What follows belongs to an exercise in optimizing a design on an open flow for small area, a short achievable clock period and few clock cycles; a production flow would make more cautious choices. Where RTL was checked, it was by simulation tests only, not by an equivalence proof against the original. Not every run is shown, and edits may drop behaviour that the tests do not exercise. For run 2, only the layout was checked, not whether the RTL still works. Power is estimated from default activity; no workload was simulated.

`flow/run.sh`:
```
#!/bin/bash
# synth_recipe.tcl (not shown) runs the flow's synth.tcl, then flattens the netlist and writes it again
# the make line also repeats each setting of config.mk as NAME=value (left out here)
make -C /OpenROAD-flow-scripts/flow DESIGN_CONFIG=/design/flow/config.mk WORK_HOME=/design/flow/orfs CLKGATE_MAP_FILE= SYNTH_SCRIPT=/design/flow/synth_recipe.tcl finish
```
`flow/config.mk`:
```
export PLATFORM = sky130hd
export DESIGN_NAME = Riscv151
export DESIGN_NICKNAME = Riscv151
export VERILOG_FILES = /design/flow/design.v
export SDC_FILE = /design/flow/constraint.sdc
export NUM_CORES = 8
export LEC_CHECK = 0
export CAP_MARGIN = 20
export CORE_MARGIN = 2
export CORE_UTILIZATION = 40
export SLEW_MARGIN = 20
```
`flow/constraint.sdc`:
```
create_clock -name core_clock -period 10.0 [get_ports {clk}]
set_input_delay 2.0000 -clock core_clock [delete_from_list [all_inputs] [get_ports {clk}]]
set_output_delay 2.0000 -clock core_clock [all_outputs]
set_load 0.01 [all_outputs]
```
`flow/design.v`:
```
module REGISTER(q, d, clk);
   parameter N = 1;
   output reg [N-1:0] q;
   input [N-1:0]      d;
   input 	     clk;
   always @(posedge clk)
    q <= d;
endmodule  
module REGISTER_CE(q, d, ce, clk);
   parameter N = 1;
   output reg [N-1:0] q;
   input [N-1:0]      d;
   input 	      ce, clk;
   always @(posedge clk)
     if (ce) q <= d;
endmodule  
module REGISTER_R(q, d, rst, clk);
   parameter N = 1;
   parameter INIT = {N{1'b0}};
   output reg [N-1:0] q;
   input [N-1:0]      d;
   input 	      rst, clk;
   always @(posedge clk)
     if (rst) q <= INIT;
     else q <= d;
endmodule  
module REGISTER_R_CE(q, d, rst, ce, clk);
   parameter N = 1;
   parameter INIT = {N{1'b0}};
   output reg [N-1:0] q;
   input [N-1:0]      d;
   input 	      rst, ce, clk;
   always @(posedge clk)
     if (rst) q <= INIT;
     else if (ce) q <= d;
endmodule  
module REGFILE_1W2R(d0, addr0, we0, q1, addr1, q2, addr2, clk);
    parameter DWIDTH = 8;                
    parameter AWIDTH = 8;                
    parameter DEPTH = 256;               
    input clk;
    input [DWIDTH-1:0] d0;                
    input [AWIDTH-1:0] addr0;             
    input              we0;               
    input [AWIDTH-1:0] addr1;             
    output [DWIDTH-1:0] q1;
    input [AWIDTH-1:0] addr2;             
    output [DWIDTH-1:0] q2;
    reg [DWIDTH-1:0] mem [DEPTH-1:0];
    always @(posedge clk) begin
        if (we0 == 1 && addr0 != 0)
            mem[addr0] <= d0;
    end
    assign q1 = (addr1 == 0) ? {DWIDTH{1'b0}} : mem[addr1];
    assign q2 = (addr2 == 0) ? {DWIDTH{1'b0}} : mem[addr2];
endmodule  
module uart_transmitter #(
    parameter CLOCK_FREQ = 125_000_000,
    parameter BAUD_RATE = 115_200)
(
    input clk,
    input rst,
    input [7:0] data_in,
    input data_in_valid,
    output data_in_ready,
    output reg serial_out
);
    localparam SYMBOL_EDGE_TIME    = CLOCK_FREQ / BAUD_RATE;
    localparam CLOCK_COUNTER_WIDTH = $clog2(SYMBOL_EDGE_TIME);
    wire [9:0] tx_shift_val;
    reg [9:0] tx_shift_next;
    wire tx_shift_ce;
    REGISTER_CE #(.N(10)) tx_shift (
        .q(tx_shift_val),
        .d(tx_shift_next),
        .ce(tx_shift_ce),
        .clk(clk));
    wire [3:0] bit_counter_val;
    reg [3:0] bit_counter_next;
    wire bit_counter_ce, bit_counter_rst;
    REGISTER_R_CE #(.N(4), .INIT(0)) bit_counter (
        .q(bit_counter_val),
        .d(bit_counter_next),
        .ce(bit_counter_ce),
        .rst(bit_counter_rst),
        .clk(clk)
    );
    wire [CLOCK_COUNTER_WIDTH-1:0] clock_counter_val;
    reg [CLOCK_COUNTER_WIDTH-1:0] clock_counter_next;
    wire clock_counter_ce, clock_counter_rst;
    REGISTER_R_CE #(.N(CLOCK_COUNTER_WIDTH), .INIT(0)) clock_counter (
        .q(clock_counter_val),
        .d(clock_counter_next),
        .ce(clock_counter_ce),
        .rst(clock_counter_rst),
        .clk(clk)
    );
    wire is_symbol_edge = (clock_counter_val == SYMBOL_EDGE_TIME - 1);
    wire data_in_fire = data_in_valid & data_in_ready;
    reg state_next;
    wire state_val;
    assign data_in_ready=~(|bit_counter_val)&&~(|clock_counter_val);
    assign clock_counter_rst=data_in_ready&&~data_in_valid||rst;
    assign tx_shift_ce=1'b1;
    assign bit_counter_ce=1'b1;
    assign clock_counter_ce=1'b1;
    assign bit_counter_rst=rst;
    always @(*) begin
        clock_counter_next=clock_counter_val+1;
        serial_out=tx_shift_val[0];
        if(data_in_ready&&data_in_valid)
            tx_shift_next= {1'b1,data_in,1'b0};
        else begin
            if(is_symbol_edge)
                tx_shift_next={1'b1,tx_shift_val[9:1]};
            else
                tx_shift_next=tx_shift_val;
        end
        if(data_in_ready)
            serial_out=1'b1;
        if(bit_counter_val==9&&is_symbol_edge)
            bit_counter_next=0;
        else begin
            if(is_symbol_edge)
                bit_counter_next=bit_counter_val+1;
            else 
               bit_counter_next=bit_counter_val ;
        end
        if(is_symbol_edge)
            clock_counter_next=0;
    end
endmodule
module uart_receiver #(
    parameter CLOCK_FREQ = 125_000_000,
    parameter BAUD_RATE  = 115_200
) (
    input clk,
    input rst,
    output [7:0] data_out,
    output  data_out_valid,
    input data_out_ready,
    input serial_in
);
    localparam SYMBOL_EDGE_TIME    = CLOCK_FREQ / BAUD_RATE;
    localparam SAMPLE_TIME         = SYMBOL_EDGE_TIME / 2;
    localparam CLOCK_COUNTER_WIDTH = $clog2(SYMBOL_EDGE_TIME);
    wire [9:0] rx_shift_val;
    reg [9:0] rx_shift_next;
    wire rx_shift_ce;
    REGISTER_CE #(.N(10)) rx_shift (
        .q(rx_shift_val),
        .d(rx_shift_next),
        .ce(rx_shift_ce),
        .clk(clk));
    assign data_out=rx_shift_next[8:1];
    wire [3:0] bit_counter_val;
    reg [3:0] bit_counter_next;
    wire bit_counter_ce;
    wire bit_counter_rst;
    REGISTER_R_CE #(.N(4), .INIT(0)) bit_counter (
        .q(bit_counter_val),
        .d(bit_counter_next),
        .ce(bit_counter_ce),
        .rst(bit_counter_rst),
        .clk(clk)
    );
    assign bit_counter_rst=rst;
    wire [CLOCK_COUNTER_WIDTH-1:0] clock_counter_val;
    reg [CLOCK_COUNTER_WIDTH-1:0] clock_counter_next;
    wire clock_counter_ce;
    reg clock_counter_rst;
    REGISTER_R_CE #(.N(CLOCK_COUNTER_WIDTH), .INIT(0)) clock_counter (
        .q(clock_counter_val),
        .d(clock_counter_next),
        .ce(clock_counter_ce),
        .rst(clock_counter_rst),
        .clk(clk)
    );
    wire is_symbol_edge = (clock_counter_val == SYMBOL_EDGE_TIME - 1);
    wire is_sample_time = (clock_counter_val == SAMPLE_TIME - 1);
    wire data_out_fire;
    assign  data_out_fire= data_out_valid & data_out_ready;
    wire state_next;
    wire state_val;
    reg state_rst;
    REGISTER_R_CE #(.N(1),.INIT(0)) negedge_state(.d(state_next),.q(state_val),.rst(state_rst),.clk(clk),.ce(1'b1));
    wire data_out_valid_val;
    reg  data_out_valid_next,data_out_valid_state_ce;
    REGISTER_R_CE #(.N(1),.INIT(0)) data_out_valid_state(.d(data_out_valid_next),.q(data_out_valid_val),.rst(data_out_fire|rst),.ce(data_out_valid_state_ce),.clk(clk));
    reg bit_ce,ser_ce;
    assign data_out_valid=data_out_valid_val;
    assign state_next=bit_ce|~serial_in;
    assign bit_counter_ce=1'b1;  
    assign rx_shift_ce=1'b1;
    assign clock_counter_ce=state_val;
    always @(*) begin
        clock_counter_rst= rst;
        clock_counter_next=clock_counter_val+1;
        bit_counter_next=bit_counter_val;
        rx_shift_next=rx_shift_val;
        data_out_valid_next=1'b0;
        bit_ce=1'b1;
        state_rst=1'b0;
        data_out_valid_state_ce=0;
        if(is_symbol_edge) begin
            clock_counter_next=0;
        end
        if(is_sample_time) begin
            rx_shift_next={serial_in,rx_shift_val[9:1]};
            if(bit_counter_val==4'd9) begin
                data_out_valid_next=1'b1;
                data_out_valid_state_ce=1;
                bit_counter_next=0;
                bit_ce=1'b0;
                state_rst=1'b1;
                clock_counter_rst=1'b1;
                state_rst=1'b1;
            end
            else begin
            bit_counter_next=bit_counter_val+1;
            end
        end
        if(bit_counter_val==4'd0)
            bit_ce=1'b0;
    end
endmodule
module IO_MEM
    #(parameter CPU_CLOCK_FREQ    = 50_000_000,
        parameter BAUD_RATE         = 115200)
    (
    input [31:0] io_addr,
    input [3:0] io_we,
    input clk,
    input rst,
    input inst_valid,
    input [31:0] d,
    input SERIAL_IN,
    input mem_re,
    output reg [31:0] q,
    output SERIAL_OUT
    );
wire  [7:0] io_addr_piped;
wire [31:0] d_piped;
wire  [3:0]io_we_piped;
wire inst_valid_piped;
REGISTER_R #(.N(8))io_addr_reg(.d(io_addr[7:0]),.q(io_addr_piped),.rst(rst),.clk(clk));
REGISTER_R #(.N(32))d_reg(.d(d),.q(d_piped),.rst(rst),.clk(clk));
wire uart_tx_data_in_ready_piped,uart_rx_data_out_valid_piped;
wire [7:0] uart_rx_data_out_piped;
wire io_re_piped;
REGISTER_R #(.N(16))sig_reg(.d({{io_we},{inst_valid},{uart_tx_data_in_ready},{uart_rx_data_out_valid},{uart_rx_data_out},{mem_re&io_addr[31]}}),
                            .q({{io_we_piped},{inst_valid_piped},{uart_tx_data_in_ready_piped},{uart_rx_data_out_valid_piped},{uart_rx_data_out_piped},{io_re_piped}}),
                            .rst(rst),.clk(clk));
wire [7:0] uart_rx_data_out;
wire uart_rx_data_out_valid;
reg uart_rx_data_out_ready;
uart_receiver #(
    .CLOCK_FREQ(CPU_CLOCK_FREQ),
    .BAUD_RATE(BAUD_RATE)) uart_rx (
    .clk(clk),
    .rst(rst),
    .data_out(uart_rx_data_out),              
    .data_out_valid(uart_rx_data_out_valid),  
    .data_out_ready(uart_rx_data_out_ready),  
    .serial_in(SERIAL_IN)                
);
wire [7:0] uart_tx_data_in;
reg uart_tx_data_in_valid;
wire uart_tx_data_in_ready;
uart_transmitter #(
    .CLOCK_FREQ(CPU_CLOCK_FREQ),
    .BAUD_RATE(BAUD_RATE)) uart_tx (
    .clk(clk),
    .rst(rst),
    .data_in(uart_tx_data_in),              
    .data_in_valid(uart_tx_data_in_valid),  
    .data_in_ready(uart_tx_data_in_ready),  
    .serial_out(SERIAL_OUT)             
);
wire [31:0] cycle_conter_next;
wire [31:0] cycle_conter_val;
reg cycle_conter_rst;
REGISTER_R #(.N(32),.INIT(0)) cycle_conter(.clk(clk),.rst(rst|cycle_conter_rst),.d(cycle_conter_next),.q(cycle_conter_val));
assign cycle_conter_next=cycle_conter_val+1;
wire  [31:0] instruct_conter_next;
wire [31:0] instruct_conter_val;
reg instruct_conter_rst;
REGISTER_R #(.N(32),.INIT(0)) instruct_conter(.clk(clk),.rst(rst|instruct_conter_rst),.d(instruct_conter_next),.q(instruct_conter_val));   
wire io_mem_write=io_we_piped[0]|io_we_piped[1]|io_we_piped[2]|io_we_piped[3];
assign instruct_conter_next=instruct_conter_val+inst_valid_piped;
assign uart_tx_data_in=d_piped[7:0];
always @(*)begin
    uart_tx_data_in_valid=0;
    uart_rx_data_out_ready=0;
    cycle_conter_rst=0;
    q=0;
    instruct_conter_rst=0;
    case(io_addr_piped)
        8'h00: q= {30'b0,uart_rx_data_out_valid_piped,uart_tx_data_in_ready_piped};
        8'h04: begin
            q={24'b0,uart_rx_data_out_piped};
            uart_rx_data_out_ready=io_re_piped;
        end 
        8'h08: uart_tx_data_in_valid=io_mem_write;
        8'h10: q=cycle_conter_val;
        8'h14: q=instruct_conter_val;
        8'h18: begin
                cycle_conter_rst=io_mem_write;
                instruct_conter_rst=io_mem_write;
            end
    endcase  
end
endmodule
module alu(dataA,dataB,ALUFunc,resData);
    parameter BIT=32;
    input [BIT-1:0]dataA;
    input [BIT-1:0]dataB;
    input [5-1:0] ALUFunc; 
    output reg[BIT-1:0]resData;
    reg [BIT-1:0]lt_res_sign;
    wire lt_res_unsign,eq_res;
    assign lt_res_unsign=dataA<dataB;
    assign eq_res=dataA==dataB;
    always @(*) begin
        case(ALUFunc)
            5'b0000: resData=dataA+dataB;
            5'b0001: resData=dataA-dataB;
            5'b0010: resData=lt_res_sign;
            5'b0011: resData=lt_res_unsign;
            5'b0100:resData=dataA^dataB;
            5'b0101:resData=dataA|dataB;
            5'b0110:resData=dataA&dataB;
            5'b0111:resData=dataA<<dataB[4:0];
            5'b1000: resData=dataA>>dataB[4:0];
            5'b1001: resData=($signed(dataA))>>>dataB[4:0];
            5'b1010: resData=eq_res;
            5'b11010:resData=~eq_res;
            5'b10010: resData=~lt_res_sign;
            5'b10011:resData=~lt_res_unsign;
            default:
                resData=0;
        endcase
    end
    always@(*)  begin   
            if(!dataA[BIT-1]&&!dataB[BIT-1])begin
                lt_res_sign=dataA<dataB;
            end
            else if (dataA[BIT-1]&&!dataB[BIT-1]) begin
                lt_res_sign=1;
            end
            else if(!dataA[BIT-1]&&dataB[BIT-1])begin
                lt_res_sign=0;
            end
            else begin
                lt_res_sign=dataA[BIT-2:0]<dataB[BIT-2:0];
            end
        end
endmodule
module branch_comp( Br_OP,dataA,dataB,comp_res);
    parameter BIT =32 ;
    input [3-1:0]Br_OP;
    input [BIT-1:0] dataA;
    input [BIT-1:0] dataB;
    output comp_res;
    reg comp_res;
    reg BrLt;
    always @(*) begin
        comp_res=0;
        case (Br_OP)
            3'b001: comp_res=BrLt;
            3'b011:comp_res=dataA<dataB;
            3'b101:comp_res=~BrLt;
            3'b111: comp_res=~(dataA<dataB);
            3'b010: comp_res=dataA==dataB;
            3'b110: comp_res=~(dataA==dataB);
        endcase
    end
    always @(*) begin
        if(!dataA[BIT-1]&&!dataB[BIT-1])begin
            BrLt=dataA<dataB;
        end
        else if (dataA[BIT-1]&&!dataB[BIT-1]) begin
            BrLt=1;
        end
        else if(!dataA[BIT-1]&&dataB[BIT-1])begin
            BrLt=0;
        end
        else begin
            BrLt=dataA[BIT-2:0]<dataB[BIT-2:0];
        end
    end
endmodule
module control(inst,PcJump,Branch,imm,regWE,BSel,ASel,ALUFunc,MemRE,MemWE,WBSel,CSR_EN,load_unsign,bhw,Br_OP);
    input [32-1:0] inst;
    output reg Branch;
    output reg PcJump,BSel,regWE,ASel,load_unsign;
    output reg  MemRE,MemWE;
    output reg [31:0] imm;
    output reg [3:0]bhw;
    output reg [1:0] CSR_EN;
    output reg [3-1:0] Br_OP;
    output reg [1:0]WBSel;
    output reg [5-1:0] ALUFunc;
    wire [6:0] opcode;
    wire [2:0] funct;
    assign opcode=inst[6:0];
    assign funct=inst[14:12];
    always @(*) begin
        Branch=0;
        PcJump=0;
        regWE=0;
        BSel=1;
        ASel=1;
        ALUFunc=5'b0000;
        MemRE=1'b0;
        MemWE=1'b0;
        WBSel=2'b01;
        imm={{20{inst[31]}},inst[31:20]};
        load_unsign=1;
        CSR_EN=0;
        bhw=4'b1111;
        Br_OP=0;
        case(opcode)
            7'b0110111: begin
                regWE=1;
                imm={inst[31:12],12'b0};
                WBSel=2'b11;
            end
            7'b0010111: begin
                regWE=1;
                ASel=0;
                WBSel=2'b01;
                imm={inst[31:12],12'b0};
            end
            7'b1101111: begin
                regWE=1;
                PcJump=1;
                ASel=0;
                WBSel=2'b00;
                imm={{11{inst[31]}},inst[31],inst[19:12],inst[20],inst[30:21],1'b0};
            end
            7'b1100111:begin
                regWE=1;
                PcJump=1;
                WBSel=2'b00;
                imm={{20{inst[31]}},inst[31:20]};
            end
            7'b1100011: begin
                Branch=1;
                WBSel=2'b01;
                ASel=0;
                imm={{19{inst[31]}},inst[31],inst[7],inst[30:25],inst[11:8],1'b0};
                case (funct)
                    3'b000: Br_OP=3'b010;
                    3'b001: Br_OP=3'b110;
                    3'b100: Br_OP=3'b001;
                    3'b101: Br_OP=3'b101;
                    3'b110: Br_OP=3'b011;
                    3'b111: Br_OP=3'b111;
                endcase
            end
            7'b0000011: begin
                regWE=1;
                WBSel=2'b10;
                load_unsign=0;
                MemRE=1;
                case(funct) 
                    3'b000: bhw=4'b001; 
                    3'b001:  bhw=4'b011; 
                    3'b010: bhw=4'b1111; 
                    3'b100:begin
                        load_unsign=1;
                        bhw=4'b001;
                    end
                    3'b101:begin
                        load_unsign=1;
                        bhw=4'b011;
                    end
                endcase
            end
            7'b0100011: begin
                ASel=1;
                 MemWE=1'b1;
                imm={{20{inst[31]}},inst[31:25],inst[11:7]};
                case(funct) 
                    3'b000: bhw=4'b001;
                    3'b001: bhw=4'b011;
                    3'b010: bhw=4'b1111;
                endcase
            end   
        7'b0010011:begin
                regWE=1;
            case(funct)
                3'b000: ALUFunc=5'b0000;
                3'b010:  ALUFunc=5'b0010; 
                3'b011:begin
                    ALUFunc=5'b0011;
                    imm={{20{inst[31]}},inst[31:20]};
                end
                3'b100: ALUFunc=5'b0100;
                3'b110: ALUFunc=5'b0101;
                3'b111: ALUFunc=5'b0110;
                3'b001:begin
                    ALUFunc=5'b0111;
                    imm={{27{inst[31]}},inst[24:20]};
                end
                3'b101:begin
                    if(inst[30])
                        ALUFunc=5'b1001;
                    else 
                        ALUFunc=5'b1000;
                    imm={{27{inst[31]}},inst[24:20]};
                end
         endcase
        end
        7'b0110011:begin
                    imm=32'b0;
                    BSel=0;
                regWE=1;
            case(funct)
                3'b000: begin
                    if(inst[30])
                        ALUFunc=5'b0001;
                    else
                        ALUFunc=5'b0000;
                end 
                3'b010: ALUFunc=5'b0010; 
                3'b011: ALUFunc=5'b0011;
                3'b100: ALUFunc=5'b0100;
                3'b110: ALUFunc=5'b0101;
                3'b111: ALUFunc=5'b0110;
                3'b001:  ALUFunc=5'b0111;
                3'b101:begin
                    if(inst[30])
                        ALUFunc=5'b1001;
                    else
                        ALUFunc=5'b1000;
                end
            endcase
        end
        7'b1110011:begin  
                imm={20'b0,inst[31:20]};
                CSR_EN=2'b0;
                case (funct)
                    3'b001:  CSR_EN=2'b01;
                    3'b101:  CSR_EN=2'b10;
                endcase
            end
    endcase
    end
endmodule
module csr (
    input [31:0] addr,
    input [31:0] data,
    input csr_WE,
    input clk,
    input rst,
    output  reg [31:0] state);
    localparam to_host_addr=31'h51e;
    wire [31:0] to_host_out;
    reg to_host_ce;
    wire [31:0] addr_piped;
    wire [31:0] data_piped;
    wire csr_WE_piped;
    REGISTER_R #(.N(32)) pipe_addr(.d(addr),.q(addr_piped),.clk(clk),.rst(rst));
    REGISTER_R #(.N(32)) pipe_data (.d(data),.q(data_piped),.clk(clk),.rst(rst));
    REGISTER_R #(.N(1)) pipe_con_sig(.d(csr_WE),.q(csr_WE_piped),.rst(rst),.clk(clk)); 
    REGISTER_R_CE #(.N(32),.INIT(0)) to_host(.q(to_host_out),.d(data_piped),.rst(rst),.clk(clk),.ce(to_host_ce));
    always @(*) begin
        to_host_ce=0;
        state=to_host_out;
        if(addr_piped==to_host_addr)begin
            to_host_ce=csr_WE_piped;
        end
    end
endmodule
module mask_bhw(bhw,mask,load_unsign,data_in,data_out);
    input [3:0]bhw;
    input [31:0] data_in;
    input load_unsign;
    output [31:0] data_out;
    input [3:0] mask;
    reg [31:0] data_unsign;
    assign  data_out=data_unsign;
    always @(*) begin
            data_unsign=data_in;
            case (mask)
                4'h1: data_unsign=(load_unsign)? {24'b0,data_in[7:0]}:{{24{data_in[7]}},data_in[7:0]};
                4'h2: data_unsign=(load_unsign)? {24'b0,data_in[15:8]}:{{24{data_in[15]}},data_in[15:8]};
                4'h4: data_unsign=(load_unsign)? {24'b0,data_in[23:16]}:{{24{data_in[23]}},data_in[23:16]};
                4'h8: data_unsign=(load_unsign)? {24'b0,data_in[31:24]}:{{24{data_in[31]}},data_in[31:24]};
                4'h3: data_unsign=(load_unsign)? {16'b0,data_in[15:0]}:{{16{data_in[15]}},data_in[15:0]};
                4'h6: data_unsign=(load_unsign)? {16'b0,data_in[23:8]}:{{16{data_in[23]}},data_in[23:8]};
                4'hc: data_unsign=(load_unsign)? {16'b0,data_in[31:16]}:{{16{data_in[31]}},data_in[31:16]};
            endcase 
        end
endmodule   
module Riscv151 #(
    parameter CPU_CLOCK_FREQ    = 100_000_000,
    parameter RESET_PC          = 32'h4000_0000,
    parameter BAUD_RATE         = 115200
) (
    input  clk,
    input  rst,
    input  FPGA_SERIAL_RX,
    output FPGA_SERIAL_TX,
    output [31:0] csr,
    output [13:0] imem_addra,
    input  [31:0] imem_douta,
    output [13:0] imem_addrb,
    output [31:0] imem_dinb,
    output [3:0]  imem_web,
    output [11:0] bios_addra,
    input  [31:0] bios_douta,
    output [11:0] bios_addrb,
    input  [31:0] bios_doutb,
    output [13:0] dmem_addra,
    output [31:0] dmem_dina,
    output [3:0]  dmem_wea,
    input  [31:0] dmem_douta
);
    wire [31:0] Pc_val;
    wire [31:0] Pc_next;
    wire [31:0] inst_addr_DC, inst_addr_EX,inst_addr_MEM;   
    wire inst_valid,inst_valid_MEM;  
    wire [31:0] Pc_add4=inst_addr+4;
    reg [31:0] inst_addr;
    always @(*) begin
        if(bp_fail)
            if(branch_taken)
                inst_addr=ALU_val;
            else 
                inst_addr=inst_addr_EX+4;
        else if(PcJump_EX)
                inst_addr=ALU_val;
        else if(bp_taken_en)
                inst_addr=branch_addr;
        else
                inst_addr=Pc_val;
    end
    wire PcSel;
    assign Pc_next=Pc_add4;
    REGISTER_R_CE #(.N(32),.INIT(RESET_PC)) pc(.d(Pc_add4),.q(Pc_val),.rst(rst),.clk(clk),.ce(~bubble_from_bypass));
    REGISTER_R_CE #(.N(32),.INIT(0)) PIPE_addr(.d(inst_addr),.q(inst_addr_DC),.rst(rst),.clk(clk),.ce(~bubble_from_bypass));
    localparam IMEM_AWIDTH = 14;
    localparam IMEM_DWIDTH = 32;
    localparam IMEM_DEPTH  = 16384;
    reg [3:0] imem_web_from_cpu;
    assign imem_addra=inst_addr[IMEM_AWIDTH+1:2];
    assign imem_web=imem_web_from_cpu;
    assign imem_dinb=dataB_shift;
    assign imem_addrb=RW_Mem_addr[IMEM_AWIDTH+1:2]; 
    wire regWE,BrUnsig,BSel,ASel,load_unsign,MemWE,MemRE,PcJump,inst_branch;
    wire PcJump_EX,branch_EX,BSel_EX,ASel_EX,loadu_EX,MemWE_EX,MemRE_EX,regWE_EX;
    wire [1:0]CSR_EN,CSR_EN_EX;
    wire [3-1:0] Br_OP,Br_OP_EX;
    wire [5-1:0] ALUFunc,ALUFunc_EX;
    wire [1:0] WBSel,WBSel_EX,WBSel_MEM,WBSel_WB;
    wire [31:0] imm,imm_EX,imm_MEM;
    wire [3:0] bhw,bhw_EX,bhw_MEM;
    assign PcSel=(branch_taken)? 1:PcJump_EX;
    assign inst_valid=~PcSel;
    wire [31:0] inst_back_up;
    wire bubble_from_bypass;
    REGISTER_R #(.N(32)) backup_inst(.d(inst),.q(inst_back_up),.clk(clk),.rst(rst));
    wire [31:0] inst,inst_in_control;
    assign inst= (bubble_inst_from_bypass)? inst_back_up: (inst_addr_DC[30])?  bios_douta:imem_douta;
    assign inst_in_control=(PcJump_EX||bp_fail)? 32'h0:inst;
    control  con(.inst(inst_in_control),.PcJump(PcJump),.Branch(inst_branch),.imm(imm),.regWE(regWE),
                .BSel(BSel),.ASel(ASel),.ALUFunc(ALUFunc),.MemWE(MemWE),.MemRE(MemRE),.WBSel(WBSel),.CSR_EN(CSR_EN),.load_unsign(load_unsign),.bhw(bhw),.Br_OP(Br_OP));
    wire bp_taken_DC,bp_taken_EX;
    REGISTER_R #(.N(1)) backup_bp_taken(.d(bp_taken),.q(bp_taken_DC),.clk(clk),.rst(rst));
    wire bp_taken=1'b0;   
    wire bp_fail=(bp_taken_EX!=branch_taken)&&branch_EX;
    wire [31:0] branch_addr=inst_addr_DC+imm;
    wire bp_taken_en=bp_taken_DC&&inst_branch;
    wire rf_we;
    wire [4:0]  rf_ra1, rf_ra2, rf_wa;
    wire [31:0] rf_wd;
    wire [31:0] rf_rd1, rf_rd2;
    REGFILE_1W2R # (
        .AWIDTH(5),
        .DWIDTH(32),
        .DEPTH(32)
    ) rf (
        .d0(rf_wd),      
        .addr0(rf_wa),   
        .we0(rf_we),     
        .q1(rf_rd1),     
        .addr1(rf_ra1),  
        .q2(rf_rd2),     
        .addr2(rf_ra2),  
        .clk(clk));
    wire [4:0] RS1,RS1_EX,RS2,RS2_EX,RD,RD_MEM,RD_EX;
    assign RD=inst[11:7];
    assign RS1=inst[19:15];
    assign RS2=inst[24:20];
    assign rf_ra1=RS1;
    assign rf_ra2=RS2;
    assign rf_wa=RD_WB;
    assign rf_we=(rf_wa==5'b0)? 0:regWE_WB;
    assign rf_wd=WB_val;
    REGISTER_R #(.N(26),.INIT(0)) PIPE_SIG_EX(
                .d({{PcJump},{inst_branch},{regWE},{BSel},{ASel},{ALUFunc},{MemWE},{MemRE},
                    {WBSel},{CSR_EN},{load_unsign},{bhw},{Br_OP},{inst_valid},{bp_taken_DC}}),
                .q({{PcJump_EX},{branch_EX},{regWE_EX},{BSel_EX},{ASel_EX},{ALUFunc_EX},{MemWE_EX},{MemRE_EX},{WBSel_EX},{CSR_EN_EX},
                    {loadu_EX},{bhw_EX},{Br_OP_EX},{inst_valid_MEM},{bp_taken_EX}}),
                .rst(rst|bubble_from_bypass),.clk(clk));
    REGISTER_R #(.N(32),.INIT(0)) PIPE_IMM_1(.d(imm),.q(imm_EX),.rst(rst),.clk(clk));
    REGISTER_R #(.N(15),.INIT(0)) PIPE_RSRD(.d({{RS1},{RS2},{RD}}),.q({{RS1_EX},{RS2_EX},{RD_EX}}),.rst(rst),.clk(clk));
    wire [31:0] rs1_data,rs1_data_EX,rs2_data,rs2_data_EX;
    REGISTER_R #(.N(32),.INIT(0)) PIPE_rs1_data(.d(rs1_data),.q(rs1_data_EX),.rst(rst),.clk(clk));
    REGISTER_R #(.N(32),.INIT(0)) PIPE_rs2_data(.d(rs2_data),.q(rs2_data_EX),.rst(rst),.clk(clk));
    REGISTER_R_CE #(.N(32),.INIT(0)) PIPE_PC1(.d(inst_addr_DC),.q(inst_addr_EX),.rst(rst),.clk(clk),.ce(1'b1));
    REGISTER_R #(.N(32)) PIPE_PC2(.d(inst_addr_EX),.q(inst_addr_MEM),.rst(rst),.clk(clk));
    wire bypass_EX_EN=(RD_EX!=5'b0)&&regWE_EX&&(~MemRE_EX);
    wire bypass_MEM_EN=(RD_MEM!=5'b0)&&regWE_MEM;
    wire bypass_WB_EN=(RD_WB!=5'b0)&&regWE_WB;
    assign bubble_from_bypass=(RD_EX!=5'b0)&&regWE_EX&&MemRE_EX&&(RS1==RD_EX||RS2==RD_EX);
    reg [31:0] bypass_data_EX,bypass_data_MEM;
    wire [31:0] bypass_data_WB;
    always @(*) begin
        case(WBSel_EX)
            2'b00: bypass_data_EX=inst_addr_DC;
            2'b01: bypass_data_EX=ALU_val; 
            2'b10: bypass_data_EX=0; 
            2'b11: bypass_data_EX=imm_EX; 
        endcase
        case(WBSel_MEM)
            2'b00: bypass_data_MEM=inst_addr_EX;
            2'b01: bypass_data_MEM=ALU_val_MEM; 
            2'b10: bypass_data_MEM=MemSel_out; 
            2'b11: bypass_data_MEM=imm_MEM; 
        endcase
    end
    assign bypass_data_WB=WB_val;
    assign rs1_data=(RS1==RD_EX&&bypass_EX_EN)? bypass_data_EX : (RS1==RD_MEM&&bypass_MEM_EN)? bypass_data_MEM:  (RS1==RD_WB&&bypass_WB_EN)? bypass_data_WB  :rf_rd1 ;
    assign rs2_data=(RS2==RD_EX&&bypass_EX_EN)? bypass_data_EX : (RS2==RD_MEM&&bypass_MEM_EN)? bypass_data_MEM:  (RS2==RD_WB&&bypass_WB_EN)? bypass_data_WB  :rf_rd2 ;
    wire insert_buble_next,bubble_inst_from_bypass;
    REGISTER_R #(.N(1),.INIT(0)) insert_bubble_state(.d({{bubble_from_bypass}}),
            .q({{bubble_inst_from_bypass}}),.rst(rst),.clk(clk));
    wire [31:0] dataA,dataB;
    assign dataA=rs1_data_EX;
    assign dataB=rs2_data_EX;
    wire b_comp_res,branch_taken;
    branch_comp brc(.Br_OP(Br_OP_EX),.dataA(dataA),.dataB(dataB),.comp_res(b_comp_res));
    assign branch_taken=b_comp_res&&branch_EX;
    wire [31:0]csr_next,csr_val;
    wire csr_WE=CSR_EN_EX[0]||CSR_EN_EX[1];
    csr csr_M(.addr(imm_EX),.data(csr_next),.csr_WE(csr_WE),.rst(rst),.clk(clk),.state(csr_val));
    assign csr_next=CSR_EN_EX[0]? dataA:{27'b0,RS1_EX};
    assign csr=csr_val;
    wire [31:0]ALU_in_A;
    wire [31:0]ALU_in_B;
    wire [31:0] ALU_val;
    wire [31:0] ALU_val_MEM;
    assign ALU_in_A=(ASel_EX)? dataA:inst_addr_EX;
    assign ALU_in_B=(BSel_EX)? imm_EX:dataB;
    alu  alu(.dataA(ALU_in_A),.dataB(ALU_in_B),.ALUFunc(ALUFunc_EX),.resData(ALU_val));
    wire regWE_MEM,loadu_MEM;
    reg [3:0]write_mask;
    wire [3:0]write_mask_MEM;
    REGISTER_R #(.N(32),.INIT(32'h0)) PIPE_IMM_2(.d(imm_EX),.q(imm_MEM),.rst(rst),.clk(clk));
    REGISTER_R #(.N(17),.INIT(0)) PIPE_CON_SIG_2(.d({{regWE_EX},{WBSel_EX},{loadu_EX},{bhw_EX},{RD_EX},{write_mask}}),
                .q({{regWE_MEM},{WBSel_MEM},{loadu_MEM},{bhw_MEM},{RD_MEM},{write_mask_MEM}}),
                .rst(rst),.clk(clk));
    REGISTER_R #(.N(32),.INIT(0)) PIPE_ALU_VAL(.d(ALU_val),.q(ALU_val_MEM),.rst(rst),.clk(clk));
    wire [31:0] RW_Mem_addr=ALU_in_A+ALU_in_B;
    localparam BIOS_AWIDTH = 12;
    localparam BIOS_DWIDTH = 32;
    localparam BIOS_DEPTH  = 4096;
    assign bios_addra=inst_addr[BIOS_AWIDTH+1:2];
    assign bios_addrb=RW_Mem_addr[BIOS_AWIDTH+1:2];
    localparam DMEM_AWIDTH = 14;
    localparam DMEM_DWIDTH = 32;
    localparam DMEM_DEPTH  = 16384;
    reg [3:0] dmem_wea_from_cpu;
    assign dmem_addra=RW_Mem_addr[DMEM_AWIDTH+1:2];
    assign dmem_dina=dataB_shift;
    assign dmem_wea=dmem_wea_from_cpu;
    reg [3:0] io_we;
    wire [31:0] IO_out;
    IO_MEM #(.CPU_CLOCK_FREQ(CPU_CLOCK_FREQ),.BAUD_RATE(BAUD_RATE)) io_m(.io_addr(RW_Mem_addr),.io_we(io_we),.clk(clk),.rst(rst),.inst_valid(inst_valid_MEM),.d(dataB),.q(IO_out),
        .SERIAL_IN(FPGA_SERIAL_RX),.SERIAL_OUT(FPGA_SERIAL_TX),.mem_re(MemRE_EX)
    );
    wire [31:0] ALU_val_WB,MemSel_out_MEM,imm_WB;
    wire [4:0] RD_WB;
    wire regWE_WB,MemRE_WB;
    REGISTER_R #(.N(32)) PIPE_ALU_VAL1(.d(ALU_val_MEM),.q(ALU_val_WB),.rst(rst),.clk(clk));
    REGISTER_R #(.N(32)) PIPE_MemSel(.d(MemSel_out),.q(MemSel_out_MEM),.rst(rst),.clk(clk));
    REGISTER_R #(.N(32)) PIPE_IMM2(.d(imm_MEM),.q(imm_WB),.rst(rst),.clk(clk));
    REGISTER_R #(.N(9)) PIPE_RD3(.d({{regWE_MEM},{RD_MEM},{WBSel_MEM},{MemRE_EX}}),
                                    .q({{regWE_WB},{RD_WB},{WBSel_WB},{MemRE_WB}}),.rst(rst),.clk(clk));
    wire [31:0] Mask_out,Mask_in,MemSel_out;
    assign Mask_in=(ALU_val_MEM[30])? bios_doutb:dmem_douta;
    assign MemSel_out=(ALU_val_MEM[31])? IO_out:Mask_out;
    mask_bhw mask(.bhw(bhw_MEM),.mask(write_mask_MEM),.load_unsign(loadu_MEM),.data_in(Mask_in),.data_out(Mask_out));
    reg [31:0] WB_val;
    always @(*) begin
        case (WBSel_WB)
            2'b00: WB_val=inst_addr_MEM;
            2'b01: WB_val=ALU_val_WB;
            2'b10: WB_val=MemSel_out_MEM;
            2'b11: WB_val=imm_WB;
        endcase
    end
    wire bios_M=inst_addr_EX[30];
    reg [31:0]dataB_shift;
    always @(*) begin
        write_mask=bhw_EX<<RW_Mem_addr[1:0];
        dataB_shift=dataB<<{RW_Mem_addr[1:0],3'b0};
        if(RW_Mem_addr[1:0]==2'b11&&bhw_EX==4'b11)begin
                write_mask=4'b1100;
                dataB_shift={dataB[15:0],16'b0};
            end
        io_we=0;
        imem_web_from_cpu=0;
        dmem_wea_from_cpu=0;
        if(MemWE_EX)begin
            io_we=write_mask&{4{RW_Mem_addr[31]}};
            if(RW_Mem_addr[29]&&bios_M)
                imem_web_from_cpu=write_mask;
            else
                dmem_wea_from_cpu=write_mask; 
        end
    end 
endmodule
```
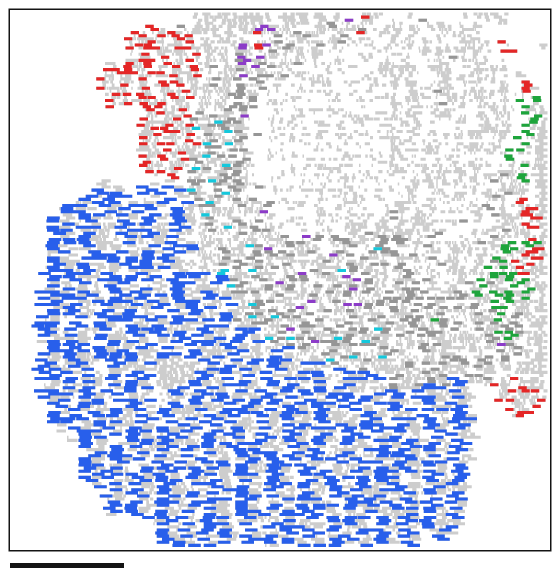
run_1/hierarchy.png
Bar = 100 µm. Other sequential cells in the stronger gray, the rest of the logic in the fainter gray.
Key: red = io_m [sequential cells 144]; cyan = PIPE_MemSel [sequential cells 32]; green = csr_M [sequential cells 65, where middle right]; blue = rf [sequential cells 1024]; purple = PIPE_addr [sequential cells 30]

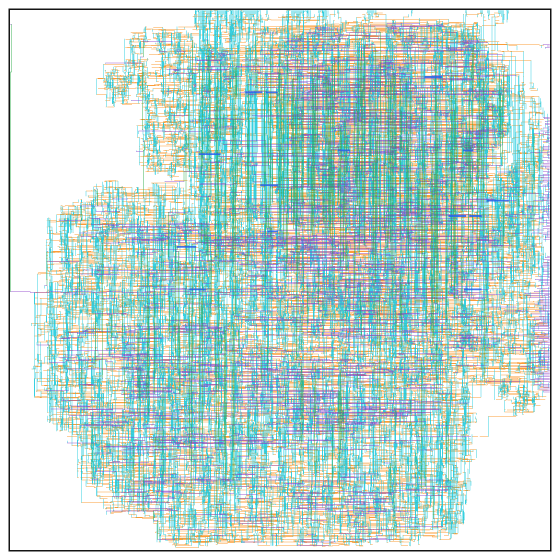
run_1/metal_stack.png
Key: blue = met5 [wire length 174 µm]; green = met4 [wire length 19800 µm]; orange = met1 [wire length 141 mm]; cyan = met2 [wire length 156 mm]; purple = met3 [wire length 38.9 mm]
number of vias in the routed layout: 67.7k
average wire length per cell after detail routing: 33.3 µm
Total GRT Usage: 0.307

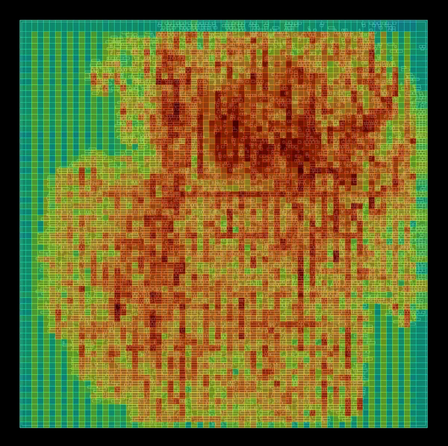
run_1/final_congestion.png
routing layer with the top usage in global route: met2
share of the core filled with cells: 0.456
met1 track demand over resource: 0.412
GR Util met2: 0.460

==> flow_results.org, run 1 <==
** Status
- Run status :: no timing/DRC/antenna violations

** CTS
- Clock latency on the worst-skew pair, taken at its later pin, is about 0.86 ns.
- Clock tree synthesis selected as its root buffer the cell sky130_fd_sc_hd__clkbuf_16.
- In this run, CTS created clock tree buffers numbering 182.

** Synth
- Mux contribution to synthesized area :: 0.201
- Dividing the synthesized area by the synthesized cell count gives around 12 µm².
- After synthesis, the largest family of logic cells by area is multiplexers.
- Of the total synthesized cell area, the portion taken by AND, OR, NAND and NOR gates is 0.110.
- Among all flip-flop cells after synthesis, the most frequent one is sky130_fd_sc_hd__edfxtp_1.
- Post-synthesis adder-cell area fraction :: 0.0208
- Sequential-to-total area share from yosys stat :: 0.497

** Detailed routing
- Drt via density :: 6.34
- The pre-antenna-repair detailed-routing pass consisted of 6 iterations.
- Wires add up to 356000 µm.

** Worst hold path
- Worst hold path startpoint :: PIPE_SIG_EX.q[1]
- Hold path depth :: 1

** STA
- On the final layout, the worst hold slack is approximately 0.44 ns.
- Crit path time final :: slightly below 9 ns
- Final sum of negative setup slack :: 0 ns
- At the pin with the least slew margin, the transition time is roughly 1.4 ns.
- RSZ-0062 raised after global routing :: false

** Layout
- Multi-input logic gates represent a cell area share of 0.412.
- The top cell types in the final layout, fill and taps aside, are 1033 x sky130_fd_sc_hd__edfxtp_1, 725 x sky130_fd_sc_hd__nor2_1, 649 x sky130_fd_sc_hd__dfxtp_1.
- Number of non-clock buffers in the layout :: just under 500
- Final cell count without fillers :: ~11k

** Critical path
- The number of cells on the worst reg-to-reg path is 26.
- In this run the worst setup path begins at PIPE_SIG_EX.q[21].
- Setup crit end :: imem_addra[13]
- CP max FO :: 18
- Endpoint type of the worst setup path :: output pin

** Floorplanning
- The floorplan step defined a core boundary enclosing around 220000 µm².

** Power
- Clock group total power :: 6.90 mW
- Across the VDD grid, the largest voltage drop is roughly 0.14 mV.
- Of the total power, the clock network draws 0.379.

** Job
- Across the run, the number of max-cap violations was 0.
Testbench counts for the RTL of run 1, summed over its fixed seeds: cycles 231,151.
run_1/met2.png
Bar = 100 µm.
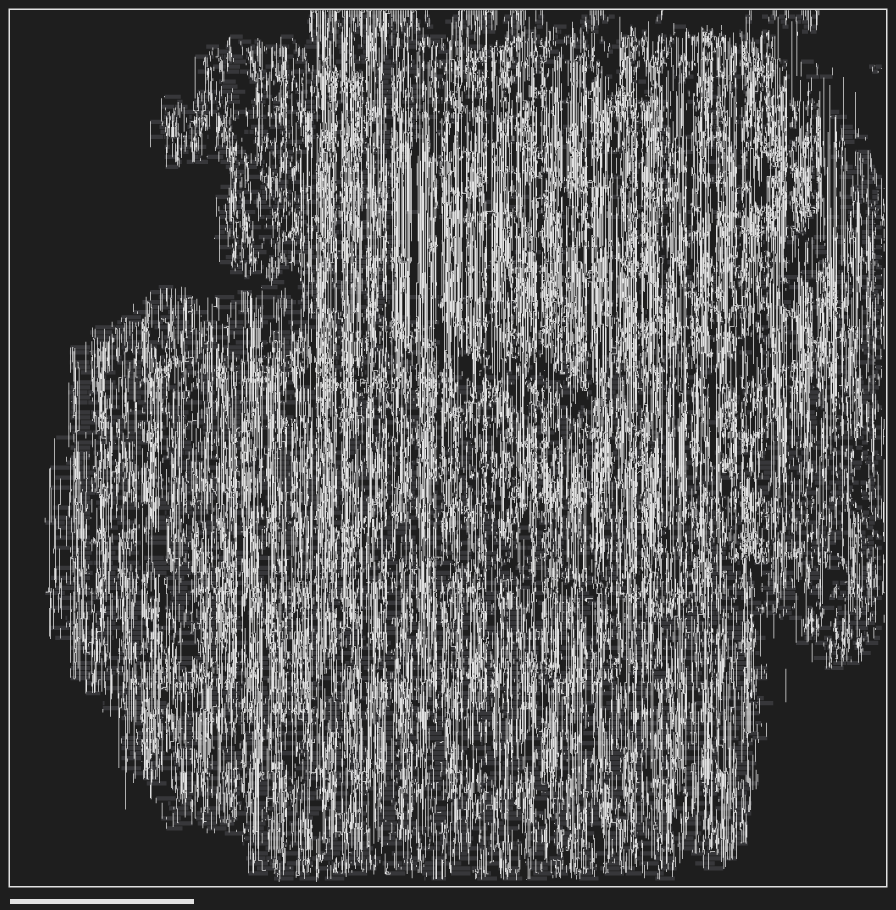

==> run 2: a larger rewrite; changed files in full <==
==> flow/design.v <==
module uart_transmitter #(
    parameter CLOCK_FREQ = 125_000_000,
    parameter BAUD_RATE = 115_200)
(
    input clk,
    input rst,
    input [7:0] data_in,
    input data_in_valid,
    output data_in_ready,
    output reg serial_out
);
    localparam SYMBOL_EDGE_TIME    = CLOCK_FREQ / BAUD_RATE;
    localparam CLOCK_COUNTER_WIDTH = $clog2(SYMBOL_EDGE_TIME);
    reg [8:0] sh;                  
    reg [3:0] bitc;
    reg [CLOCK_COUNTER_WIDTH-1:0] cc;
    wire edge_ = (cc == SYMBOL_EDGE_TIME - 1);
    assign data_in_ready = (bitc == 4'd0) && (cc == 0);
    always @(posedge clk) begin
        if (data_in_ready && data_in_valid) sh <= {data_in, 1'b0};
        else if (edge_) sh <= {1'b1, sh[8:1]};
        if (rst) bitc <= 4'd0;
        else if (edge_) bitc <= (bitc == 4'd9) ? 4'd0 : bitc + 4'd1;
        if (rst || (data_in_ready && !data_in_valid) || edge_) cc <= 0;
        else cc <= cc + 1'b1;
        if (rst) serial_out <= 1'b1;
        else serial_out <= data_in_ready ? 1'b1 : sh[0];
    end
endmodule
module uart_receiver #(
    parameter CLOCK_FREQ = 125_000_000,
    parameter BAUD_RATE  = 115_200
) (
    input clk,
    input rst,
    output reg [7:0] data_out,
    output reg data_out_valid,
    input data_out_ready,
    input serial_in
);
    localparam SYMBOL_EDGE_TIME    = CLOCK_FREQ / BAUD_RATE;
    localparam SAMPLE_TIME         = SYMBOL_EDGE_TIME / 2;
    localparam CLOCK_COUNTER_WIDTH = $clog2(SYMBOL_EDGE_TIME);
    reg busy;
    reg [3:0] bitc;
    reg [CLOCK_COUNTER_WIDTH-1:0] cc;
    wire edge_ = (cc == SYMBOL_EDGE_TIME - 1);
    wire samp  = (cc == SAMPLE_TIME - 1);
    wire last  = samp && (bitc == 4'd9);
    always @(posedge clk) begin
        if (rst || last) busy <= 1'b0;
        else busy <= ((bitc != 4'd0) || !serial_in);
        if (rst || last) cc <= 0;
        else if (busy) cc <= edge_ ? 0 : cc + 1'b1;
        if (rst) bitc <= 4'd0;
        else if (samp) bitc <= (bitc == 4'd9) ? 4'd0 : bitc + 4'd1;
        if (samp && (bitc != 4'd0) && (bitc != 4'd9)) data_out <= {serial_in, data_out[7:1]};
        if (rst || (data_out_valid && data_out_ready)) data_out_valid <= 1'b0;
        else if (last) data_out_valid <= 1'b1;
    end
endmodule
module Riscv151 #(
    parameter CPU_CLOCK_FREQ    = 100_000_000,
    parameter RESET_PC          = 32'h4000_0000,
    parameter BAUD_RATE         = 115200
) (
    input  clk,
    input  rst,
    input  FPGA_SERIAL_RX,
    output FPGA_SERIAL_TX,
    output [31:0] csr,
    output [13:0] imem_addra,
    input  [31:0] imem_douta,
    output [13:0] imem_addrb,
    output [31:0] imem_dinb,
    output [3:0]  imem_web,
    output [11:0] bios_addra,
    input  [31:0] bios_douta,
    output [11:0] bios_addrb,
    input  [31:0] bios_doutb,
    output [13:0] dmem_addra,
    output [31:0] dmem_dina,
    output [3:0]  dmem_wea,
    input  [31:0] dmem_douta
);
    reg  [31:2] pcF;               
    reg  [31:2] pcD;               
    reg         vD;                
    reg         vX;
    reg  [31:0] opA, opB, aux;     
    reg         fwdA, fwdB, fwdS;  
    reg  [4:0]  rdX;
    reg         wenX, ldX, stX, brX, jalrX, csrX, predX, biosX, subX;
    reg  [2:0]  f3X;
    reg         rAdd, rSll, rSlt, rSltu, rXor, rSr, rOr, rAnd, rAux, sraX;
    reg  [31:0] resM, wdM;
    reg  [3:0]  dweM, iweM;
    reg         stM, ldM, wenM;
    reg  [4:0]  rdM;
    reg  [2:0]  f3M;
    reg  [31:0] resW;
    reg         ldW, wenW;
    reg  [4:0]  rdW;
    reg  [2:0]  f3W;
    reg  [31:0] csr_r;
    reg  [31:0] rf [1:31];
    wire [31:0] wbW;               
    genvar gi;
    generate
        for (gi = 1; gi < 32; gi = gi + 1) begin : g_rf
            always @(posedge clk)
                if (wenW && rdW == gi) rf[gi] <= wbW;
        end
    endgenerate
    assign imem_addra = pcF[15:2];
    assign bios_addra = pcF[13:2];
    wire [31:0] inst = pcD[30] ? bios_douta : imem_douta;
    wire [4:0]  opc  = inst[6:2];
    wire [2:0]  f3   = inst[14:12];
    wire [4:0]  rdD  = inst[11:7];
    wire [4:0]  rs1  = inst[19:15];
    wire [4:0]  rs2  = inst[24:20];
    wire isLUI   = (opc == 5'b01101);
    wire isAUIPC = (opc == 5'b00101);
    wire isJAL   = (opc == 5'b11011);
    wire isJALR  = (opc == 5'b11001);
    wire isBR    = (opc == 5'b11000);
    wire isLD    = (opc == 5'b00000);
    wire isST    = (opc == 5'b01000);
    wire isOPI   = (opc == 5'b00100);
    wire isOP    = (opc == 5'b01100);
    wire isCSR   = (opc == 5'b11100) && (f3[1:0] == 2'b01) && (inst[31:20] == 12'h51e);
    wire wenD  = (isLUI | isAUIPC | isJAL | isJALR | isLD | isOPI | isOP) && (rdD != 5'd0);
    wire use1  = isJALR | isBR | isLD | isST | isOPI | isOP | (isCSR & ~f3[2]);
    wire use2  = isBR | isST | isOP;
    wire [31:0] immI = {{20{inst[31]}}, inst[31:20]};
    wire [31:0] immS = {{20{inst[31]}}, inst[31:25], inst[11:7]};
    wire [31:0] immU = {inst[31:12], 12'b0};
    wire [31:2] immB = {{20{inst[31]}}, inst[7], inst[30:25], inst[11:9]};
    wire [31:2] immJ = {{12{inst[31]}}, inst[19:12], inst[20], inst[30:22]};
    wire ldXw = vX & ldX & wenX;
    wire ldMw = ldM & wenM;
    wire hit1X = (rs1 == rdX), hit2X = (rs2 == rdX);
    wire hit1M = (rs1 == rdM), hit2M = (rs2 == rdM);
    wire replay = vD & ((use1 & ((ldXw & hit1X) | (ldMw & hit1M))) |
                        (use2 & ((ldXw & hit2X) | (ldMw & hit2M))));
    wire [31:1] oh1, oh2;
    generate
        for (gi = 1; gi < 32; gi = gi + 1) begin : g_dec
            assign oh1[gi] = (rs1 == gi);
            assign oh2[gi] = (rs2 == gi);
        end
    endgenerate
    reg [31:0] rf1, rf2;
    integer k;
    always @(*) begin
        rf1 = 32'd0;
        rf2 = 32'd0;
        for (k = 1; k < 32; k = k + 1) begin
            rf1 = rf1 | ({32{oh1[k]}} & rf[k]);
            rf2 = rf2 | ({32{oh2[k]}} & rf[k]);
        end
    end
    wire fM1 = wenM & ~ldM & hit1M, fM2 = wenM & ~ldM & hit2M;
    wire fW1 = wenW & (rs1 == rdW),  fW2 = wenW & (rs2 == rdW);
    wire [31:0] rs1v = fM1 ? resM : fW1 ? wbW : rf1;
    wire [31:0] rs2v = fM2 ? resM : fW2 ? wbW : rf2;
    wire fX1 = vX & wenX & hit1X;
    wire fX2 = vX & wenX & hit2X;
    wire [31:2] tgtD = pcD + (isJAL ? immJ : immB);
    wire predD = isBR & inst[31];
    wire [31:0] A = fwdA ? resM : opA;
    wire [31:0] B = fwdB ? resM : opB;
    wire [31:0] S = fwdS ? resM : aux;
    wire [32:0] sum = {1'b0, A} + {1'b0, B ^ {32{subX}}} + {32'd0, subX};
    wire ltu = ~sum[32];
    wire lt  = (A[31] ^ B[31]) ? A[31] : sum[31];
    wire eq  = (A == B);
    wire [31:0] shl = A << B[4:0];
    wire [31:0] shr = $signed({sraX & A[31], A}) >>> B[4:0];
    wire [31:0] resX = ({32{rAdd}}  & sum[31:0]) |
                       ({32{rSll}}  & shl) |
                       ({32{rSlt}}  & {31'd0, lt}) |
                       ({32{rSltu}} & {31'd0, ltu}) |
                       ({32{rXor}}  & (A ^ B)) |
                       ({32{rSr}}   & shr) |
                       ({32{rOr}}   & (A | B)) |
                       ({32{rAnd}}  & (A & B)) |
                       ({32{rAux}}  & aux);
    wire cond  = (f3X[2] ? (f3X[1] ? ltu : lt) : eq) ^ f3X[0];
    wire misp  = vX & brX & (cond ^ predX);
    wire xjalr = vX & jalrX;
    wire xRedirect = misp | xjalr;
    wire [31:2] xTarget = jalrX ? sum[31:2] : aux[31:2];
    wire [1:0] ao = sum[1:0];
    wire [3:0] smask = (f3X[1:0] == 2'b00) ? (4'b0001 << ao) :
                       (f3X[1:0] == 2'b01) ? (ao[1] ? 4'b1100 : 4'b0011) : 4'b1111;
    wire [31:0] sdata = (f3X[1:0] == 2'b00) ? {4{S[7:0]}} :
                        (f3X[1:0] == 2'b01) ? {2{S[15:0]}} : S;
    wire toImem = sum[29] & biosX;
    wire dRedirect = vD & (isJAL | predD);
    always @(posedge clk) begin
        if (rst) begin
            pcF <= RESET_PC[31:2];
            vD  <= 1'b0;
        end else begin
            if (xRedirect)       pcF <= xTarget;
            else if (replay)     pcF <= pcD;
            else if (dRedirect)  pcF <= tgtD;
            else                 pcF <= pcF + 30'd1;
            vD <= ~(xRedirect | replay | dRedirect);
        end
        pcD <= pcF;
    end
    always @(posedge clk) begin
        if (rst) vX <= 1'b0;
        else     vX <= vD & ~xRedirect & ~replay;
        opA  <= isAUIPC ? {pcD, 2'b00} :
                (isLUI | isCSR & f3[2]) ? {27'd0, rs1 & {5{isCSR}}} : rs1v;
        opB  <= (isOP | isBR) ? rs2v : isST ? immS : (isLUI | isAUIPC) ? immU : immI;
        aux  <= isST ? rs2v : (isBR & ~predD) ? {tgtD, 2'b00} : {pcF, 2'b00};
        fwdA <= fX1 & use1;
        fwdB <= fX2 & (isOP | isBR);
        fwdS <= fX2 & isST;
        rdX  <= rdD;
        wenX <= wenD;
        ldX  <= isLD;
        stX  <= isST;
        brX  <= isBR;
        jalrX <= isJALR;
        csrX <= isCSR;
        predX <= predD;
        biosX <= pcD[30];
        f3X  <= f3;
        subX <= isBR | ((isOP | isOPI) & (f3 == 3'b010 || f3 == 3'b011)) |
                (isOP & f3 == 3'b000 & inst[30]);
        sraX <= inst[30];
        rAdd  <= isLUI | isAUIPC | isLD | isST | ((isOP | isOPI) & f3 == 3'b000);
        rSll  <= (isOP | isOPI) & f3 == 3'b001;
        rSlt  <= (isOP | isOPI) & f3 == 3'b010;
        rSltu <= (isOP | isOPI) & f3 == 3'b011;
        rXor  <= (isOP | isOPI) & f3 == 3'b100;
        rSr   <= (isOP | isOPI) & f3 == 3'b101;
        rOr   <= (isOP | isOPI) & f3 == 3'b110;
        rAnd  <= (isOP | isOPI) & f3 == 3'b111;
        rAux  <= isJAL | isJALR;
    end
    always @(posedge clk) begin
        if (rst) begin
            stM <= 1'b0; ldM <= 1'b0; wenM <= 1'b0;
            dweM <= 4'd0; iweM <= 4'd0;
            csr_r <= 32'd0;
        end else begin
            stM  <= vX & stX;
            ldM  <= vX & ldX;
            wenM <= vX & wenX;
            dweM <= (vX & stX & ~toImem) ? smask : 4'd0;
            iweM <= (vX & stX &  toImem) ? smask : 4'd0;
            if (vX & csrX) csr_r <= A;
        end
        resM <= resX;
        wdM  <= sdata;
        rdM  <= rdX;
        f3M  <= f3X;
    end
    assign dmem_addra = resM[15:2];
    assign imem_addrb = resM[15:2];
    assign bios_addrb = resM[13:2];
    assign dmem_dina  = wdM;
    assign imem_dinb  = wdM;
    assign dmem_wea   = dweM;
    assign imem_web   = iweM;
    assign csr        = csr_r;
    always @(posedge clk) begin
        if (rst) begin
            ldW <= 1'b0; wenW <= 1'b0;
        end else begin
            ldW  <= ldM;
            wenW <= wenM;
        end
        resW <= resM;
        rdW  <= rdM;
        f3W  <= f3M;
    end
    wire ioM = stM & resM[31];
    wire tx_valid = ioM & (resM[7:0] == 8'h08);
    wire cnt_clr  = ioM & (resM[7:0] == 8'h18);
    wire rx_pop   = ldW & resW[31] & (resW[7:0] == 8'h04);
    wire tx_ready, rx_valid;
    wire [7:0] rx_data;
    reg  [31:0] cyc_cnt, ins_cnt;
    always @(posedge clk) begin
        if (rst | cnt_clr) begin
            cyc_cnt <= 32'd0;
            ins_cnt <= 32'd0;
        end else begin
            cyc_cnt <= cyc_cnt + 32'd1;
            ins_cnt <= ins_cnt + {31'd0, vX};
        end
    end
    uart_transmitter #(.CLOCK_FREQ(CPU_CLOCK_FREQ), .BAUD_RATE(BAUD_RATE)) uart_tx (
        .clk(clk), .rst(rst),
        .data_in(wdM[7:0]), .data_in_valid(tx_valid), .data_in_ready(tx_ready),
        .serial_out(FPGA_SERIAL_TX));
    uart_receiver #(.CLOCK_FREQ(CPU_CLOCK_FREQ), .BAUD_RATE(BAUD_RATE)) uart_rx (
        .clk(clk), .rst(rst),
        .data_out(rx_data), .data_out_valid(rx_valid), .data_out_ready(rx_pop),
        .serial_in(FPGA_SERIAL_RX));
    reg [31:0] io_rd;
    always @(*) begin
        case (resW[7:0])
            8'h00:   io_rd = {30'd0, rx_valid, tx_ready};
            8'h04:   io_rd = {24'd0, rx_data};
            8'h10:   io_rd = cyc_cnt;
            8'h14:   io_rd = ins_cnt;
            default: io_rd = 32'd0;
        endcase
    end
    wire [31:0] ldraw = resW[31] ? io_rd : resW[30] ? bios_doutb : dmem_douta;
    wire [31:0] ldsh  = ldraw >> {resW[1:0], 3'b000};
    wire [31:0] ldv   = (f3W[1:0] == 2'b00) ? {{24{~f3W[2] & ldsh[7]}},  ldsh[7:0]} :
                        (f3W[1:0] == 2'b01) ? {{16{~f3W[2] & ldsh[15]}}, ldsh[15:0]} : ldsh;
    assign wbW = ldW ? ldv : resW;
endmodule
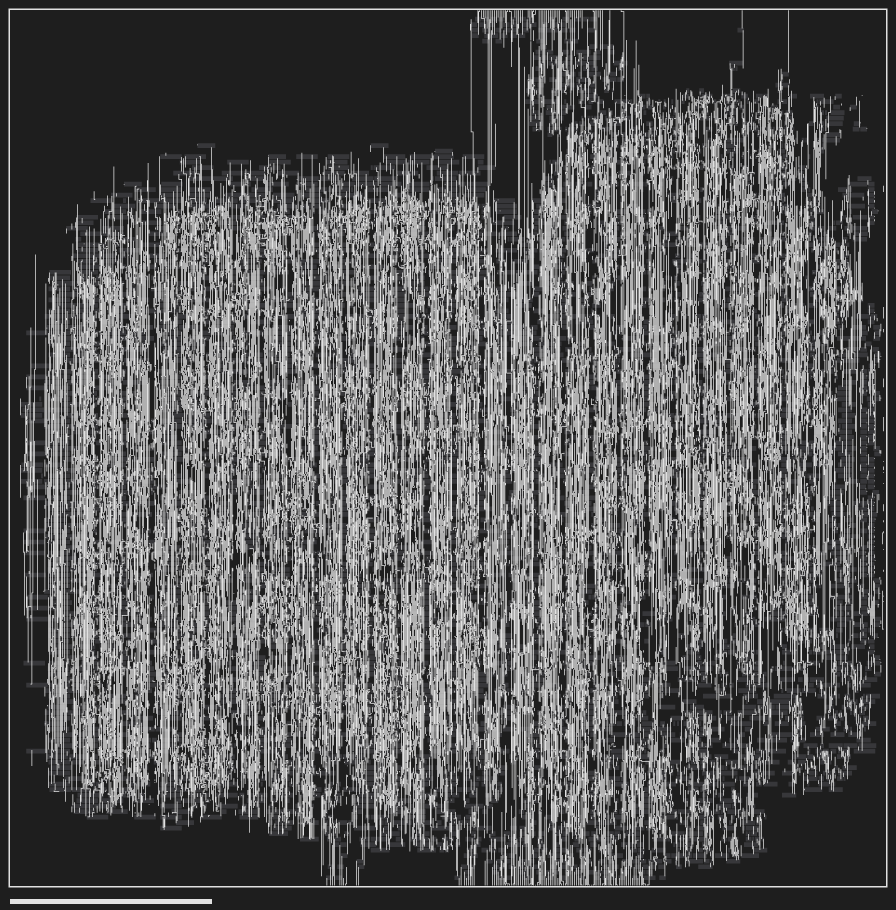
run_2/met2.png
Bar = 100 µm.
The longest straight run is 123 µm. 6080 nets have wire on it. The wires run mostly vertical.

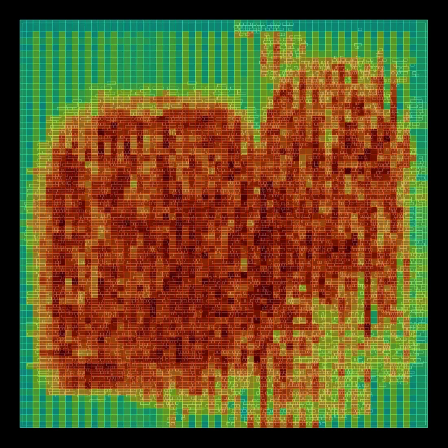
run_2/final_congestion.png
met1 track demand over resource: 0.470
M3 GR Usage: 0.183
GR Util met2: 0.563
average wire length per cell after detail routing: 41.3 µm

==> run 2 against run 1 <==
  * Count of clock-buffer cells in the layout is 44 lower
  * Sequential power decreased by about 10%
  * Maximum frequency is 23% higher
  * Largest power group unchanged
  * Power down 8.5%
  * Cell count fell by 12%
  * Highest routed layer unchanged
  * Still clean on timing, DRC and antenna
  * Clock skew is 0.0066 ns lower
==> flow_results.org, run 2 <==
** Worst hold path
- The startpoint identified for the worst hold timing path is f3M[0].
- The worst hold path was traced through 0 stages.

** Power
- VDD IR-drop max :: ~0.13 mV
- The clock network consumes a total of 6.11 mW.
- Clock Power Share :: 0.366

** Layout
- Leaving out fill and tap cells, the most frequent cells in the layout are 1008 x sky130_fd_sc_hd__edfxtp_1, 490 x sky130_fd_sc_hd__a22oi_1, 441 x sky130_fd_sc_hd__nor2_1.
- Number of non-clock buffers in the layout :: roughly 590
- Number of ordinary inverters in the final layout :: about 130
- Share of the core filled with cells :: 0.470

** Synth
- Simple logic cell fraction of the synthesized area :: 0.108
- Of the synthesized area, sequential elements account for 0.531.
- Mux contribution to synthesized area :: 0.0508
- Post-synthesis adder-cell area fraction :: 0.0230
- The most used flip-flop cell after synthesis is sky130_fd_sc_hd__edfxtp_1.
- Post-synth EDFFs :: roughly 1.0k
- By area, the combinational part of the netlist is dominated by compound AO/OA/AOI/OAI gates.

** Critical path
- Following the worst setup path forward leads to its endpoint at aux[27].
- Worst setup startpoint :: imem_douta[5]
- STA classifies the critical path endpoint as a flip-flop.
- The number of cells on the worst reg-to-reg path is 13.
- CP max FO :: 19

** Job
- Max-cap violations :: 0

** Status
- Run status :: no timing/DRC/antenna violations

** CTS
- CTS buffer count :: 155
- Worst-Skew Late Latency :: ~0.87 ns
- The cell sitting at the root of the clock tree is a sky130_fd_sc_hd__clkbuf_16.

** Detailed routing
- Summing over every cut layer, the via total after detailed routing is 69.2k.
- Drt via density :: approximately 7.3
- Wires add up to slightly below 400000 µm.
- The pre-antenna-repair detailed-routing pass consisted of 11 iterations.

** STA
- The count of endpoints failing hold in the final timing report is 0.
- Final sum of negative setup slack :: 0 ns
- RSZ-0062 raised after global routing :: false
- At the pin with the least slew margin, the transition time is between 1 and 1.5 ns.
- Crit path time final :: between 7 and 8 ns
- Min Hold Slack :: between 0.3 and 0.4 ns

** Floorplanning
- The core region is around 180000 µm².

** GRT
- In this run the most used layer during global routing was met2.
run_2/metal_stack.png
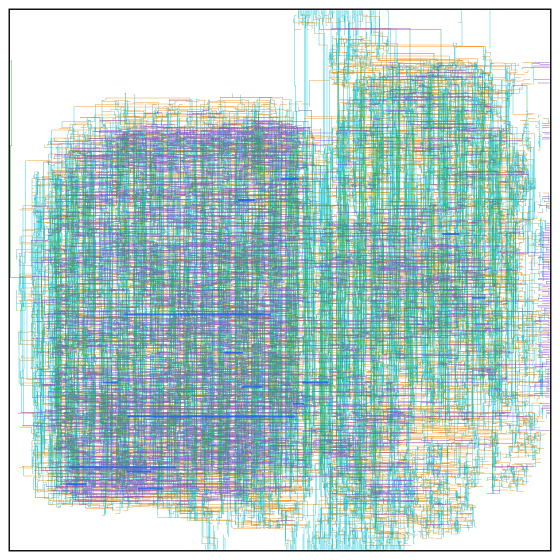

==> inputs of run 3 (changes only) <==
--- a/flow/design.v
+++ b/flow/design.v
@@ -86,11 +86,16 @@
     reg  [31:2] pcF;               
     reg  [31:2] pcD;               
     reg         vD;                
+    reg         hitD;              
+    reg  [1:0]  idxD;              
+    reg  [11:0] offD;              
     reg         vX;
     reg  [31:0] opA, opB, aux;     
-    reg         fwdA, fwdB, fwdS;  
     reg  [4:0]  rdX;
-    reg         wenX, ldX, stX, brX, jalrX, csrX, predX, biosX, subX;
+    reg         wenX, ldX, stX, brX, jalrX, csrX, predX, biosX, subX, hitX;
+    reg  [1:0]  idxX;
+    reg  [7:0]  tagX;
+    reg  [11:0] boX;               
     reg  [2:0]  f3X;
     reg         rAdd, rSll, rSlt, rSltu, rXor, rSr, rOr, rAnd, rAux, sraX;
     reg  [31:0] resM, wdM;
@@ -114,6 +119,19 @@
     endgenerate
     assign imem_addra = pcF[15:2];
     assign bios_addra = pcF[13:2];
+    reg         bv [0:3];
+    reg  [7:0]  btag [0:3];
+    reg  [11:0] boff [0:3];
+    reg  [1:0]  bptr;
+    wire [3:0]  bm;
+    generate
+        for (gi = 0; gi < 4; gi = gi + 1) begin : g_bm
+            assign bm[gi] = bv[gi] && (btag[gi] == pcF[9:2]);
+        end
+    endgenerate
+    wire        bhit = |bm;
+    wire [1:0]  bidx = bm[0] ? 2'd0 : bm[1] ? 2'd1 : bm[2] ? 2'd2 : 2'd3;
+    wire [11:0] bo   = bm[0] ? boff[0] : bm[1] ? boff[1] : bm[2] ? boff[2] : boff[3];
     wire [31:0] inst = pcD[30] ? bios_douta : imem_douta;
     wire [4:0]  opc  = inst[6:2];
     wire [2:0]  f3   = inst[14:12];
@@ -136,8 +154,9 @@
     wire [31:0] immI = {{20{inst[31]}}, inst[31:20]};
     wire [31:0] immS = {{20{inst[31]}}, inst[31:25], inst[11:7]};
     wire [31:0] immU = {inst[31:12], 12'b0};
-    wire [31:2] immB = {{20{inst[31]}}, inst[7], inst[30:25], inst[11:9]};
-    wire [31:2] immJ = {{12{inst[31]}}, inst[19:12], inst[20], inst[30:22]};
+    wire [31:2] immBJ = inst[3] ? {{12{inst[31]}}, inst[19:12], inst[20], inst[30:22]}
+                                : {{20{inst[31]}}, inst[7], inst[30:25], inst[11:9]};
+    wire [31:2] tgtD = pcD + immBJ;
     wire ldXw = vX & ldX & wenX;
     wire ldMw = ldM & wenM;
     wire hit1X = (rs1 == rdX), hit2X = (rs2 == rdX);
@@ -161,17 +180,19 @@
             rf2 = rf2 | ({32{oh2[k]}} & rf[k]);
         end
     end
+    wire fX1 = vX & wenX & ~ldX & hit1X;
+    wire fX2 = vX & wenX & ~ldX & hit2X;
     wire fM1 = wenM & ~ldM & hit1M, fM2 = wenM & ~ldM & hit2M;
     wire fW1 = wenW & (rs1 == rdW),  fW2 = wenW & (rs2 == rdW);
-    wire [31:0] rs1v = fM1 ? resM : fW1 ? wbW : rf1;
-    wire [31:0] rs2v = fM2 ? resM : fW2 ? wbW : rf2;
-    wire fX1 = vX & wenX & hit1X;
-    wire fX2 = vX & wenX & hit2X;
-    wire [31:2] tgtD = pcD + (isJAL ? immJ : immB);
-    wire predD = isBR & inst[31];
-    wire [31:0] A = fwdA ? resM : opA;
-    wire [31:0] B = fwdB ? resM : opB;
-    wire [31:0] S = fwdS ? resM : aux;
+    wire [31:0] rs1m = fM1 ? resM : fW1 ? wbW : rf1;
+    wire [31:0] rs2m = fM2 ? resM : fW2 ? wbW : rf2;
+    wire predT  = isJAL | (isBR & (hitD | inst[31]));
+    wire offOk  = (offD == immBJ[13:2]) && (immBJ[31:13] == {19{offD[11]}});
+    wire dWrong = vD & (predT ? ~(hitD & offOk) : hitD);
+    wire [31:2] pcD1 = pcD + 30'd1;
+    wire [31:2] dTarget = predT ? tgtD : pcD1;
+    wire [31:0] A = opA;
+    wire [31:0] B = opB;
     wire [32:0] sum = {1'b0, A} + {1'b0, B ^ {32{subX}}} + {32'd0, subX};
     wire ltu = ~sum[32];
     wire lt  = (A[31] ^ B[31]) ? A[31] : sum[31];
@@ -195,33 +216,62 @@
     wire [1:0] ao = sum[1:0];
     wire [3:0] smask = (f3X[1:0] == 2'b00) ? (4'b0001 << ao) :
                        (f3X[1:0] == 2'b01) ? (ao[1] ? 4'b1100 : 4'b0011) : 4'b1111;
-    wire [31:0] sdata = (f3X[1:0] == 2'b00) ? {4{S[7:0]}} :
-                        (f3X[1:0] == 2'b01) ? {2{S[15:0]}} : S;
+    wire [31:0] sdata = (f3X[1:0] == 2'b00) ? {4{aux[7:0]}} :
+                        (f3X[1:0] == 2'b01) ? {2{aux[15:0]}} : aux;
     wire toImem = sum[29] & biosX;
-    wire dRedirect = vD & (isJAL | predD);
+    wire dRedir = dWrong & ~replay;
     always @(posedge clk) begin
         if (rst) begin
             pcF <= RESET_PC[31:2];
             vD  <= 1'b0;
         end else begin
-            if (xRedirect)       pcF <= xTarget;
-            else if (replay)     pcF <= pcD;
-            else if (dRedirect)  pcF <= tgtD;
-            else                 pcF <= pcF + 30'd1;
-            vD <= ~(xRedirect | replay | dRedirect);
+            if (xRedirect)      pcF <= xTarget;
+            else if (replay)    pcF <= pcD;
+            else if (dRedir)    pcF <= dTarget;
+            else if (bhit)      pcF <= pcF + {{18{bo[11]}}, bo};
+            else                pcF <= pcF + 30'd1;
+            vD <= ~(xRedirect | replay | dRedir);
+        end
+        pcD  <= pcF;
+        hitD <= bhit;
+        idxD <= bidx;
+        offD <= bo;
+    end
+    wire insX  = misp & ~predX;
+    wire dropX = misp & predX & hitX;
+    wire insD  = dRedir & predT;
+    wire dropD = dRedir & ~predT;
+    integer bi;
+    always @(posedge clk) begin
+        if (rst) begin
+            for (bi = 0; bi < 4; bi = bi + 1) bv[bi] <= 1'b0;
+            bptr <= 2'd0;
+        end else if (insX) begin
+            bv[bptr] <= 1'b1;
+            btag[bptr] <= tagX;
+            boff[bptr] <= boX;
+            bptr <= bptr + 2'd1;
+        end else if (dropX) begin
+            bv[idxX] <= 1'b0;
+        end else if (insD) begin
+            bv[hitD ? idxD : bptr] <= 1'b1;
+            btag[hitD ? idxD : bptr] <= pcD[9:2];
+            boff[hitD ? idxD : bptr] <= immBJ[13:2];
+            if (!hitD) bptr <= bptr + 2'd1;
+        end else if (dropD) begin
+            bv[idxD] <= 1'b0;
         end
-        pcD <= pcF;
     end
     always @(posedge clk) begin
         if (rst) vX <= 1'b0;
-        else     vX <= vD & ~xRedirect & ~replay;
-        opA  <= isAUIPC ? {pcD, 2'b00} :
-                (isLUI | isCSR & f3[2]) ? {27'd0, rs1 & {5{isCSR}}} : rs1v;
-        opB  <= (isOP | isBR) ? rs2v : isST ? immS : (isLUI | isAUIPC) ? immU : immI;
-        aux  <= isST ? rs2v : (isBR & ~predD) ? {tgtD, 2'b00} : {pcF, 2'b00};
-        fwdA <= fX1 & use1;
-        fwdB <= fX2 & (isOP | isBR);
-        fwdS <= fX2 & isST;
+        else     vX <= vD & ~replay & ~xRedirect;
+        opA  <= (fX1 & use1) ? resX :
+                isAUIPC ? {pcD, 2'b00} :
+                (isLUI | isCSR & f3[2]) ? {27'd0, rs1 & {5{isCSR}}} : rs1m;
+        opB  <= (fX2 & (isOP | isBR)) ? resX :
+                (isOP | isBR) ? rs2m : isST ? immS : (isLUI | isAUIPC) ? immU : immI;
+        aux  <= (fX2 & isST) ? resX :
+                isST ? rs2m : (isBR & ~predT) ? {tgtD, 2'b00} : {pcD1, 2'b00};
         rdX  <= rdD;
         wenX <= wenD;
         ldX  <= isLD;
@@ -229,7 +279,11 @@
         brX  <= isBR;
         jalrX <= isJALR;
         csrX <= isCSR;
-        predX <= predD;
+        predX <= predT;
+        hitX <= hitD;
+        idxX <= idxD;
+        tagX <= pcD[9:2];
+        boX  <= immBJ[13:2];
         biosX <= pcD[30];
         f3X  <= f3;
         subX <= isBR | ((isOP | isOPI) & (f3 == 3'b010 || f3 == 3'b011)) |
@@ -282,9 +336,9 @@
         rdW  <= rdM;
         f3W  <= f3M;
     end
-    wire ioM = stM & resM[31];
-    wire tx_valid = ioM & (resM[7:0] == 8'h08);
-    wire cnt_clr  = ioM & (resM[7:0] == 8'h18);
+    wire ioS = stM & resM[31];
+    wire tx_valid = ioS & (resM[7:0] == 8'h08);
+    wire cnt_clr  = ioS & (resM[7:0] == 8'h18);
     wire rx_pop   = ldW & resW[31] & (resW[7:0] == 8'h04);
     wire tx_ready, rx_valid;
     wire [7:0] rx_data;
--- a/flow/config.mk
+++ b/flow/config.mk
@@ -8,4 +8,5 @@
 export CAP_MARGIN = 20
 export CORE_MARGIN = 2
 export CORE_UTILIZATION = 40
+export SETUP_SLACK_MARGIN = 5
 export SLEW_MARGIN = 20
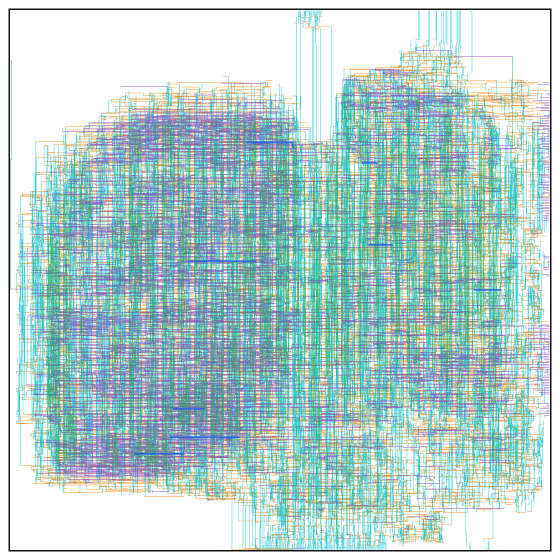
run_3/metal_stack.png
Key: cyan = met2 [wire length 161 mm]; orange = met1 [wire length 130 mm]; purple = met3 [wire length 58.2 mm]; green = met4 [wire length 36.3 mm]; blue = met5 [wire length 268 µm]
number of vias in the routed layout: 71.1k
average wire length per cell after detail routing: 38.4 µm
Total GRT Usage: 0.370
final WL: 386000 µm

==> run 3 against run 2 <==
  * Global-route usage decreased by 3.1 points
  * Sequential power increased by 7.8%
  * Synthesized area increased by 7.3%
  * Critical path depth decreased by 2
  * Die area increased by 7.2%
  * Critical path type unchanged
  * Largest power group unchanged
==> flow_results.org, run 3 <==
** Synth
- After synthesis, the largest family of logic cells by area is compound AO/OA/AOI/OAI gates.
- The compound-cell area share of the yosys netlist was 0.211.
- Post-synthesis adder-cell area fraction :: 0.0264
- Gate count after technology mapping :: about 7k
- Synthesized area per cell :: between 10 and 15 µm²
- Of the total synthesized cell area, the portion taken by AND, OR, NAND and NOR gates is 0.102.
- The share of the Yosys chip area taken by registers is 0.536.
- Commonest register cell after synthesis :: sky130_fd_sc_hd__edfxtp_1
- Mux contribution to synthesized area :: 0.0494

** Floorplanning
- In this run the standard cell core region covers between 150000 and 200000 µm².
- The die covers between 200000 and 250000 µm².

** CTS
- TritonCTS built the clock tree.
- The clock reaches the later pin of the worst-skew pair after 0.86 ns.
- Buffer type at the clock tree root :: sky130_fd_sc_hd__clkbuf_16
- The H-tree generated during clock tree synthesis spans 4 levels.

** STA
- Setup repair after global routing could not meet its margin everywhere.
- Crit path time final :: 5.15 ns
- Tightest Pin Transition :: between 1 and 1.5 ns
- Final sum of negative setup slack :: 0 ns
- Final hold vios :: 0
- Hold timing on the final database bottoms out at a slack of around 0.32 ns.

** Worst hold path
- Worst hold path startpoint :: f3M[1]
- Hold path depth :: 0

** GRT
- The layer flagged by global routing as most heavily used is met2.

** Critical path
- Along the worst path, the maximum fanout reaches 19.
- Startpoint of the worst register-to-register path :: opB[2]
- The critical path ends at opA[25].
- Critical Path AT :: a little under 6 ns
- Worst setup startpoint :: imem_douta[18]
- The worst setup path is captured at a flip-flop.
- For the worst flop-to-flop path, the logic depth is 15.

** Layout
- Most used cells in the layout excluding fill and tap cells :: 1092 x sky130_fd_sc_hd__edfxtp_1, 457 x sky130_fd_sc_hd__dfxtp_1, 445 x sky130_fd_sc_hd__a22oi_1
- The count of cells in the finished layout, fillers not included, comes to 10.0k.
- Number of non-clock buffers in the layout :: 703
- Share of the final layout cell area in sequential cells :: 0.449
- Number of ordinary inverters in the final layout :: 158
- Largest registers in the final layout :: rf x992, boff x48
- Share of cells above drive strength 1 :: 0.162
- Share of the final layout cell area in multi-input gates :: 0.378

** Power
- VDD sags by at most between 0.15 and 0.2 mV.
- Clock Power Share :: 0.377
- For the clock group, total power comes out at 6.49 mW.

** Detailed routing
- The first detailed-routing pass ran for 13 iterations.
- Using the TritonRoute via totals, the vias-per-cell ratio works out to between 7 and 8.

** Job
- The tool flagged a number of max-cap violations equal to 0.

** Status
- Run status :: no timing/DRC/antenna violations
Testbench counts for the RTL of run 3, summed over its fixed seeds: cycles 224,309.
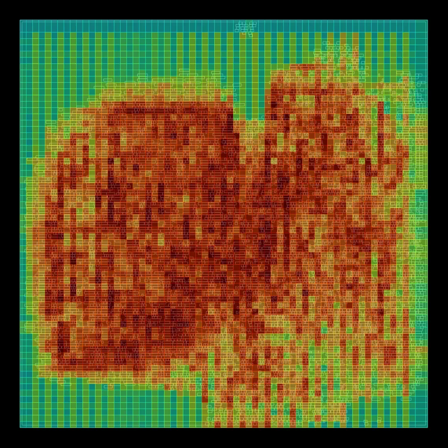
run_3/final_congestion.png
GR Util met2: 0.544
met1 track demand over resource: 0.439
M3 GR Usage: 0.149
share of the core filled with cells: 0.480

run_3/met2.png
Bar = 100 µm.
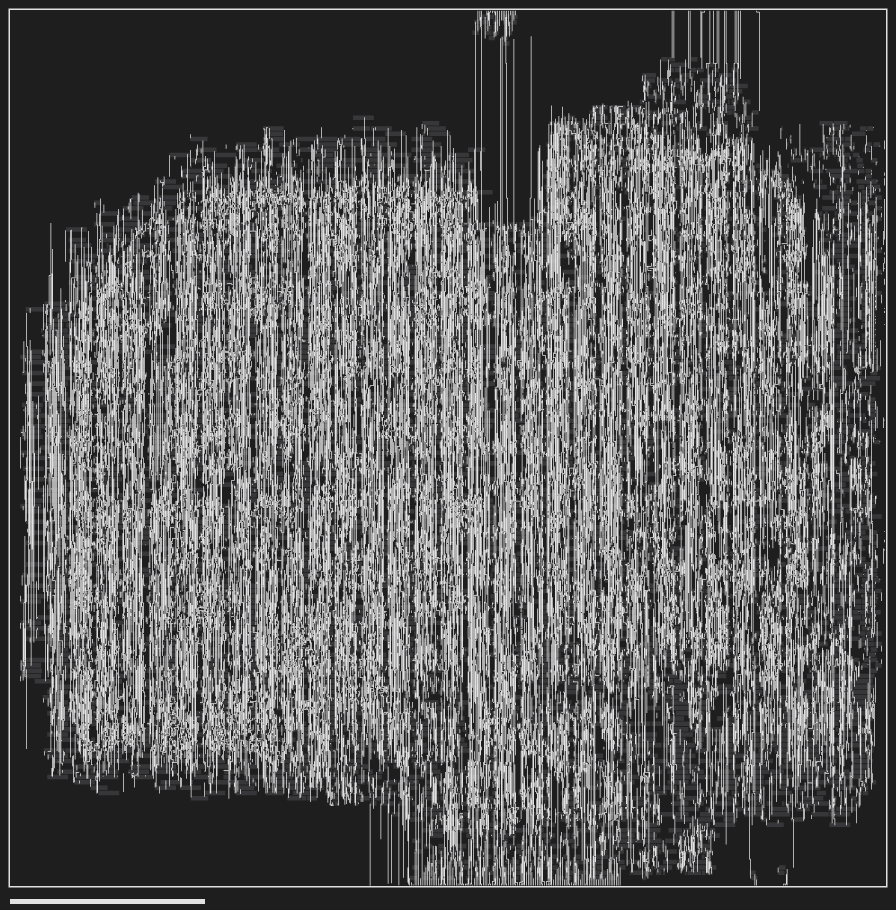

==> run 4: a larger rewrite; changed files in full <==
removed: flow/run.sh
==> flow/design.v <==
module uart_transmitter #(
    parameter CLOCK_FREQ = 125_000_000,
    parameter BAUD_RATE = 115_200)
(
    input clk,
    input rst,
    input [7:0] data_in,
    input data_in_valid,
    output data_in_ready,
    output reg serial_out
);
    localparam SYMBOL_EDGE_TIME    = CLOCK_FREQ / BAUD_RATE;
    localparam CLOCK_COUNTER_WIDTH = $clog2(SYMBOL_EDGE_TIME);
    reg [8:0] sh;                  
    reg [3:0] bitc;
    reg [CLOCK_COUNTER_WIDTH-1:0] cc;
    wire edge_ = (cc == SYMBOL_EDGE_TIME - 1);
    assign data_in_ready = (bitc == 4'd0) && (cc == 0);
    always @(posedge clk) begin
        if (data_in_ready && data_in_valid) sh <= {data_in, 1'b0};
        else if (edge_) sh <= {1'b1, sh[8:1]};
        if (rst) bitc <= 4'd0;
        else if (edge_) bitc <= (bitc == 4'd9) ? 4'd0 : bitc + 4'd1;
        if (rst || (data_in_ready && !data_in_valid) || edge_) cc <= 0;
        else cc <= cc + 1'b1;
        if (rst) serial_out <= 1'b1;
        else serial_out <= data_in_ready ? 1'b1 : sh[0];
    end
endmodule
module uart_receiver #(
    parameter CLOCK_FREQ = 125_000_000,
    parameter BAUD_RATE  = 115_200
) (
    input clk,
    input rst,
    output reg [7:0] data_out,
    output reg data_out_valid,
    input data_out_ready,
    input serial_in
);
    localparam SYMBOL_EDGE_TIME    = CLOCK_FREQ / BAUD_RATE;
    localparam SAMPLE_TIME         = SYMBOL_EDGE_TIME / 2;
    localparam CLOCK_COUNTER_WIDTH = $clog2(SYMBOL_EDGE_TIME);
    reg busy;
    reg [3:0] bitc;
    reg [CLOCK_COUNTER_WIDTH-1:0] cc;
    wire edge_ = (cc == SYMBOL_EDGE_TIME - 1);
    wire samp  = (cc == SAMPLE_TIME - 1);
    wire last  = samp && (bitc == 4'd9);
    always @(posedge clk) begin
        if (rst || last) busy <= 1'b0;
        else busy <= ((bitc != 4'd0) || !serial_in);
        if (rst || last) cc <= 0;
        else if (busy) cc <= edge_ ? 0 : cc + 1'b1;
        if (rst) bitc <= 4'd0;
        else if (samp) bitc <= (bitc == 4'd9) ? 4'd0 : bitc + 4'd1;
        if (samp && (bitc != 4'd0) && (bitc != 4'd9)) data_out <= {serial_in, data_out[7:1]};
        if (rst || (data_out_valid && data_out_ready)) data_out_valid <= 1'b0;
        else if (last) data_out_valid <= 1'b1;
    end
endmodule
module Riscv151 #(
    parameter CPU_CLOCK_FREQ    = 100_000_000,
    parameter RESET_PC          = 32'h4000_0000,
    parameter BAUD_RATE         = 115200
) (
    input  clk,
    input  rst,
    input  FPGA_SERIAL_RX,
    output FPGA_SERIAL_TX,
    output [31:0] csr,
    output [13:0] imem_addra,
    input  [31:0] imem_douta,
    output [13:0] imem_addrb,
    output [31:0] imem_dinb,
    output [3:0]  imem_web,
    output [11:0] bios_addra,
    input  [31:0] bios_douta,
    output [11:0] bios_addrb,
    input  [31:0] bios_doutb,
    output [13:0] dmem_addra,
    output [31:0] dmem_dina,
    output [3:0]  dmem_wea,
    input  [31:0] dmem_douta
);
    reg  [31:2] pcF;               
    reg  [31:2] pcF2;              
    reg         vF2;               
    reg  [31:0] IR;
    reg  [31:2] pcD;
    reg         vD;
    reg  [14:0] offD;              
    reg         offFitD;           
    reg         okD;               
    reg         vX;
    reg  [31:0] opA, opB, aux;     
    reg  [4:0]  rdX;
    reg         wenX, ldX, stX, brX, jalrX, csrX, predX, biosX, subX, succX;
    reg  [7:0]  tagX;
    reg  [2:0]  f3X;
    reg         rAdd, rSll, rSlt, rSltu, rXor, rSr, rOr, rAnd, rAux, sraX;
    reg  [31:0] resM, wdM;
    reg  [3:0]  dweM, iweM;
    reg         stM, ldM, wenM;
    reg  [4:0]  rdM;
    reg  [2:0]  f3M;
    reg  [31:0] resW;
    reg         ldW, wenW;
    reg  [4:0]  rdW;
    reg  [2:0]  f3W;
    reg  [31:0] csr_r;
    reg  [31:0] rf [1:31];
    wire [31:0] wbW;               
    genvar gi;
    generate
        for (gi = 1; gi < 32; gi = gi + 1) begin : g_rf
            always @(posedge clk)
                if (wenW && rdW == gi) rf[gi] <= wbW;
        end
    endgenerate
    assign imem_addra = pcF[15:2];
    assign bios_addra = pcF[13:2];
    reg         bv [0:3];
    reg  [7:0]  btag [0:3];
    reg  [15:2] btgt [0:3];
    reg  [1:0]  bptr;
    wire [3:0]  bm;
    generate
        for (gi = 0; gi < 4; gi = gi + 1) begin : g_bm
            assign bm[gi] = bv[gi] && (btag[gi] == pcF[9:2]);
        end
    endgenerate
    wire        bhit = |bm;
    wire [15:2] bt   = bm[0] ? btgt[0] : bm[1] ? btgt[1] : bm[2] ? btgt[2] : btgt[3];
    wire [31:0] inst = pcF2[30] ? bios_douta : imem_douta;
    wire [31:2] offF2 = pcF - pcF2;           
    wire        fitF2 = (offF2[31:16] == {16{offF2[16]}});
    wire [4:0]  opc  = IR[6:2];
    wire [2:0]  f3   = IR[14:12];
    wire [4:0]  rdD  = IR[11:7];
    wire [4:0]  rs1  = IR[19:15];
    wire [4:0]  rs2  = IR[24:20];
    wire isLUI   = (opc == 5'b01101);
    wire isAUIPC = (opc == 5'b00101);
    wire isJAL   = (opc == 5'b11011);
    wire isJALR  = (opc == 5'b11001);
    wire isBR    = (opc == 5'b11000);
    wire isLD    = (opc == 5'b00000);
    wire isST    = (opc == 5'b01000);
    wire isOPI   = (opc == 5'b00100);
    wire isOP    = (opc == 5'b01100);
    wire isCSR   = (opc == 5'b11100) && (f3[1:0] == 2'b01) && (IR[31:20] == 12'h51e);
    wire wenD  = (isLUI | isAUIPC | isJAL | isJALR | isLD | isOPI | isOP) && (rdD != 5'd0);
    wire use1  = isJALR | isBR | isLD | isST | isOPI | isOP | (isCSR & ~f3[2]);
    wire use2  = isBR | isST | isOP;
    wire [31:0] immI = {{20{IR[31]}}, IR[31:20]};
    wire [31:0] immS = {{20{IR[31]}}, IR[31:25], IR[11:7]};
    wire [31:0] immU = {IR[31:12], 12'b0};
    wire [31:2] immBJ = IR[3] ? {{12{IR[31]}}, IR[19:12], IR[20], IR[30:22]}
                              : {{20{IR[31]}}, IR[7], IR[30:25], IR[11:9]};
    wire [31:2] tgtD = pcD + immBJ;
    wire [31:2] pcD1 = pcD + 30'd1;
    wire ldXw = vX & ldX & wenX;
    wire ldMw = ldM & wenM;
    wire hit1X = (rs1 == rdX), hit2X = (rs2 == rdX);
    wire hit1M = (rs1 == rdM), hit2M = (rs2 == rdM);
    wire hazard = (use1 & ((ldXw & hit1X) | (ldMw & hit1M))) |
                  (use2 & ((ldXw & hit2X) | (ldMw & hit2M)));
    wire [31:1] oh1, oh2;
    generate
        for (gi = 1; gi < 32; gi = gi + 1) begin : g_dec
            assign oh1[gi] = (rs1 == gi);
            assign oh2[gi] = (rs2 == gi);
        end
    endgenerate
    reg [31:0] rf1, rf2;
    integer k;
    always @(*) begin
        rf1 = 32'd0;
        rf2 = 32'd0;
        for (k = 1; k < 32; k = k + 1) begin
            rf1 = rf1 | ({32{oh1[k]}} & rf[k]);
            rf2 = rf2 | ({32{oh2[k]}} & rf[k]);
        end
    end
    wire fX1 = vX & wenX & ~ldX & hit1X;
    wire fX2 = vX & wenX & ~ldX & hit2X;
    wire fM1 = wenM & ~ldM & hit1M, fM2 = wenM & ~ldM & hit2M;
    wire fW1 = wenW & (rs1 == rdW),  fW2 = wenW & (rs2 == rdW);
    wire [31:0] rs1v = fM1 ? resM : fW1 ? wbW : rf1;
    wire [31:0] rs2v = fM2 ? resM : fW2 ? wbW : rf2;
    wire offIsT = offFitD && (offD == immBJ[16:2]) && (immBJ[31:17] == {15{offD[14]}});
    wire offIs1 = offFitD && (offD == 15'd1);
    wire predT  = isJAL | (isBR & (offIsT | IR[31]));
    wire dWrong = vD & ~okD & ~isJALR & (predT ? ~offIsT : ~offIs1);
    wire [31:2] dTarget = predT ? tgtD : pcD1;
    wire [31:0] A = opA;
    wire [31:0] B = opB;
    wire [32:0] sum = {1'b0, A} + {1'b0, B ^ {32{subX}}} + {32'd0, subX};
    wire ltu = ~sum[32];
    wire lt  = (A[31] ^ B[31]) ? A[31] : sum[31];
    wire eq  = (A == B);
    wire [31:0] shl = A << B[4:0];
    wire [31:0] shr = $signed({sraX & A[31], A}) >>> B[4:0];
    wire [31:0] resX = ({32{rAdd}}  & sum[31:0]) |
                       ({32{rSll}}  & shl) |
                       ({32{rSlt}}  & {31'd0, lt}) |
                       ({32{rSltu}} & {31'd0, ltu}) |
                       ({32{rXor}}  & (A ^ B)) |
                       ({32{rSr}}   & shr) |
                       ({32{rOr}}   & (A | B)) |
                       ({32{rAnd}}  & (A & B)) |
                       ({32{rAux}}  & aux);
    wire cond  = (f3X[2] ? (f3X[1] ? ltu : lt) : eq) ^ f3X[0];
    wire misp  = vX & brX & (cond ^ predX);
    wire [31:0] jt = sum[31:0];
    wire [31:0] jC  = {pcD, A[1:0] + B[1:0]};
    wire [31:0] jr  = A ^ B ^ jC;
    wire [31:0] jco = (A & B) | ((A | B) & jr);
    wire jOk   = succX & vD & (jco[30:0] == jr[31:1]);
    wire jmisp = vX & jalrX & ~jOk;
    wire xRedirect = misp | jmisp;
    wire [31:2] xTarget = jalrX ? jt[31:2] : aux[31:2];
    wire [1:0] ao = sum[1:0];
    wire [3:0] smask = (f3X[1:0] == 2'b00) ? (4'b0001 << ao) :
                       (f3X[1:0] == 2'b01) ? (ao[1] ? 4'b1100 : 4'b0011) : 4'b1111;
    wire [31:0] sdata = (f3X[1:0] == 2'b00) ? {4{aux[7:0]}} :
                        (f3X[1:0] == 2'b01) ? {2{aux[15:0]}} : aux;
    wire toImem = sum[29] & biosX;
    wire stall   = vD & hazard;                 
    wire dRedir  = dWrong;                      
    wire refetch = stall & vF2;                 
    wire advD    = ~stall;                      
    always @(posedge clk) begin
        if (rst) begin
            pcF <= RESET_PC[31:2];
            vF2 <= 1'b0;
            vD  <= 1'b0;
        end else begin
            if (xRedirect)      pcF <= xTarget;
            else if (dRedir)    pcF <= dTarget;
            else if (refetch)   pcF <= pcF2;
            else if (bhit)      pcF <= {pcF[31:16], bt};
            else                pcF <= pcF + 30'd1;
            vF2 <= ~(xRedirect | dRedir | refetch);
            if (xRedirect)  vD <= 1'b0;
            else if (advD)  vD <= vF2 & ~dRedir;
        end
        pcF2 <= pcF;
        if (advD) begin
            IR      <= inst;
            pcD     <= pcF2;
            offD    <= offF2[16:2];
            offFitD <= fitF2;
            okD     <= 1'b0;
        end else if (dRedir) begin
            okD     <= 1'b1;
        end
    end
    reg         xInsM, xDropM;
    reg  [7:0]  xTagM;
    reg  [15:2] xTgtM;
    always @(posedge clk) begin
        if (rst) begin
            xInsM <= 1'b0; xDropM <= 1'b0;
        end else begin
            xInsM  <= misp & ~predX | jmisp;
            xDropM <= misp & predX;
        end
        xTagM <= tagX;
        xTgtM <= jalrX ? jt[15:2] : aux[15:2];
    end
    wire        dIns  = dRedir & predT;
    wire        dDrop = dRedir & ~predT;
    wire        useX  = xInsM | xDropM;
    wire [7:0]  uTag  = useX ? xTagM : pcD[9:2];
    wire [15:2] uTgt  = useX ? xTgtM : tgtD[15:2];
    wire        uIns  = useX ? xInsM : dIns;
    wire        uDrop = useX ? xDropM : dDrop;
    wire [3:0]  um;
    generate
        for (gi = 0; gi < 4; gi = gi + 1) begin : g_um
            assign um[gi] = bv[gi] && (btag[gi] == uTag);
        end
    endgenerate
    wire [1:0]  uSlot = um[0] ? 2'd0 : um[1] ? 2'd1 : um[2] ? 2'd2 : um[3] ? 2'd3 : bptr;
    integer bi;
    always @(posedge clk) begin
        if (rst) begin
            for (bi = 0; bi < 4; bi = bi + 1) bv[bi] <= 1'b0;
            bptr <= 2'd0;
        end else if (uIns) begin
            bv[uSlot]   <= 1'b1;
            btag[uSlot] <= uTag;
            btgt[uSlot] <= uTgt;
            if (um == 4'd0) bptr <= bptr + 2'd1;
        end else if (uDrop) begin
            for (bi = 0; bi < 4; bi = bi + 1)
                if (um[bi]) bv[bi] <= 1'b0;
        end
    end
    always @(posedge clk) begin
        if (rst) vX <= 1'b0;
        else     vX <= vD & ~stall & ~xRedirect;
        opA  <= (fX1 & use1) ? resX :
                isAUIPC ? {pcD, 2'b00} :
                (isLUI | isCSR & f3[2]) ? {27'd0, rs1 & {5{isCSR}}} : rs1v;
        opB  <= (fX2 & (isOP | isBR)) ? resX :
                (isOP | isBR) ? rs2v : isST ? immS : (isLUI | isAUIPC) ? immU : immI;
        aux  <= (fX2 & isST) ? resX :
                isST ? rs2v : (isBR & ~predT) ? {tgtD, 2'b00} : {pcD1, 2'b00};
        rdX  <= rdD;
        wenX <= wenD;
        ldX  <= isLD;
        stX  <= isST;
        brX  <= isBR;
        jalrX <= isJALR;
        csrX <= isCSR;
        predX <= predT;
        succX <= vF2;              
        tagX <= pcD[9:2];
        biosX <= pcD[30];
        f3X  <= f3;
        subX <= isBR | ((isOP | isOPI) & (f3 == 3'b010 || f3 == 3'b011)) |
                (isOP & f3 == 3'b000 & IR[30]);
        sraX <= IR[30];
        rAdd  <= isLUI | isAUIPC | isLD | isST | ((isOP | isOPI) & f3 == 3'b000);
        rSll  <= (isOP | isOPI) & f3 == 3'b001;
        rSlt  <= (isOP | isOPI) & f3 == 3'b010;
        rSltu <= (isOP | isOPI) & f3 == 3'b011;
        rXor  <= (isOP | isOPI) & f3 == 3'b100;
        rSr   <= (isOP | isOPI) & f3 == 3'b101;
        rOr   <= (isOP | isOPI) & f3 == 3'b110;
        rAnd  <= (isOP | isOPI) & f3 == 3'b111;
        rAux  <= isJAL | isJALR;
    end
    always @(posedge clk) begin
        if (rst) begin
            stM <= 1'b0; ldM <= 1'b0; wenM <= 1'b0;
            dweM <= 4'd0; iweM <= 4'd0;
            csr_r <= 32'd0;
        end else begin
            stM  <= vX & stX;
            ldM  <= vX & ldX;
            wenM <= vX & wenX;
            dweM <= (vX & stX & ~toImem) ? smask : 4'd0;
            iweM <= (vX & stX &  toImem) ? smask : 4'd0;
            if (vX & csrX) csr_r <= A;
        end
        resM <= resX;
        wdM  <= sdata;
        rdM  <= rdX;
        f3M  <= f3X;
    end
    assign dmem_addra = resM[15:2];
    assign imem_addrb = resM[15:2];
    assign bios_addrb = resM[13:2];
    assign dmem_dina  = wdM;
    assign imem_dinb  = wdM;
    assign dmem_wea   = dweM;
    assign imem_web   = iweM;
    assign csr        = csr_r;
    always @(posedge clk) begin
        if (rst) begin
            ldW <= 1'b0; wenW <= 1'b0;
        end else begin
            ldW  <= ldM;
            wenW <= wenM;
        end
        resW <= resM;
        rdW  <= rdM;
        f3W  <= f3M;
    end
    wire ioM = stM & resM[31];
    wire tx_valid = ioM & (resM[7:0] == 8'h08);
    wire cnt_clr  = ioM & (resM[7:0] == 8'h18);
    wire rx_pop   = ldW & resW[31] & (resW[7:0] == 8'h04);
    wire tx_ready, rx_valid;
    wire [7:0] rx_data;
    reg  [31:0] cyc_cnt, ins_cnt;
    always @(posedge clk) begin
        if (rst | cnt_clr) begin
            cyc_cnt <= 32'd0;
            ins_cnt <= 32'd0;
        end else begin
            cyc_cnt <= cyc_cnt + 32'd1;
            ins_cnt <= ins_cnt + {31'd0, vX};
        end
    end
    uart_transmitter #(.CLOCK_FREQ(CPU_CLOCK_FREQ), .BAUD_RATE(BAUD_RATE)) uart_tx (
        .clk(clk), .rst(rst),
        .data_in(wdM[7:0]), .data_in_valid(tx_valid), .data_in_ready(tx_ready),
        .serial_out(FPGA_SERIAL_TX));
    uart_receiver #(.CLOCK_FREQ(CPU_CLOCK_FREQ), .BAUD_RATE(BAUD_RATE)) uart_rx (
        .clk(clk), .rst(rst),
        .data_out(rx_data), .data_out_valid(rx_valid), .data_out_ready(rx_pop),
        .serial_in(FPGA_SERIAL_RX));
    reg [31:0] io_rd;
    always @(*) begin
        case (resW[7:0])
            8'h00:   io_rd = {30'd0, rx_valid, tx_ready};
            8'h04:   io_rd = {24'd0, rx_data};
            8'h10:   io_rd = cyc_cnt;
            8'h14:   io_rd = ins_cnt;
            default: io_rd = 32'd0;
        endcase
    end
    wire [31:0] ldraw = resW[31] ? io_rd : resW[30] ? bios_doutb : dmem_douta;
    wire [31:0] ldsh  = ldraw >> {resW[1:0], 3'b000};
    wire [31:0] ldv   = (f3W[1:0] == 2'b00) ? {{24{~f3W[2] & ldsh[7]}},  ldsh[7:0]} :
                        (f3W[1:0] == 2'b01) ? {{16{~f3W[2] & ldsh[15]}}, ldsh[15:0]} : ldsh;
    assign wbW = ldW ? ldv : resW;
endmodule
==> flow/flow/run.sh <==
#!/bin/bash
set -euo pipefail
cd "$(dirname "$0")/.."
bash standard.sh SETUP_SLACK_MARGIN=6.5 finish > flow_make.log 2>&1
==> flow/standard.sh <==
#!/bin/bash
# synth_recipe.tcl (not shown) runs the flow's synth.tcl, then flattens the netlist and writes it again
# the make line also repeats each setting of config.mk as NAME=value (left out here)
make -C /OpenROAD-flow-scripts/flow DESIGN_CONFIG=/design/flow/config.mk WORK_HOME=/design/flow/orfs CLKGATE_MAP_FILE= SYNTH_SCRIPT=/design/flow/synth_recipe.tcl "${@:-finish}"
==> flow/config.mk <==
export PLATFORM = sky130hd
export DESIGN_NAME = Riscv151
export DESIGN_NICKNAME = Riscv151
export VERILOG_FILES = /design/flow/design.v
export SDC_FILE = /design/flow/constraint.sdc
export NUM_CORES = 8
export LEC_CHECK = 0
export CAP_MARGIN = 20
export CORE_MARGIN = 2
export CORE_UTILIZATION = 55
export CTS_CLUSTER_DIAMETER = 80
export CTS_CLUSTER_SIZE = 24
export SLEW_MARGIN = 20
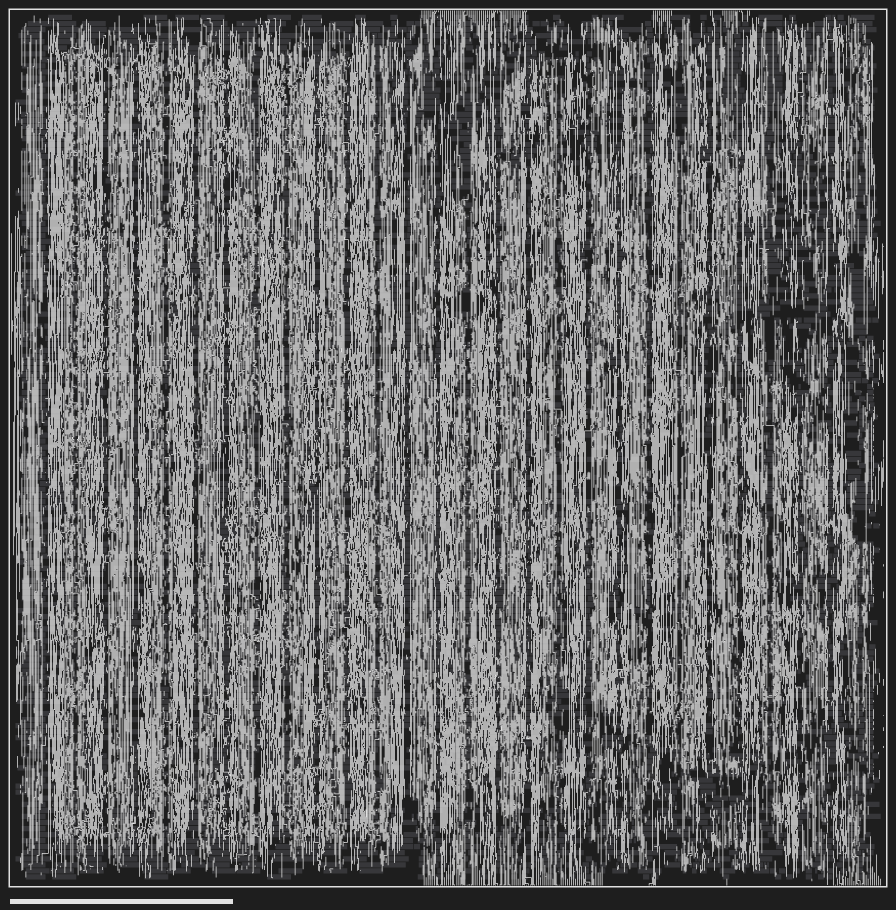
run_4/met2.png
Bar = 100 µm.
The wires run mostly vertical. The layer holds 39% of the routed length. 7252 nets have wire on it.

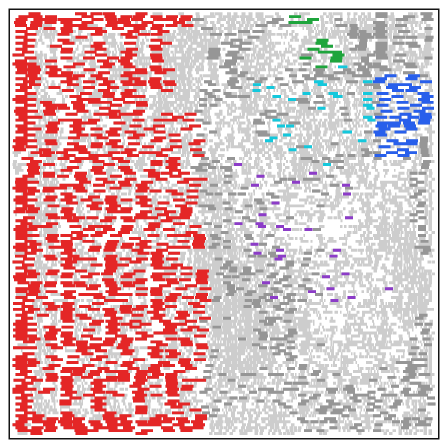
run_4/registers.png
Other sequential cells in the stronger gray, the rest of the logic in the fainter gray.
Key: purple = aux [sequential cells 32]; red = rf [sequential cells 992]; green = offD [sequential cells 15, where upper right]; cyan = pcF [sequential cells 30, where upper right]; blue = btgt [sequential cells 56, where upper right]

==> run 4 against run 3 <==
  * Still clean on timing, DRC and antenna
  * Global-route usage up 15 points
  * Sequential cell count up 82
  * Power down 2.3%
  * Worst setup slack better by 1.2 ns
  * Sequential share of layout area down 0.89 points
  * Count of clock-buffer cells in the layout down 80
  * Critical path type is now reg2reg
  * Critical endpoint is now pcF[26]
==> flow_results.org, run 4 <==
** Critical path
- STA classifies the critical path endpoint as a flip-flop.
- CP max FO :: 6
- Startpoint of the worst register-to-register path :: pcD[3]
- Data on the critical path arrives at its endpoint at 4.60 ns.
- The most critical setup path has its startpoint at pcD[3].
- Cell count of the worst reg-to-reg path :: 14
- Setup crit end :: pcF[26]

** STA
- Setup repair after global routing could not meet its margin everywhere.
- The count of endpoints failing hold in the final timing report was 0.
- Tightest Pin Transition :: about 1.4 ns
- The worst path in the final design needs a cycle of between 3 and 4 ns, including I/O delays and setup.

** Layout
- Share of the core filled with cells :: 0.675
- Biggest cell category by area in the final layout :: registers
- The largest registers in the layout are rf x992, btgt x56.
- The non-clock inverters instantiated in the layout total about 230.
- Share of the final layout cell area in sequential cells :: 0.440
- Share of cells above drive strength 1 :: 0.212
- Leaving out filler cells and counting taps, the final layout contains between 10k and 15k.
- Of the total standard cell area in the layout, the multi-input combinational portion is 0.393.
- In the layout the commonest cells are 1172 x sky130_fd_sc_hd__edfxtp_1, 865 x sky130_fd_sc_hd__a22oi_1, 691 x sky130_fd_sc_hd__nand2_1.

** Synth
- The share of the Yosys chip area taken by registers is 0.536.
- Synthesis produced a netlist whose cell count is about 7.6k.
- In this run the mean area of a mapped cell was between 10 and 15 µm².
- Combinational family with the most area after synthesis :: compound AO/OA/AOI/OAI gates
- The portion of synthesized area spent on multiplexers is 0.0462.
- Share of the synthesized area in compound gates (AO/OA/AOI/OAI) :: 0.185
- Post-synth EDFFs :: roughly 1.2k
- Simple logic cell fraction of the synthesized area :: 0.118
- Commonest register cell after synthesis :: sky130_fd_sc_hd__edfxtp_1
- Of the total synthesized cell area, the portion taken by full adders, half adders and majority gates is 0.0321.

** GRT
- Total GRT Usage :: 0.520
- Met1 track demand over resource :: 0.605
- In the global route stage, met2 resource usage came out at 0.715.
- M3 GR Usage :: 0.261
- Routing layer with the top usage in global route :: met2

** CTS
- In this run the deepest clock path goes through 3 buffers.
- Buffer type at the clock tree root :: sky130_fd_sc_hd__clkbuf_16
- CTS buffer count :: 92
- The H-tree was split into 3 levels.
- TritonCTS built the clock tree.

** Power
- For the clock group, total power comes out at 4.42 mW.
- The worst-case IR drop observed on VDD is 0.206 mV.

** Detailed routing
- Final WL :: 423000 µm
- Router iterations before antenna repair :: 22
- Number of vias in the routed layout :: 79.2k
- Average wire length per cell after detail routing :: 41.3 µm

** Status
- Run status :: no timing/DRC/antenna violations

** Floorplanning
- The die covers about 150000 µm².
- The core region is 151000 µm².

** Worst hold path
- Counting instances, the worst hold path has a depth of 0.
- Worst hold path startpoint :: tagX[4]

** Job
- Max-cap violations :: 0
Testbench counts for the RTL of run 4, summed over its fixed seeds: cycles 224,474.
run_4/final_ir_drop.png
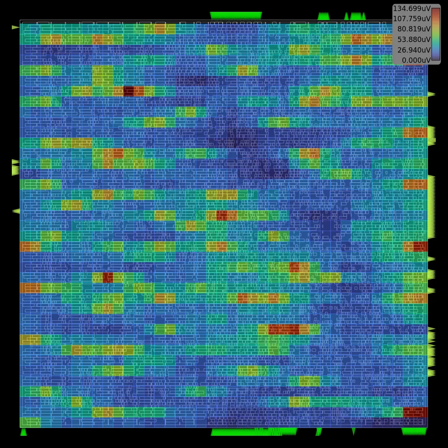

==> inputs of run 5 (changes only) <==
--- a/flow/config.mk
+++ b/flow/config.mk
@@ -7,7 +7,7 @@
 export LEC_CHECK = 0
 export CAP_MARGIN = 20
 export CORE_MARGIN = 2
-export CORE_UTILIZATION = 55
+export CORE_UTILIZATION = 40
 export CTS_CLUSTER_DIAMETER = 80
 export CTS_CLUSTER_SIZE = 24
 export SLEW_MARGIN = 20
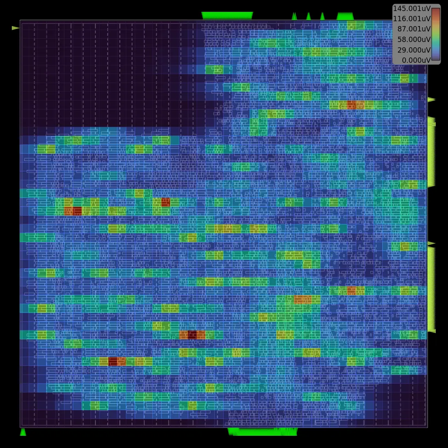
run_5/final_ir_drop.png
internal power: 11.4 mW
total power: 17.1 mW
ratio of total power to cell area: 165 nW/µm²
NetSw: 5.78 mW

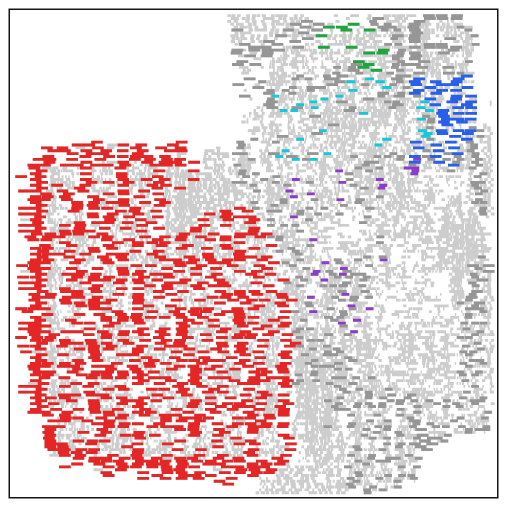
run_5/registers.png
Other sequential cells in the stronger gray, the rest of the logic in the fainter gray.
Key: blue = btgt [sequential cells 56, where upper right]; green = offD [sequential cells 15, where upper right]; red = rf [sequential cells 992]; cyan = pcF [sequential cells 30]; purple = aux [sequential cells 32]
Another 526 sequential cells are not colored.

==> run 5 against run 4 <==
  * Still clean on timing, DRC and antenna
  * Sequential power fell by 0.5%
  * Global-route usage shrank 12 points
  * Clock power increased by 4.8%
  * Largest cell class unchanged
  * Highest routed layer unchanged
==> flow_results.org, run 5 <==
** Status
- Run status :: no timing/DRC/antenna violations

** Critical path
- In this run the worst setup path begins at subX.
- CP max FO :: 8
- STA classifies the critical path endpoint as a flip-flop.
- In this run the critical register-to-register path is launched from subX.

** STA
- Counting I/O delays and the setup requirement, the final critical path takes 3.94 ns.
- Across all hold checks on the routed design, the worst slack comes to just under 0.3 ns.
- RSZ-0062 raised after global routing :: true
- At the pin with the least slew margin, the transition time is about 1.3 ns.

** GRT
- Total GRT Usage :: 0.397
- In this run the most used layer during global routing was met2.

** Layout
- Share of the final layout cell area in sequential cells :: 0.433
- After the flow finishes, the layout carries non-filler instances totaling 11.1k.
- At the end of the flow the core is filled with cells to 0.501.
- Multi-input logic gates represent a cell area share of 0.391.
- Of the cells placed in the final design, the portion with a size suffix greater than 1 is 0.228.
- Largest registers in the final layout :: rf x992, btgt x56

** Detailed routing
- In the final routed layout, each cell accounts on average for around 40 µm.
- Drt via density :: between 7 and 8

** Synth
- Post-synth EDFFs :: 1172
- Combinational family with the most area after synthesis :: compound AO/OA/AOI/OAI gates
- Share of the synthesized area in compound gates (AO/OA/AOI/OAI) :: 0.185
- Simple logic cell fraction of the synthesized area :: 0.118
- Sequential-to-total area share from yosys stat :: 0.536

** Worst hold path
- Counting instances, the worst hold path has a depth of 0.

** CTS
- The later pin in the worst-skew pair is clocked with a latency of between 0.8 and 0.9 ns.
- CTS max path bufs :: 3
- In this run the clock root is driven by a sky130_fd_sc_hd__clkbuf_16.
run_5/metal_stack.png
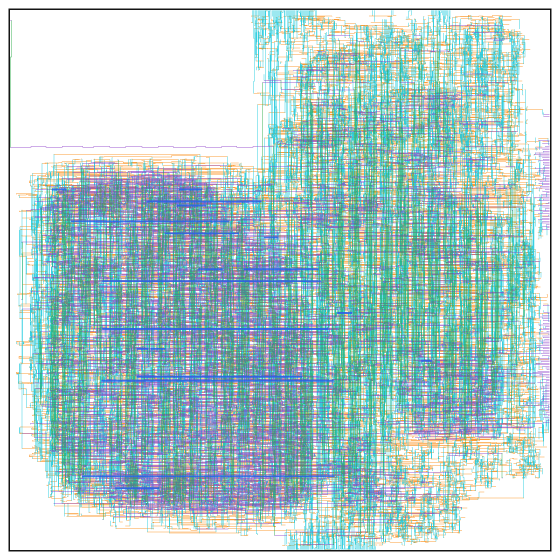

==> inputs of run 6 (changes only) <==
--- a/flow/design.v
+++ b/flow/design.v
@@ -84,6 +84,7 @@
     input  [31:0] dmem_douta
 );
     reg  [31:2] pcF;               
+    reg  [3:0]  iweM;              
     reg  [31:2] pcF2;              
     reg         vF2;               
     reg  [31:0] IR;
@@ -100,7 +101,7 @@
     reg  [2:0]  f3X;
     reg         rAdd, rSll, rSlt, rSltu, rXor, rSr, rOr, rAnd, rAux, sraX;
     reg  [31:0] resM, wdM;
-    reg  [3:0]  dweM, iweM;
+    reg  [3:0]  dweM;
     reg         stM, ldM, wenM;
     reg  [4:0]  rdM;
     reg  [2:0]  f3M;
@@ -130,7 +131,7 @@
             assign bm[gi] = bv[gi] && (btag[gi] == pcF[9:2]);
         end
     endgenerate
-    wire        bhit = |bm;
+    wire        bhit = |bm & ~(~pcF[30] & |iweM);
     wire [15:2] bt   = bm[0] ? btgt[0] : bm[1] ? btgt[1] : bm[2] ? btgt[2] : btgt[3];
     wire [31:0] inst = pcF2[30] ? bios_douta : imem_douta;
     wire [31:2] offF2 = pcF - pcF2;           
@@ -200,8 +201,16 @@
     wire ltu = ~sum[32];
     wire lt  = (A[31] ^ B[31]) ? A[31] : sum[31];
     wire eq  = (A == B);
-    wire [31:0] shl = A << B[4:0];
-    wire [31:0] shr = $signed({sraX & A[31], A}) >>> B[4:0];
+    wire [31:0] Arev, shOut, shl;
+    generate
+        for (gi = 0; gi < 32; gi = gi + 1) begin : g_rev
+            assign Arev[gi] = A[31 - gi];
+            assign shl[gi]  = shOut[31 - gi];
+        end
+    endgenerate
+    wire [31:0] shIn  = rSll ? Arev : A;
+    assign shOut = $signed({sraX & ~rSll & A[31], shIn}) >>> B[4:0];
+    wire [31:0] shr   = shOut;
     wire [31:0] resX = ({32{rAdd}}  & sum[31:0]) |
                        ({32{rSll}}  & shl) |
                        ({32{rSlt}}  & {31'd0, lt}) |
==> flow/flow/run.sh (replaced) <==
#!/bin/bash
set -euo pipefail
cd "$(dirname "$0")/.."
bash standard.sh SETUP_SLACK_MARGIN=6.5 "BUFFER_PORTS_ARGS=-buffer_cell sky130_fd_sc_hd__buf_2" finish > flow_make.log 2>&1
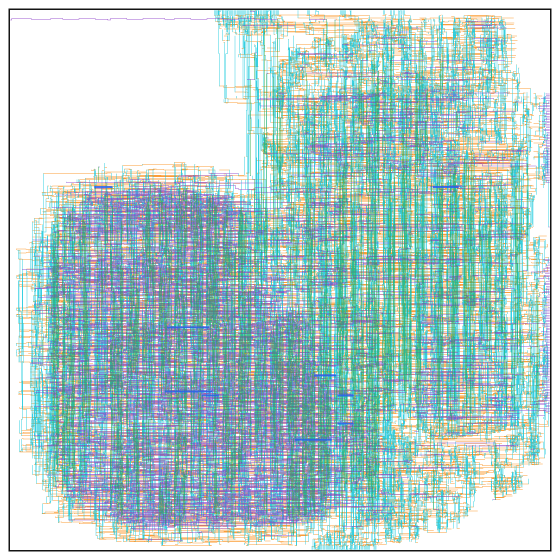
run_6/metal_stack.png
Key: green = met4 [wire length 42.1 mm]; blue = met5 [wire length 190 µm]; purple = met3 [wire length 72.3 mm]; cyan = met2 [wire length 175 mm]; orange = met1 [wire length 148 mm]
average wire length per cell after detail routing: 40.5 µm
Total GRT Usage: 0.395
number of vias in the routed layout: 77.0k
final WL: 437000 µm

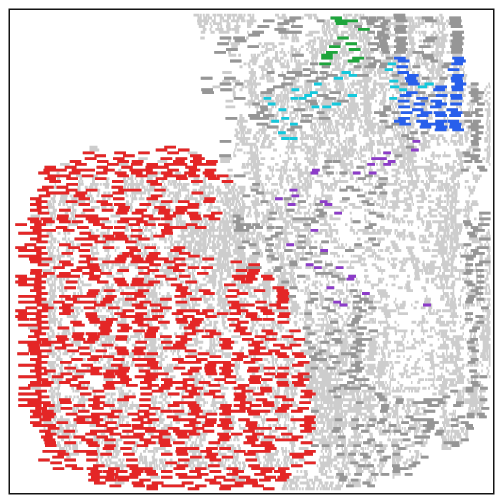
run_6/registers.png
Other sequential cells in the stronger gray, the rest of the logic in the fainter gray.
Key: green = offD [sequential cells 15]; blue = btgt [sequential cells 56, where upper right]; cyan = pcF [sequential cells 30]; red = rf [sequential cells 992]; purple = aux [sequential cells 32]
Another 526 sequential cells are not colored.

==> run 6 against run 5 <==
  * Register-to-register slack improved by 0.06 ns
  * Still clean
  * Critical path type is now in2reg
  * Highest routed layer unchanged
  * Wire length decreased by 0.83%
  * Largest power group unchanged
  * Combinational power decreased by 15%
==> flow_results.org, run 6 <==
** Job
- Across the run, the number of max-cap violations was 0.

** Critical path
- Endpoint type of the worst setup path :: flip-flop
- The startpoint identified for the worst register-to-register timing path is IR[3].
- The worst register-to-register path has a depth of 16.
- Worst setup startpoint :: dmem_douta[15]

** Status
- The flow ran to the end and the layout has no timing, DRC or antenna violations.

** STA
- Crit path time final :: slightly below 4 ns
- Final hold vios :: 0

** Synth
- Share of the synthesized area in compound gates (AO/OA/AOI/OAI) :: 0.185
- Of the total synthesized cell area, the portion taken by full adders, half adders and majority gates is 0.0324.
- Gate count after technology mapping :: ~7.5k
- Combinational family with the most area after synthesis :: compound AO/OA/AOI/OAI gates
- In this run, synthesis inferred ~1.2k flip-flops with an integrated enable.
- Commonest register cell after synthesis :: sky130_fd_sc_hd__edfxtp_1
- Of the total synthesized cell area, the portion taken by AND, OR, NAND and NOR gates is 0.117.

** Layout
- Final cell count without fillers :: 10.8k
- Once layout is complete, the utilization of the core stands at 0.491.
- Counting the inverters off the clock network in the layout gives approximately 230.
- The largest registers in the layout are rf x992, btgt x56.

** CTS
- TritonCTS created approximately 100 clock buffers.
- In this run the number of H-tree levels came out at 3.
- CTS max path bufs :: 3

** GRT
- For met1 alone, demand over resource in global routing was 0.472.
- For this run, global-route usage on met2 was measured as 0.556.

** Power
- In this run the power density over the cells is about 170 nW/µm².
- Clock group total power :: about 5.0 mW
- Of the total power, the clock network draws 0.297.
- Internal power comes to 11.2 mW.

** Detailed routing
- Drt via density :: between 7 and 8

** Worst hold path
- Counting instances, the worst hold path has a depth of 0.

** Floorplanning
- Die footprint :: 209000 µm²
Testbench counts for the RTL of run 6, summed over its fixed seeds: cycles 224,474.
run_6/final_congestion.png
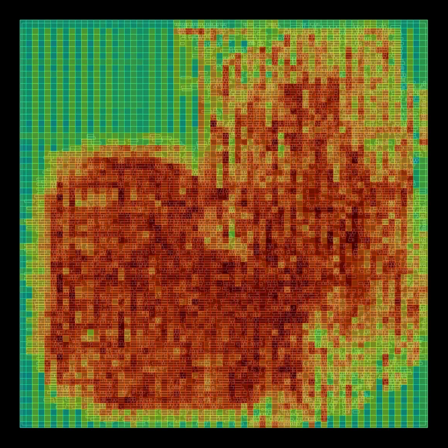

==> inputs of run 7 (changes only) <==
--- a/flow/config.mk
+++ b/flow/config.mk
@@ -5,9 +5,10 @@
 export SDC_FILE = /design/flow/constraint.sdc
 export NUM_CORES = 8
 export LEC_CHECK = 0
-export CAP_MARGIN = 20
+export CAP_MARGIN = 30
 export CORE_MARGIN = 2
 export CORE_UTILIZATION = 40
 export CTS_CLUSTER_DIAMETER = 80
 export CTS_CLUSTER_SIZE = 24
-export SLEW_MARGIN = 20
+export PLACE_DENSITY = 0.8
+export SLEW_MARGIN = 30
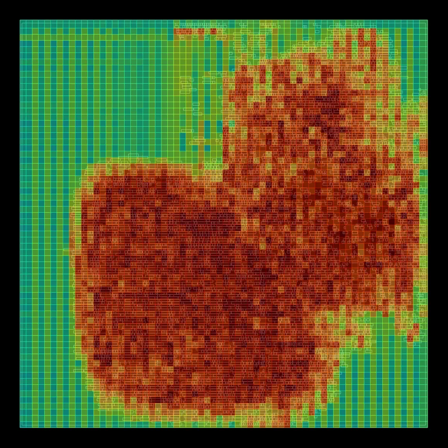
run_7/final_congestion.png
GR Util met2: 0.505
share of the core filled with cells: 0.484
met1 track demand over resource: 0.414
M3 GR Usage: 0.214
Total GRT Usage: 0.374

==> run 7 against run 6 <==
  * Still clean on timing, DRC and antenna
  * Count of clock-buffer cells in the layout down 5
  * Combinational power about the same
  * Global-route usage down 2.1 points
  * Register-to-register slack worse by 0.12 ns
  * Worst setup slack worse by 0.064 ns
  * Sequential cell count unchanged
  * Via count up 2.1%
  * Wire length down 5.2%
  * Die area unchanged
  * Maximum frequency down 1.6%
  * Largest power group unchanged
==> flow_results.org, run 7 <==
** CTS
- TritonCTS built the clock tree.
- The root buffer cell chosen for the clock tree is sky130_fd_sc_hd__clkbuf_16.
- TritonCTS created slightly above 90 clock buffers.
- Number of H-tree branching levels :: 3
- In this run the deepest clock path goes through 3 buffers.

** Detailed routing
- The first TritonRoute pass finished after 17 iterations.
- In the routed layout, each cell is associated on average with a via count of between 7 and 8.
- Number of vias in the routed layout :: roughly 79k
- Average wire length per cell after detail routing :: about 39 µm

** Layout
- Number of non-clock buffers in the layout :: just over 900
- Share of the final layout cell area in multi-input gates :: 0.393
- The largest registers in the layout are rf x992, btgt x56.
- Once layout is complete, the cells apart from fillers number around 11k.
- Most used cells in the layout excluding fill and tap cells :: 1172 x sky130_fd_sc_hd__edfxtp_1, 864 x sky130_fd_sc_hd__a22oi_1, 751 x sky130_fd_sc_hd__nand2_1
- Biggest cell category by area in the final layout :: registers
- Share of cells above drive strength 1 :: 0.241

** Synth
- In this run, synthesis inferred 1172 flip-flops with an integrated enable.
- Sequential-to-total area share from yosys stat :: 0.544
- Post-synthesis adder-cell area fraction :: 0.0324
- Synthesized area per cell :: approximately 11 µm²
- The portion of synthesized area spent on multiplexers is 0.0402.
- Gate count after technology mapping :: between 7k and 8k

** Critical path
- The critical path starts at dmem_douta[15].
- In this run the critical register-to-register path is launched from IR[20].
- Along the worst path, the maximum fanout reaches 5.
- Cell count of the worst reg-to-reg path :: 13

** Floorplanning
- After floorplanning, the core was sized to cover between 200000 and 250000 µm².
- Die footprint :: approximately 210000 µm²

** Power
- Cell internal power was estimated by the tool at around 11 mW.
- In this run, power in the clock network comes to between 4 and 5 mW.
- The worst-case IR drop observed on VDD is 0.168 mV.
- Clock Power Share :: 0.274
- NetSw :: approximately 5.4 mW
- Ratio of total power to cell area :: ~170 nW/µm²

** Worst hold path
- Worst hold path startpoint :: f3M[0]

** STA
- Final hold vios :: 0
- RSZ-0062 raised after global routing :: true
- Summed over all failing endpoints, the final setup total negative slack is 0 ns.

** Status
- The flow ran to the end and the layout has no timing, DRC or antenna violations.
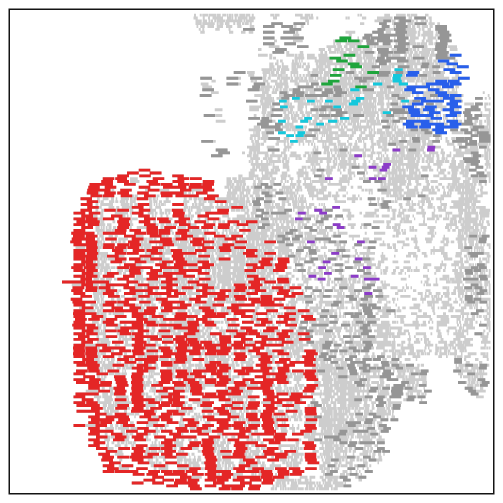
run_7/registers.png
Other sequential cells in the stronger gray, the rest of the logic in the fainter gray.
Key: blue = btgt [sequential cells 56, where upper right]; green = offD [sequential cells 15]; cyan = pcF [sequential cells 30]; purple = aux [sequential cells 32, where middle right]; red = rf [sequential cells 992]
Another 526 sequential cells are not colored.
power consumed by sequential cells: 7.91 mW
share of the final layout cell area in sequential cells: 0.454


==> layout pictures side by side <==
Port wiring.
Bar = 100 µm.
(a)
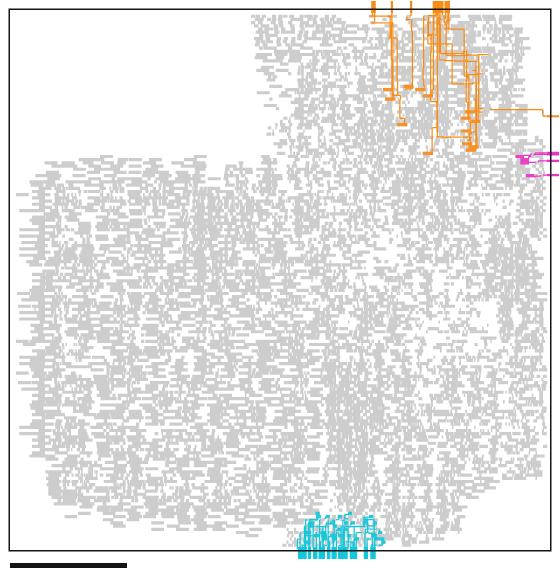
(b)
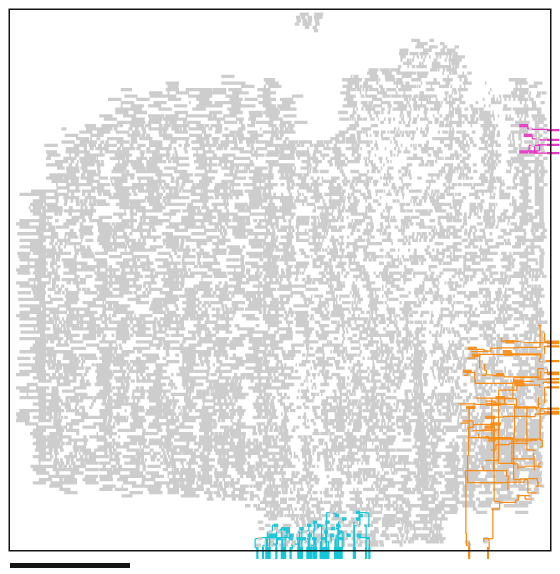
(c)
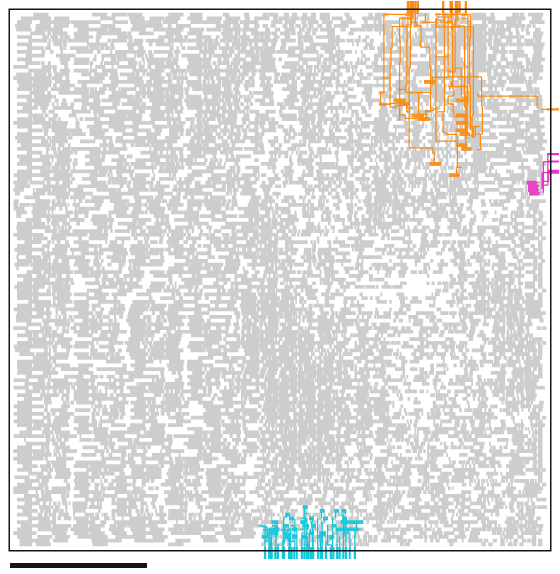
(d)
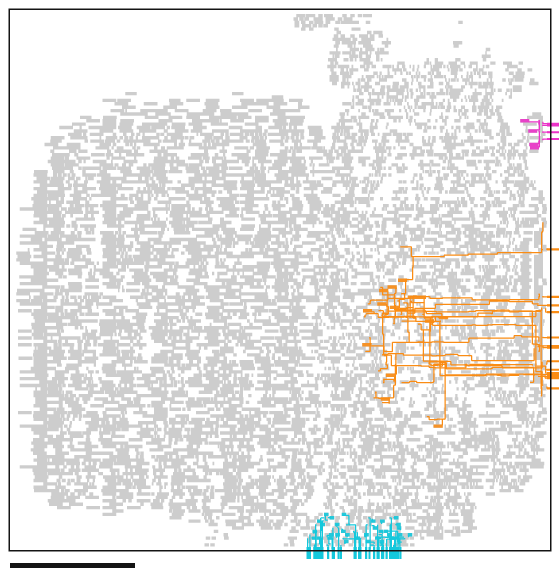
(e)
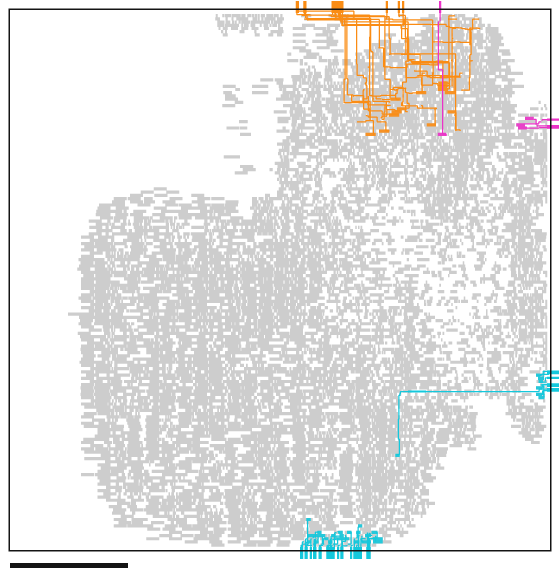
Of these, smallest die: (c)
| picture | from |
|---|---|
| (b) | run 3 |
| (c) | run 4 |
| (d) | run 2 |
| (e) | run 7 |
| (a) | run 5 |

Key to (b):
Key: cyan = bios_doutb [bits 32, direction input, edge bottom, end cells 32, buffers 32, wire 632 µm]; magenta = dmem_wea [bits 4, direction output, edge right, end cells 4, buffers 4, wire 73.2 µm]; orange = imem_addra [bits 14, direction output, edge 12 right, 2 bottom, end cells 14, buffers 14, wire 1900 µm]

[what the ideal ports hide]
How much do the figures lean on ideal ports? The routed layouts below were timed once more, with nothing changed but the port constraints. Step 1, drivers: a clkbuf_16 drives clk and a buf_2 each remaining input, both assumed. Step 2 moves the port delays by t, midway between the first and last clock arrival at a register: inputs arrive t later, outputs are due t later. That takes back most of the time a late clock gives input paths. Slacks: ideal ports / drivers / drivers and shift; pairs: ideal ports / drivers.
run	shift t [ns]	setup slack, ns	clock arrival spread, ns	worst slew at a driven data input, ns	cell pins on the clock port's net
run 1	0.922	1.210 / 1.120 / 2.042	0.060 / 0.060	0.14	1
run 2	0.927	2.842 / 2.886 / 1.958	0.065 / 0.065	0.05	1
run 3	0.921	4.848 / 4.882 / 3.961	0.062 / 0.062	0.10	1
run 4	0.852	6.014 / 6.014 / 5.239	0.066 / 0.066	0.05	1
run 5	0.902	6.061 / 6.061 / 5.448	0.084 / 0.084	0.05	1
run 6	0.931	6.052 / 6.093 / 5.162	0.126 / 0.126	0.07	1
run 7	0.889	5.988 / 6.002 / 5.151	0.140 / 0.140	0.12	1
After both steps setup and hold are still met in every run listed. The setup slack of run 6, which loses most, moves by +0.041 ns with the drivers and by -0.890 ns with both steps.
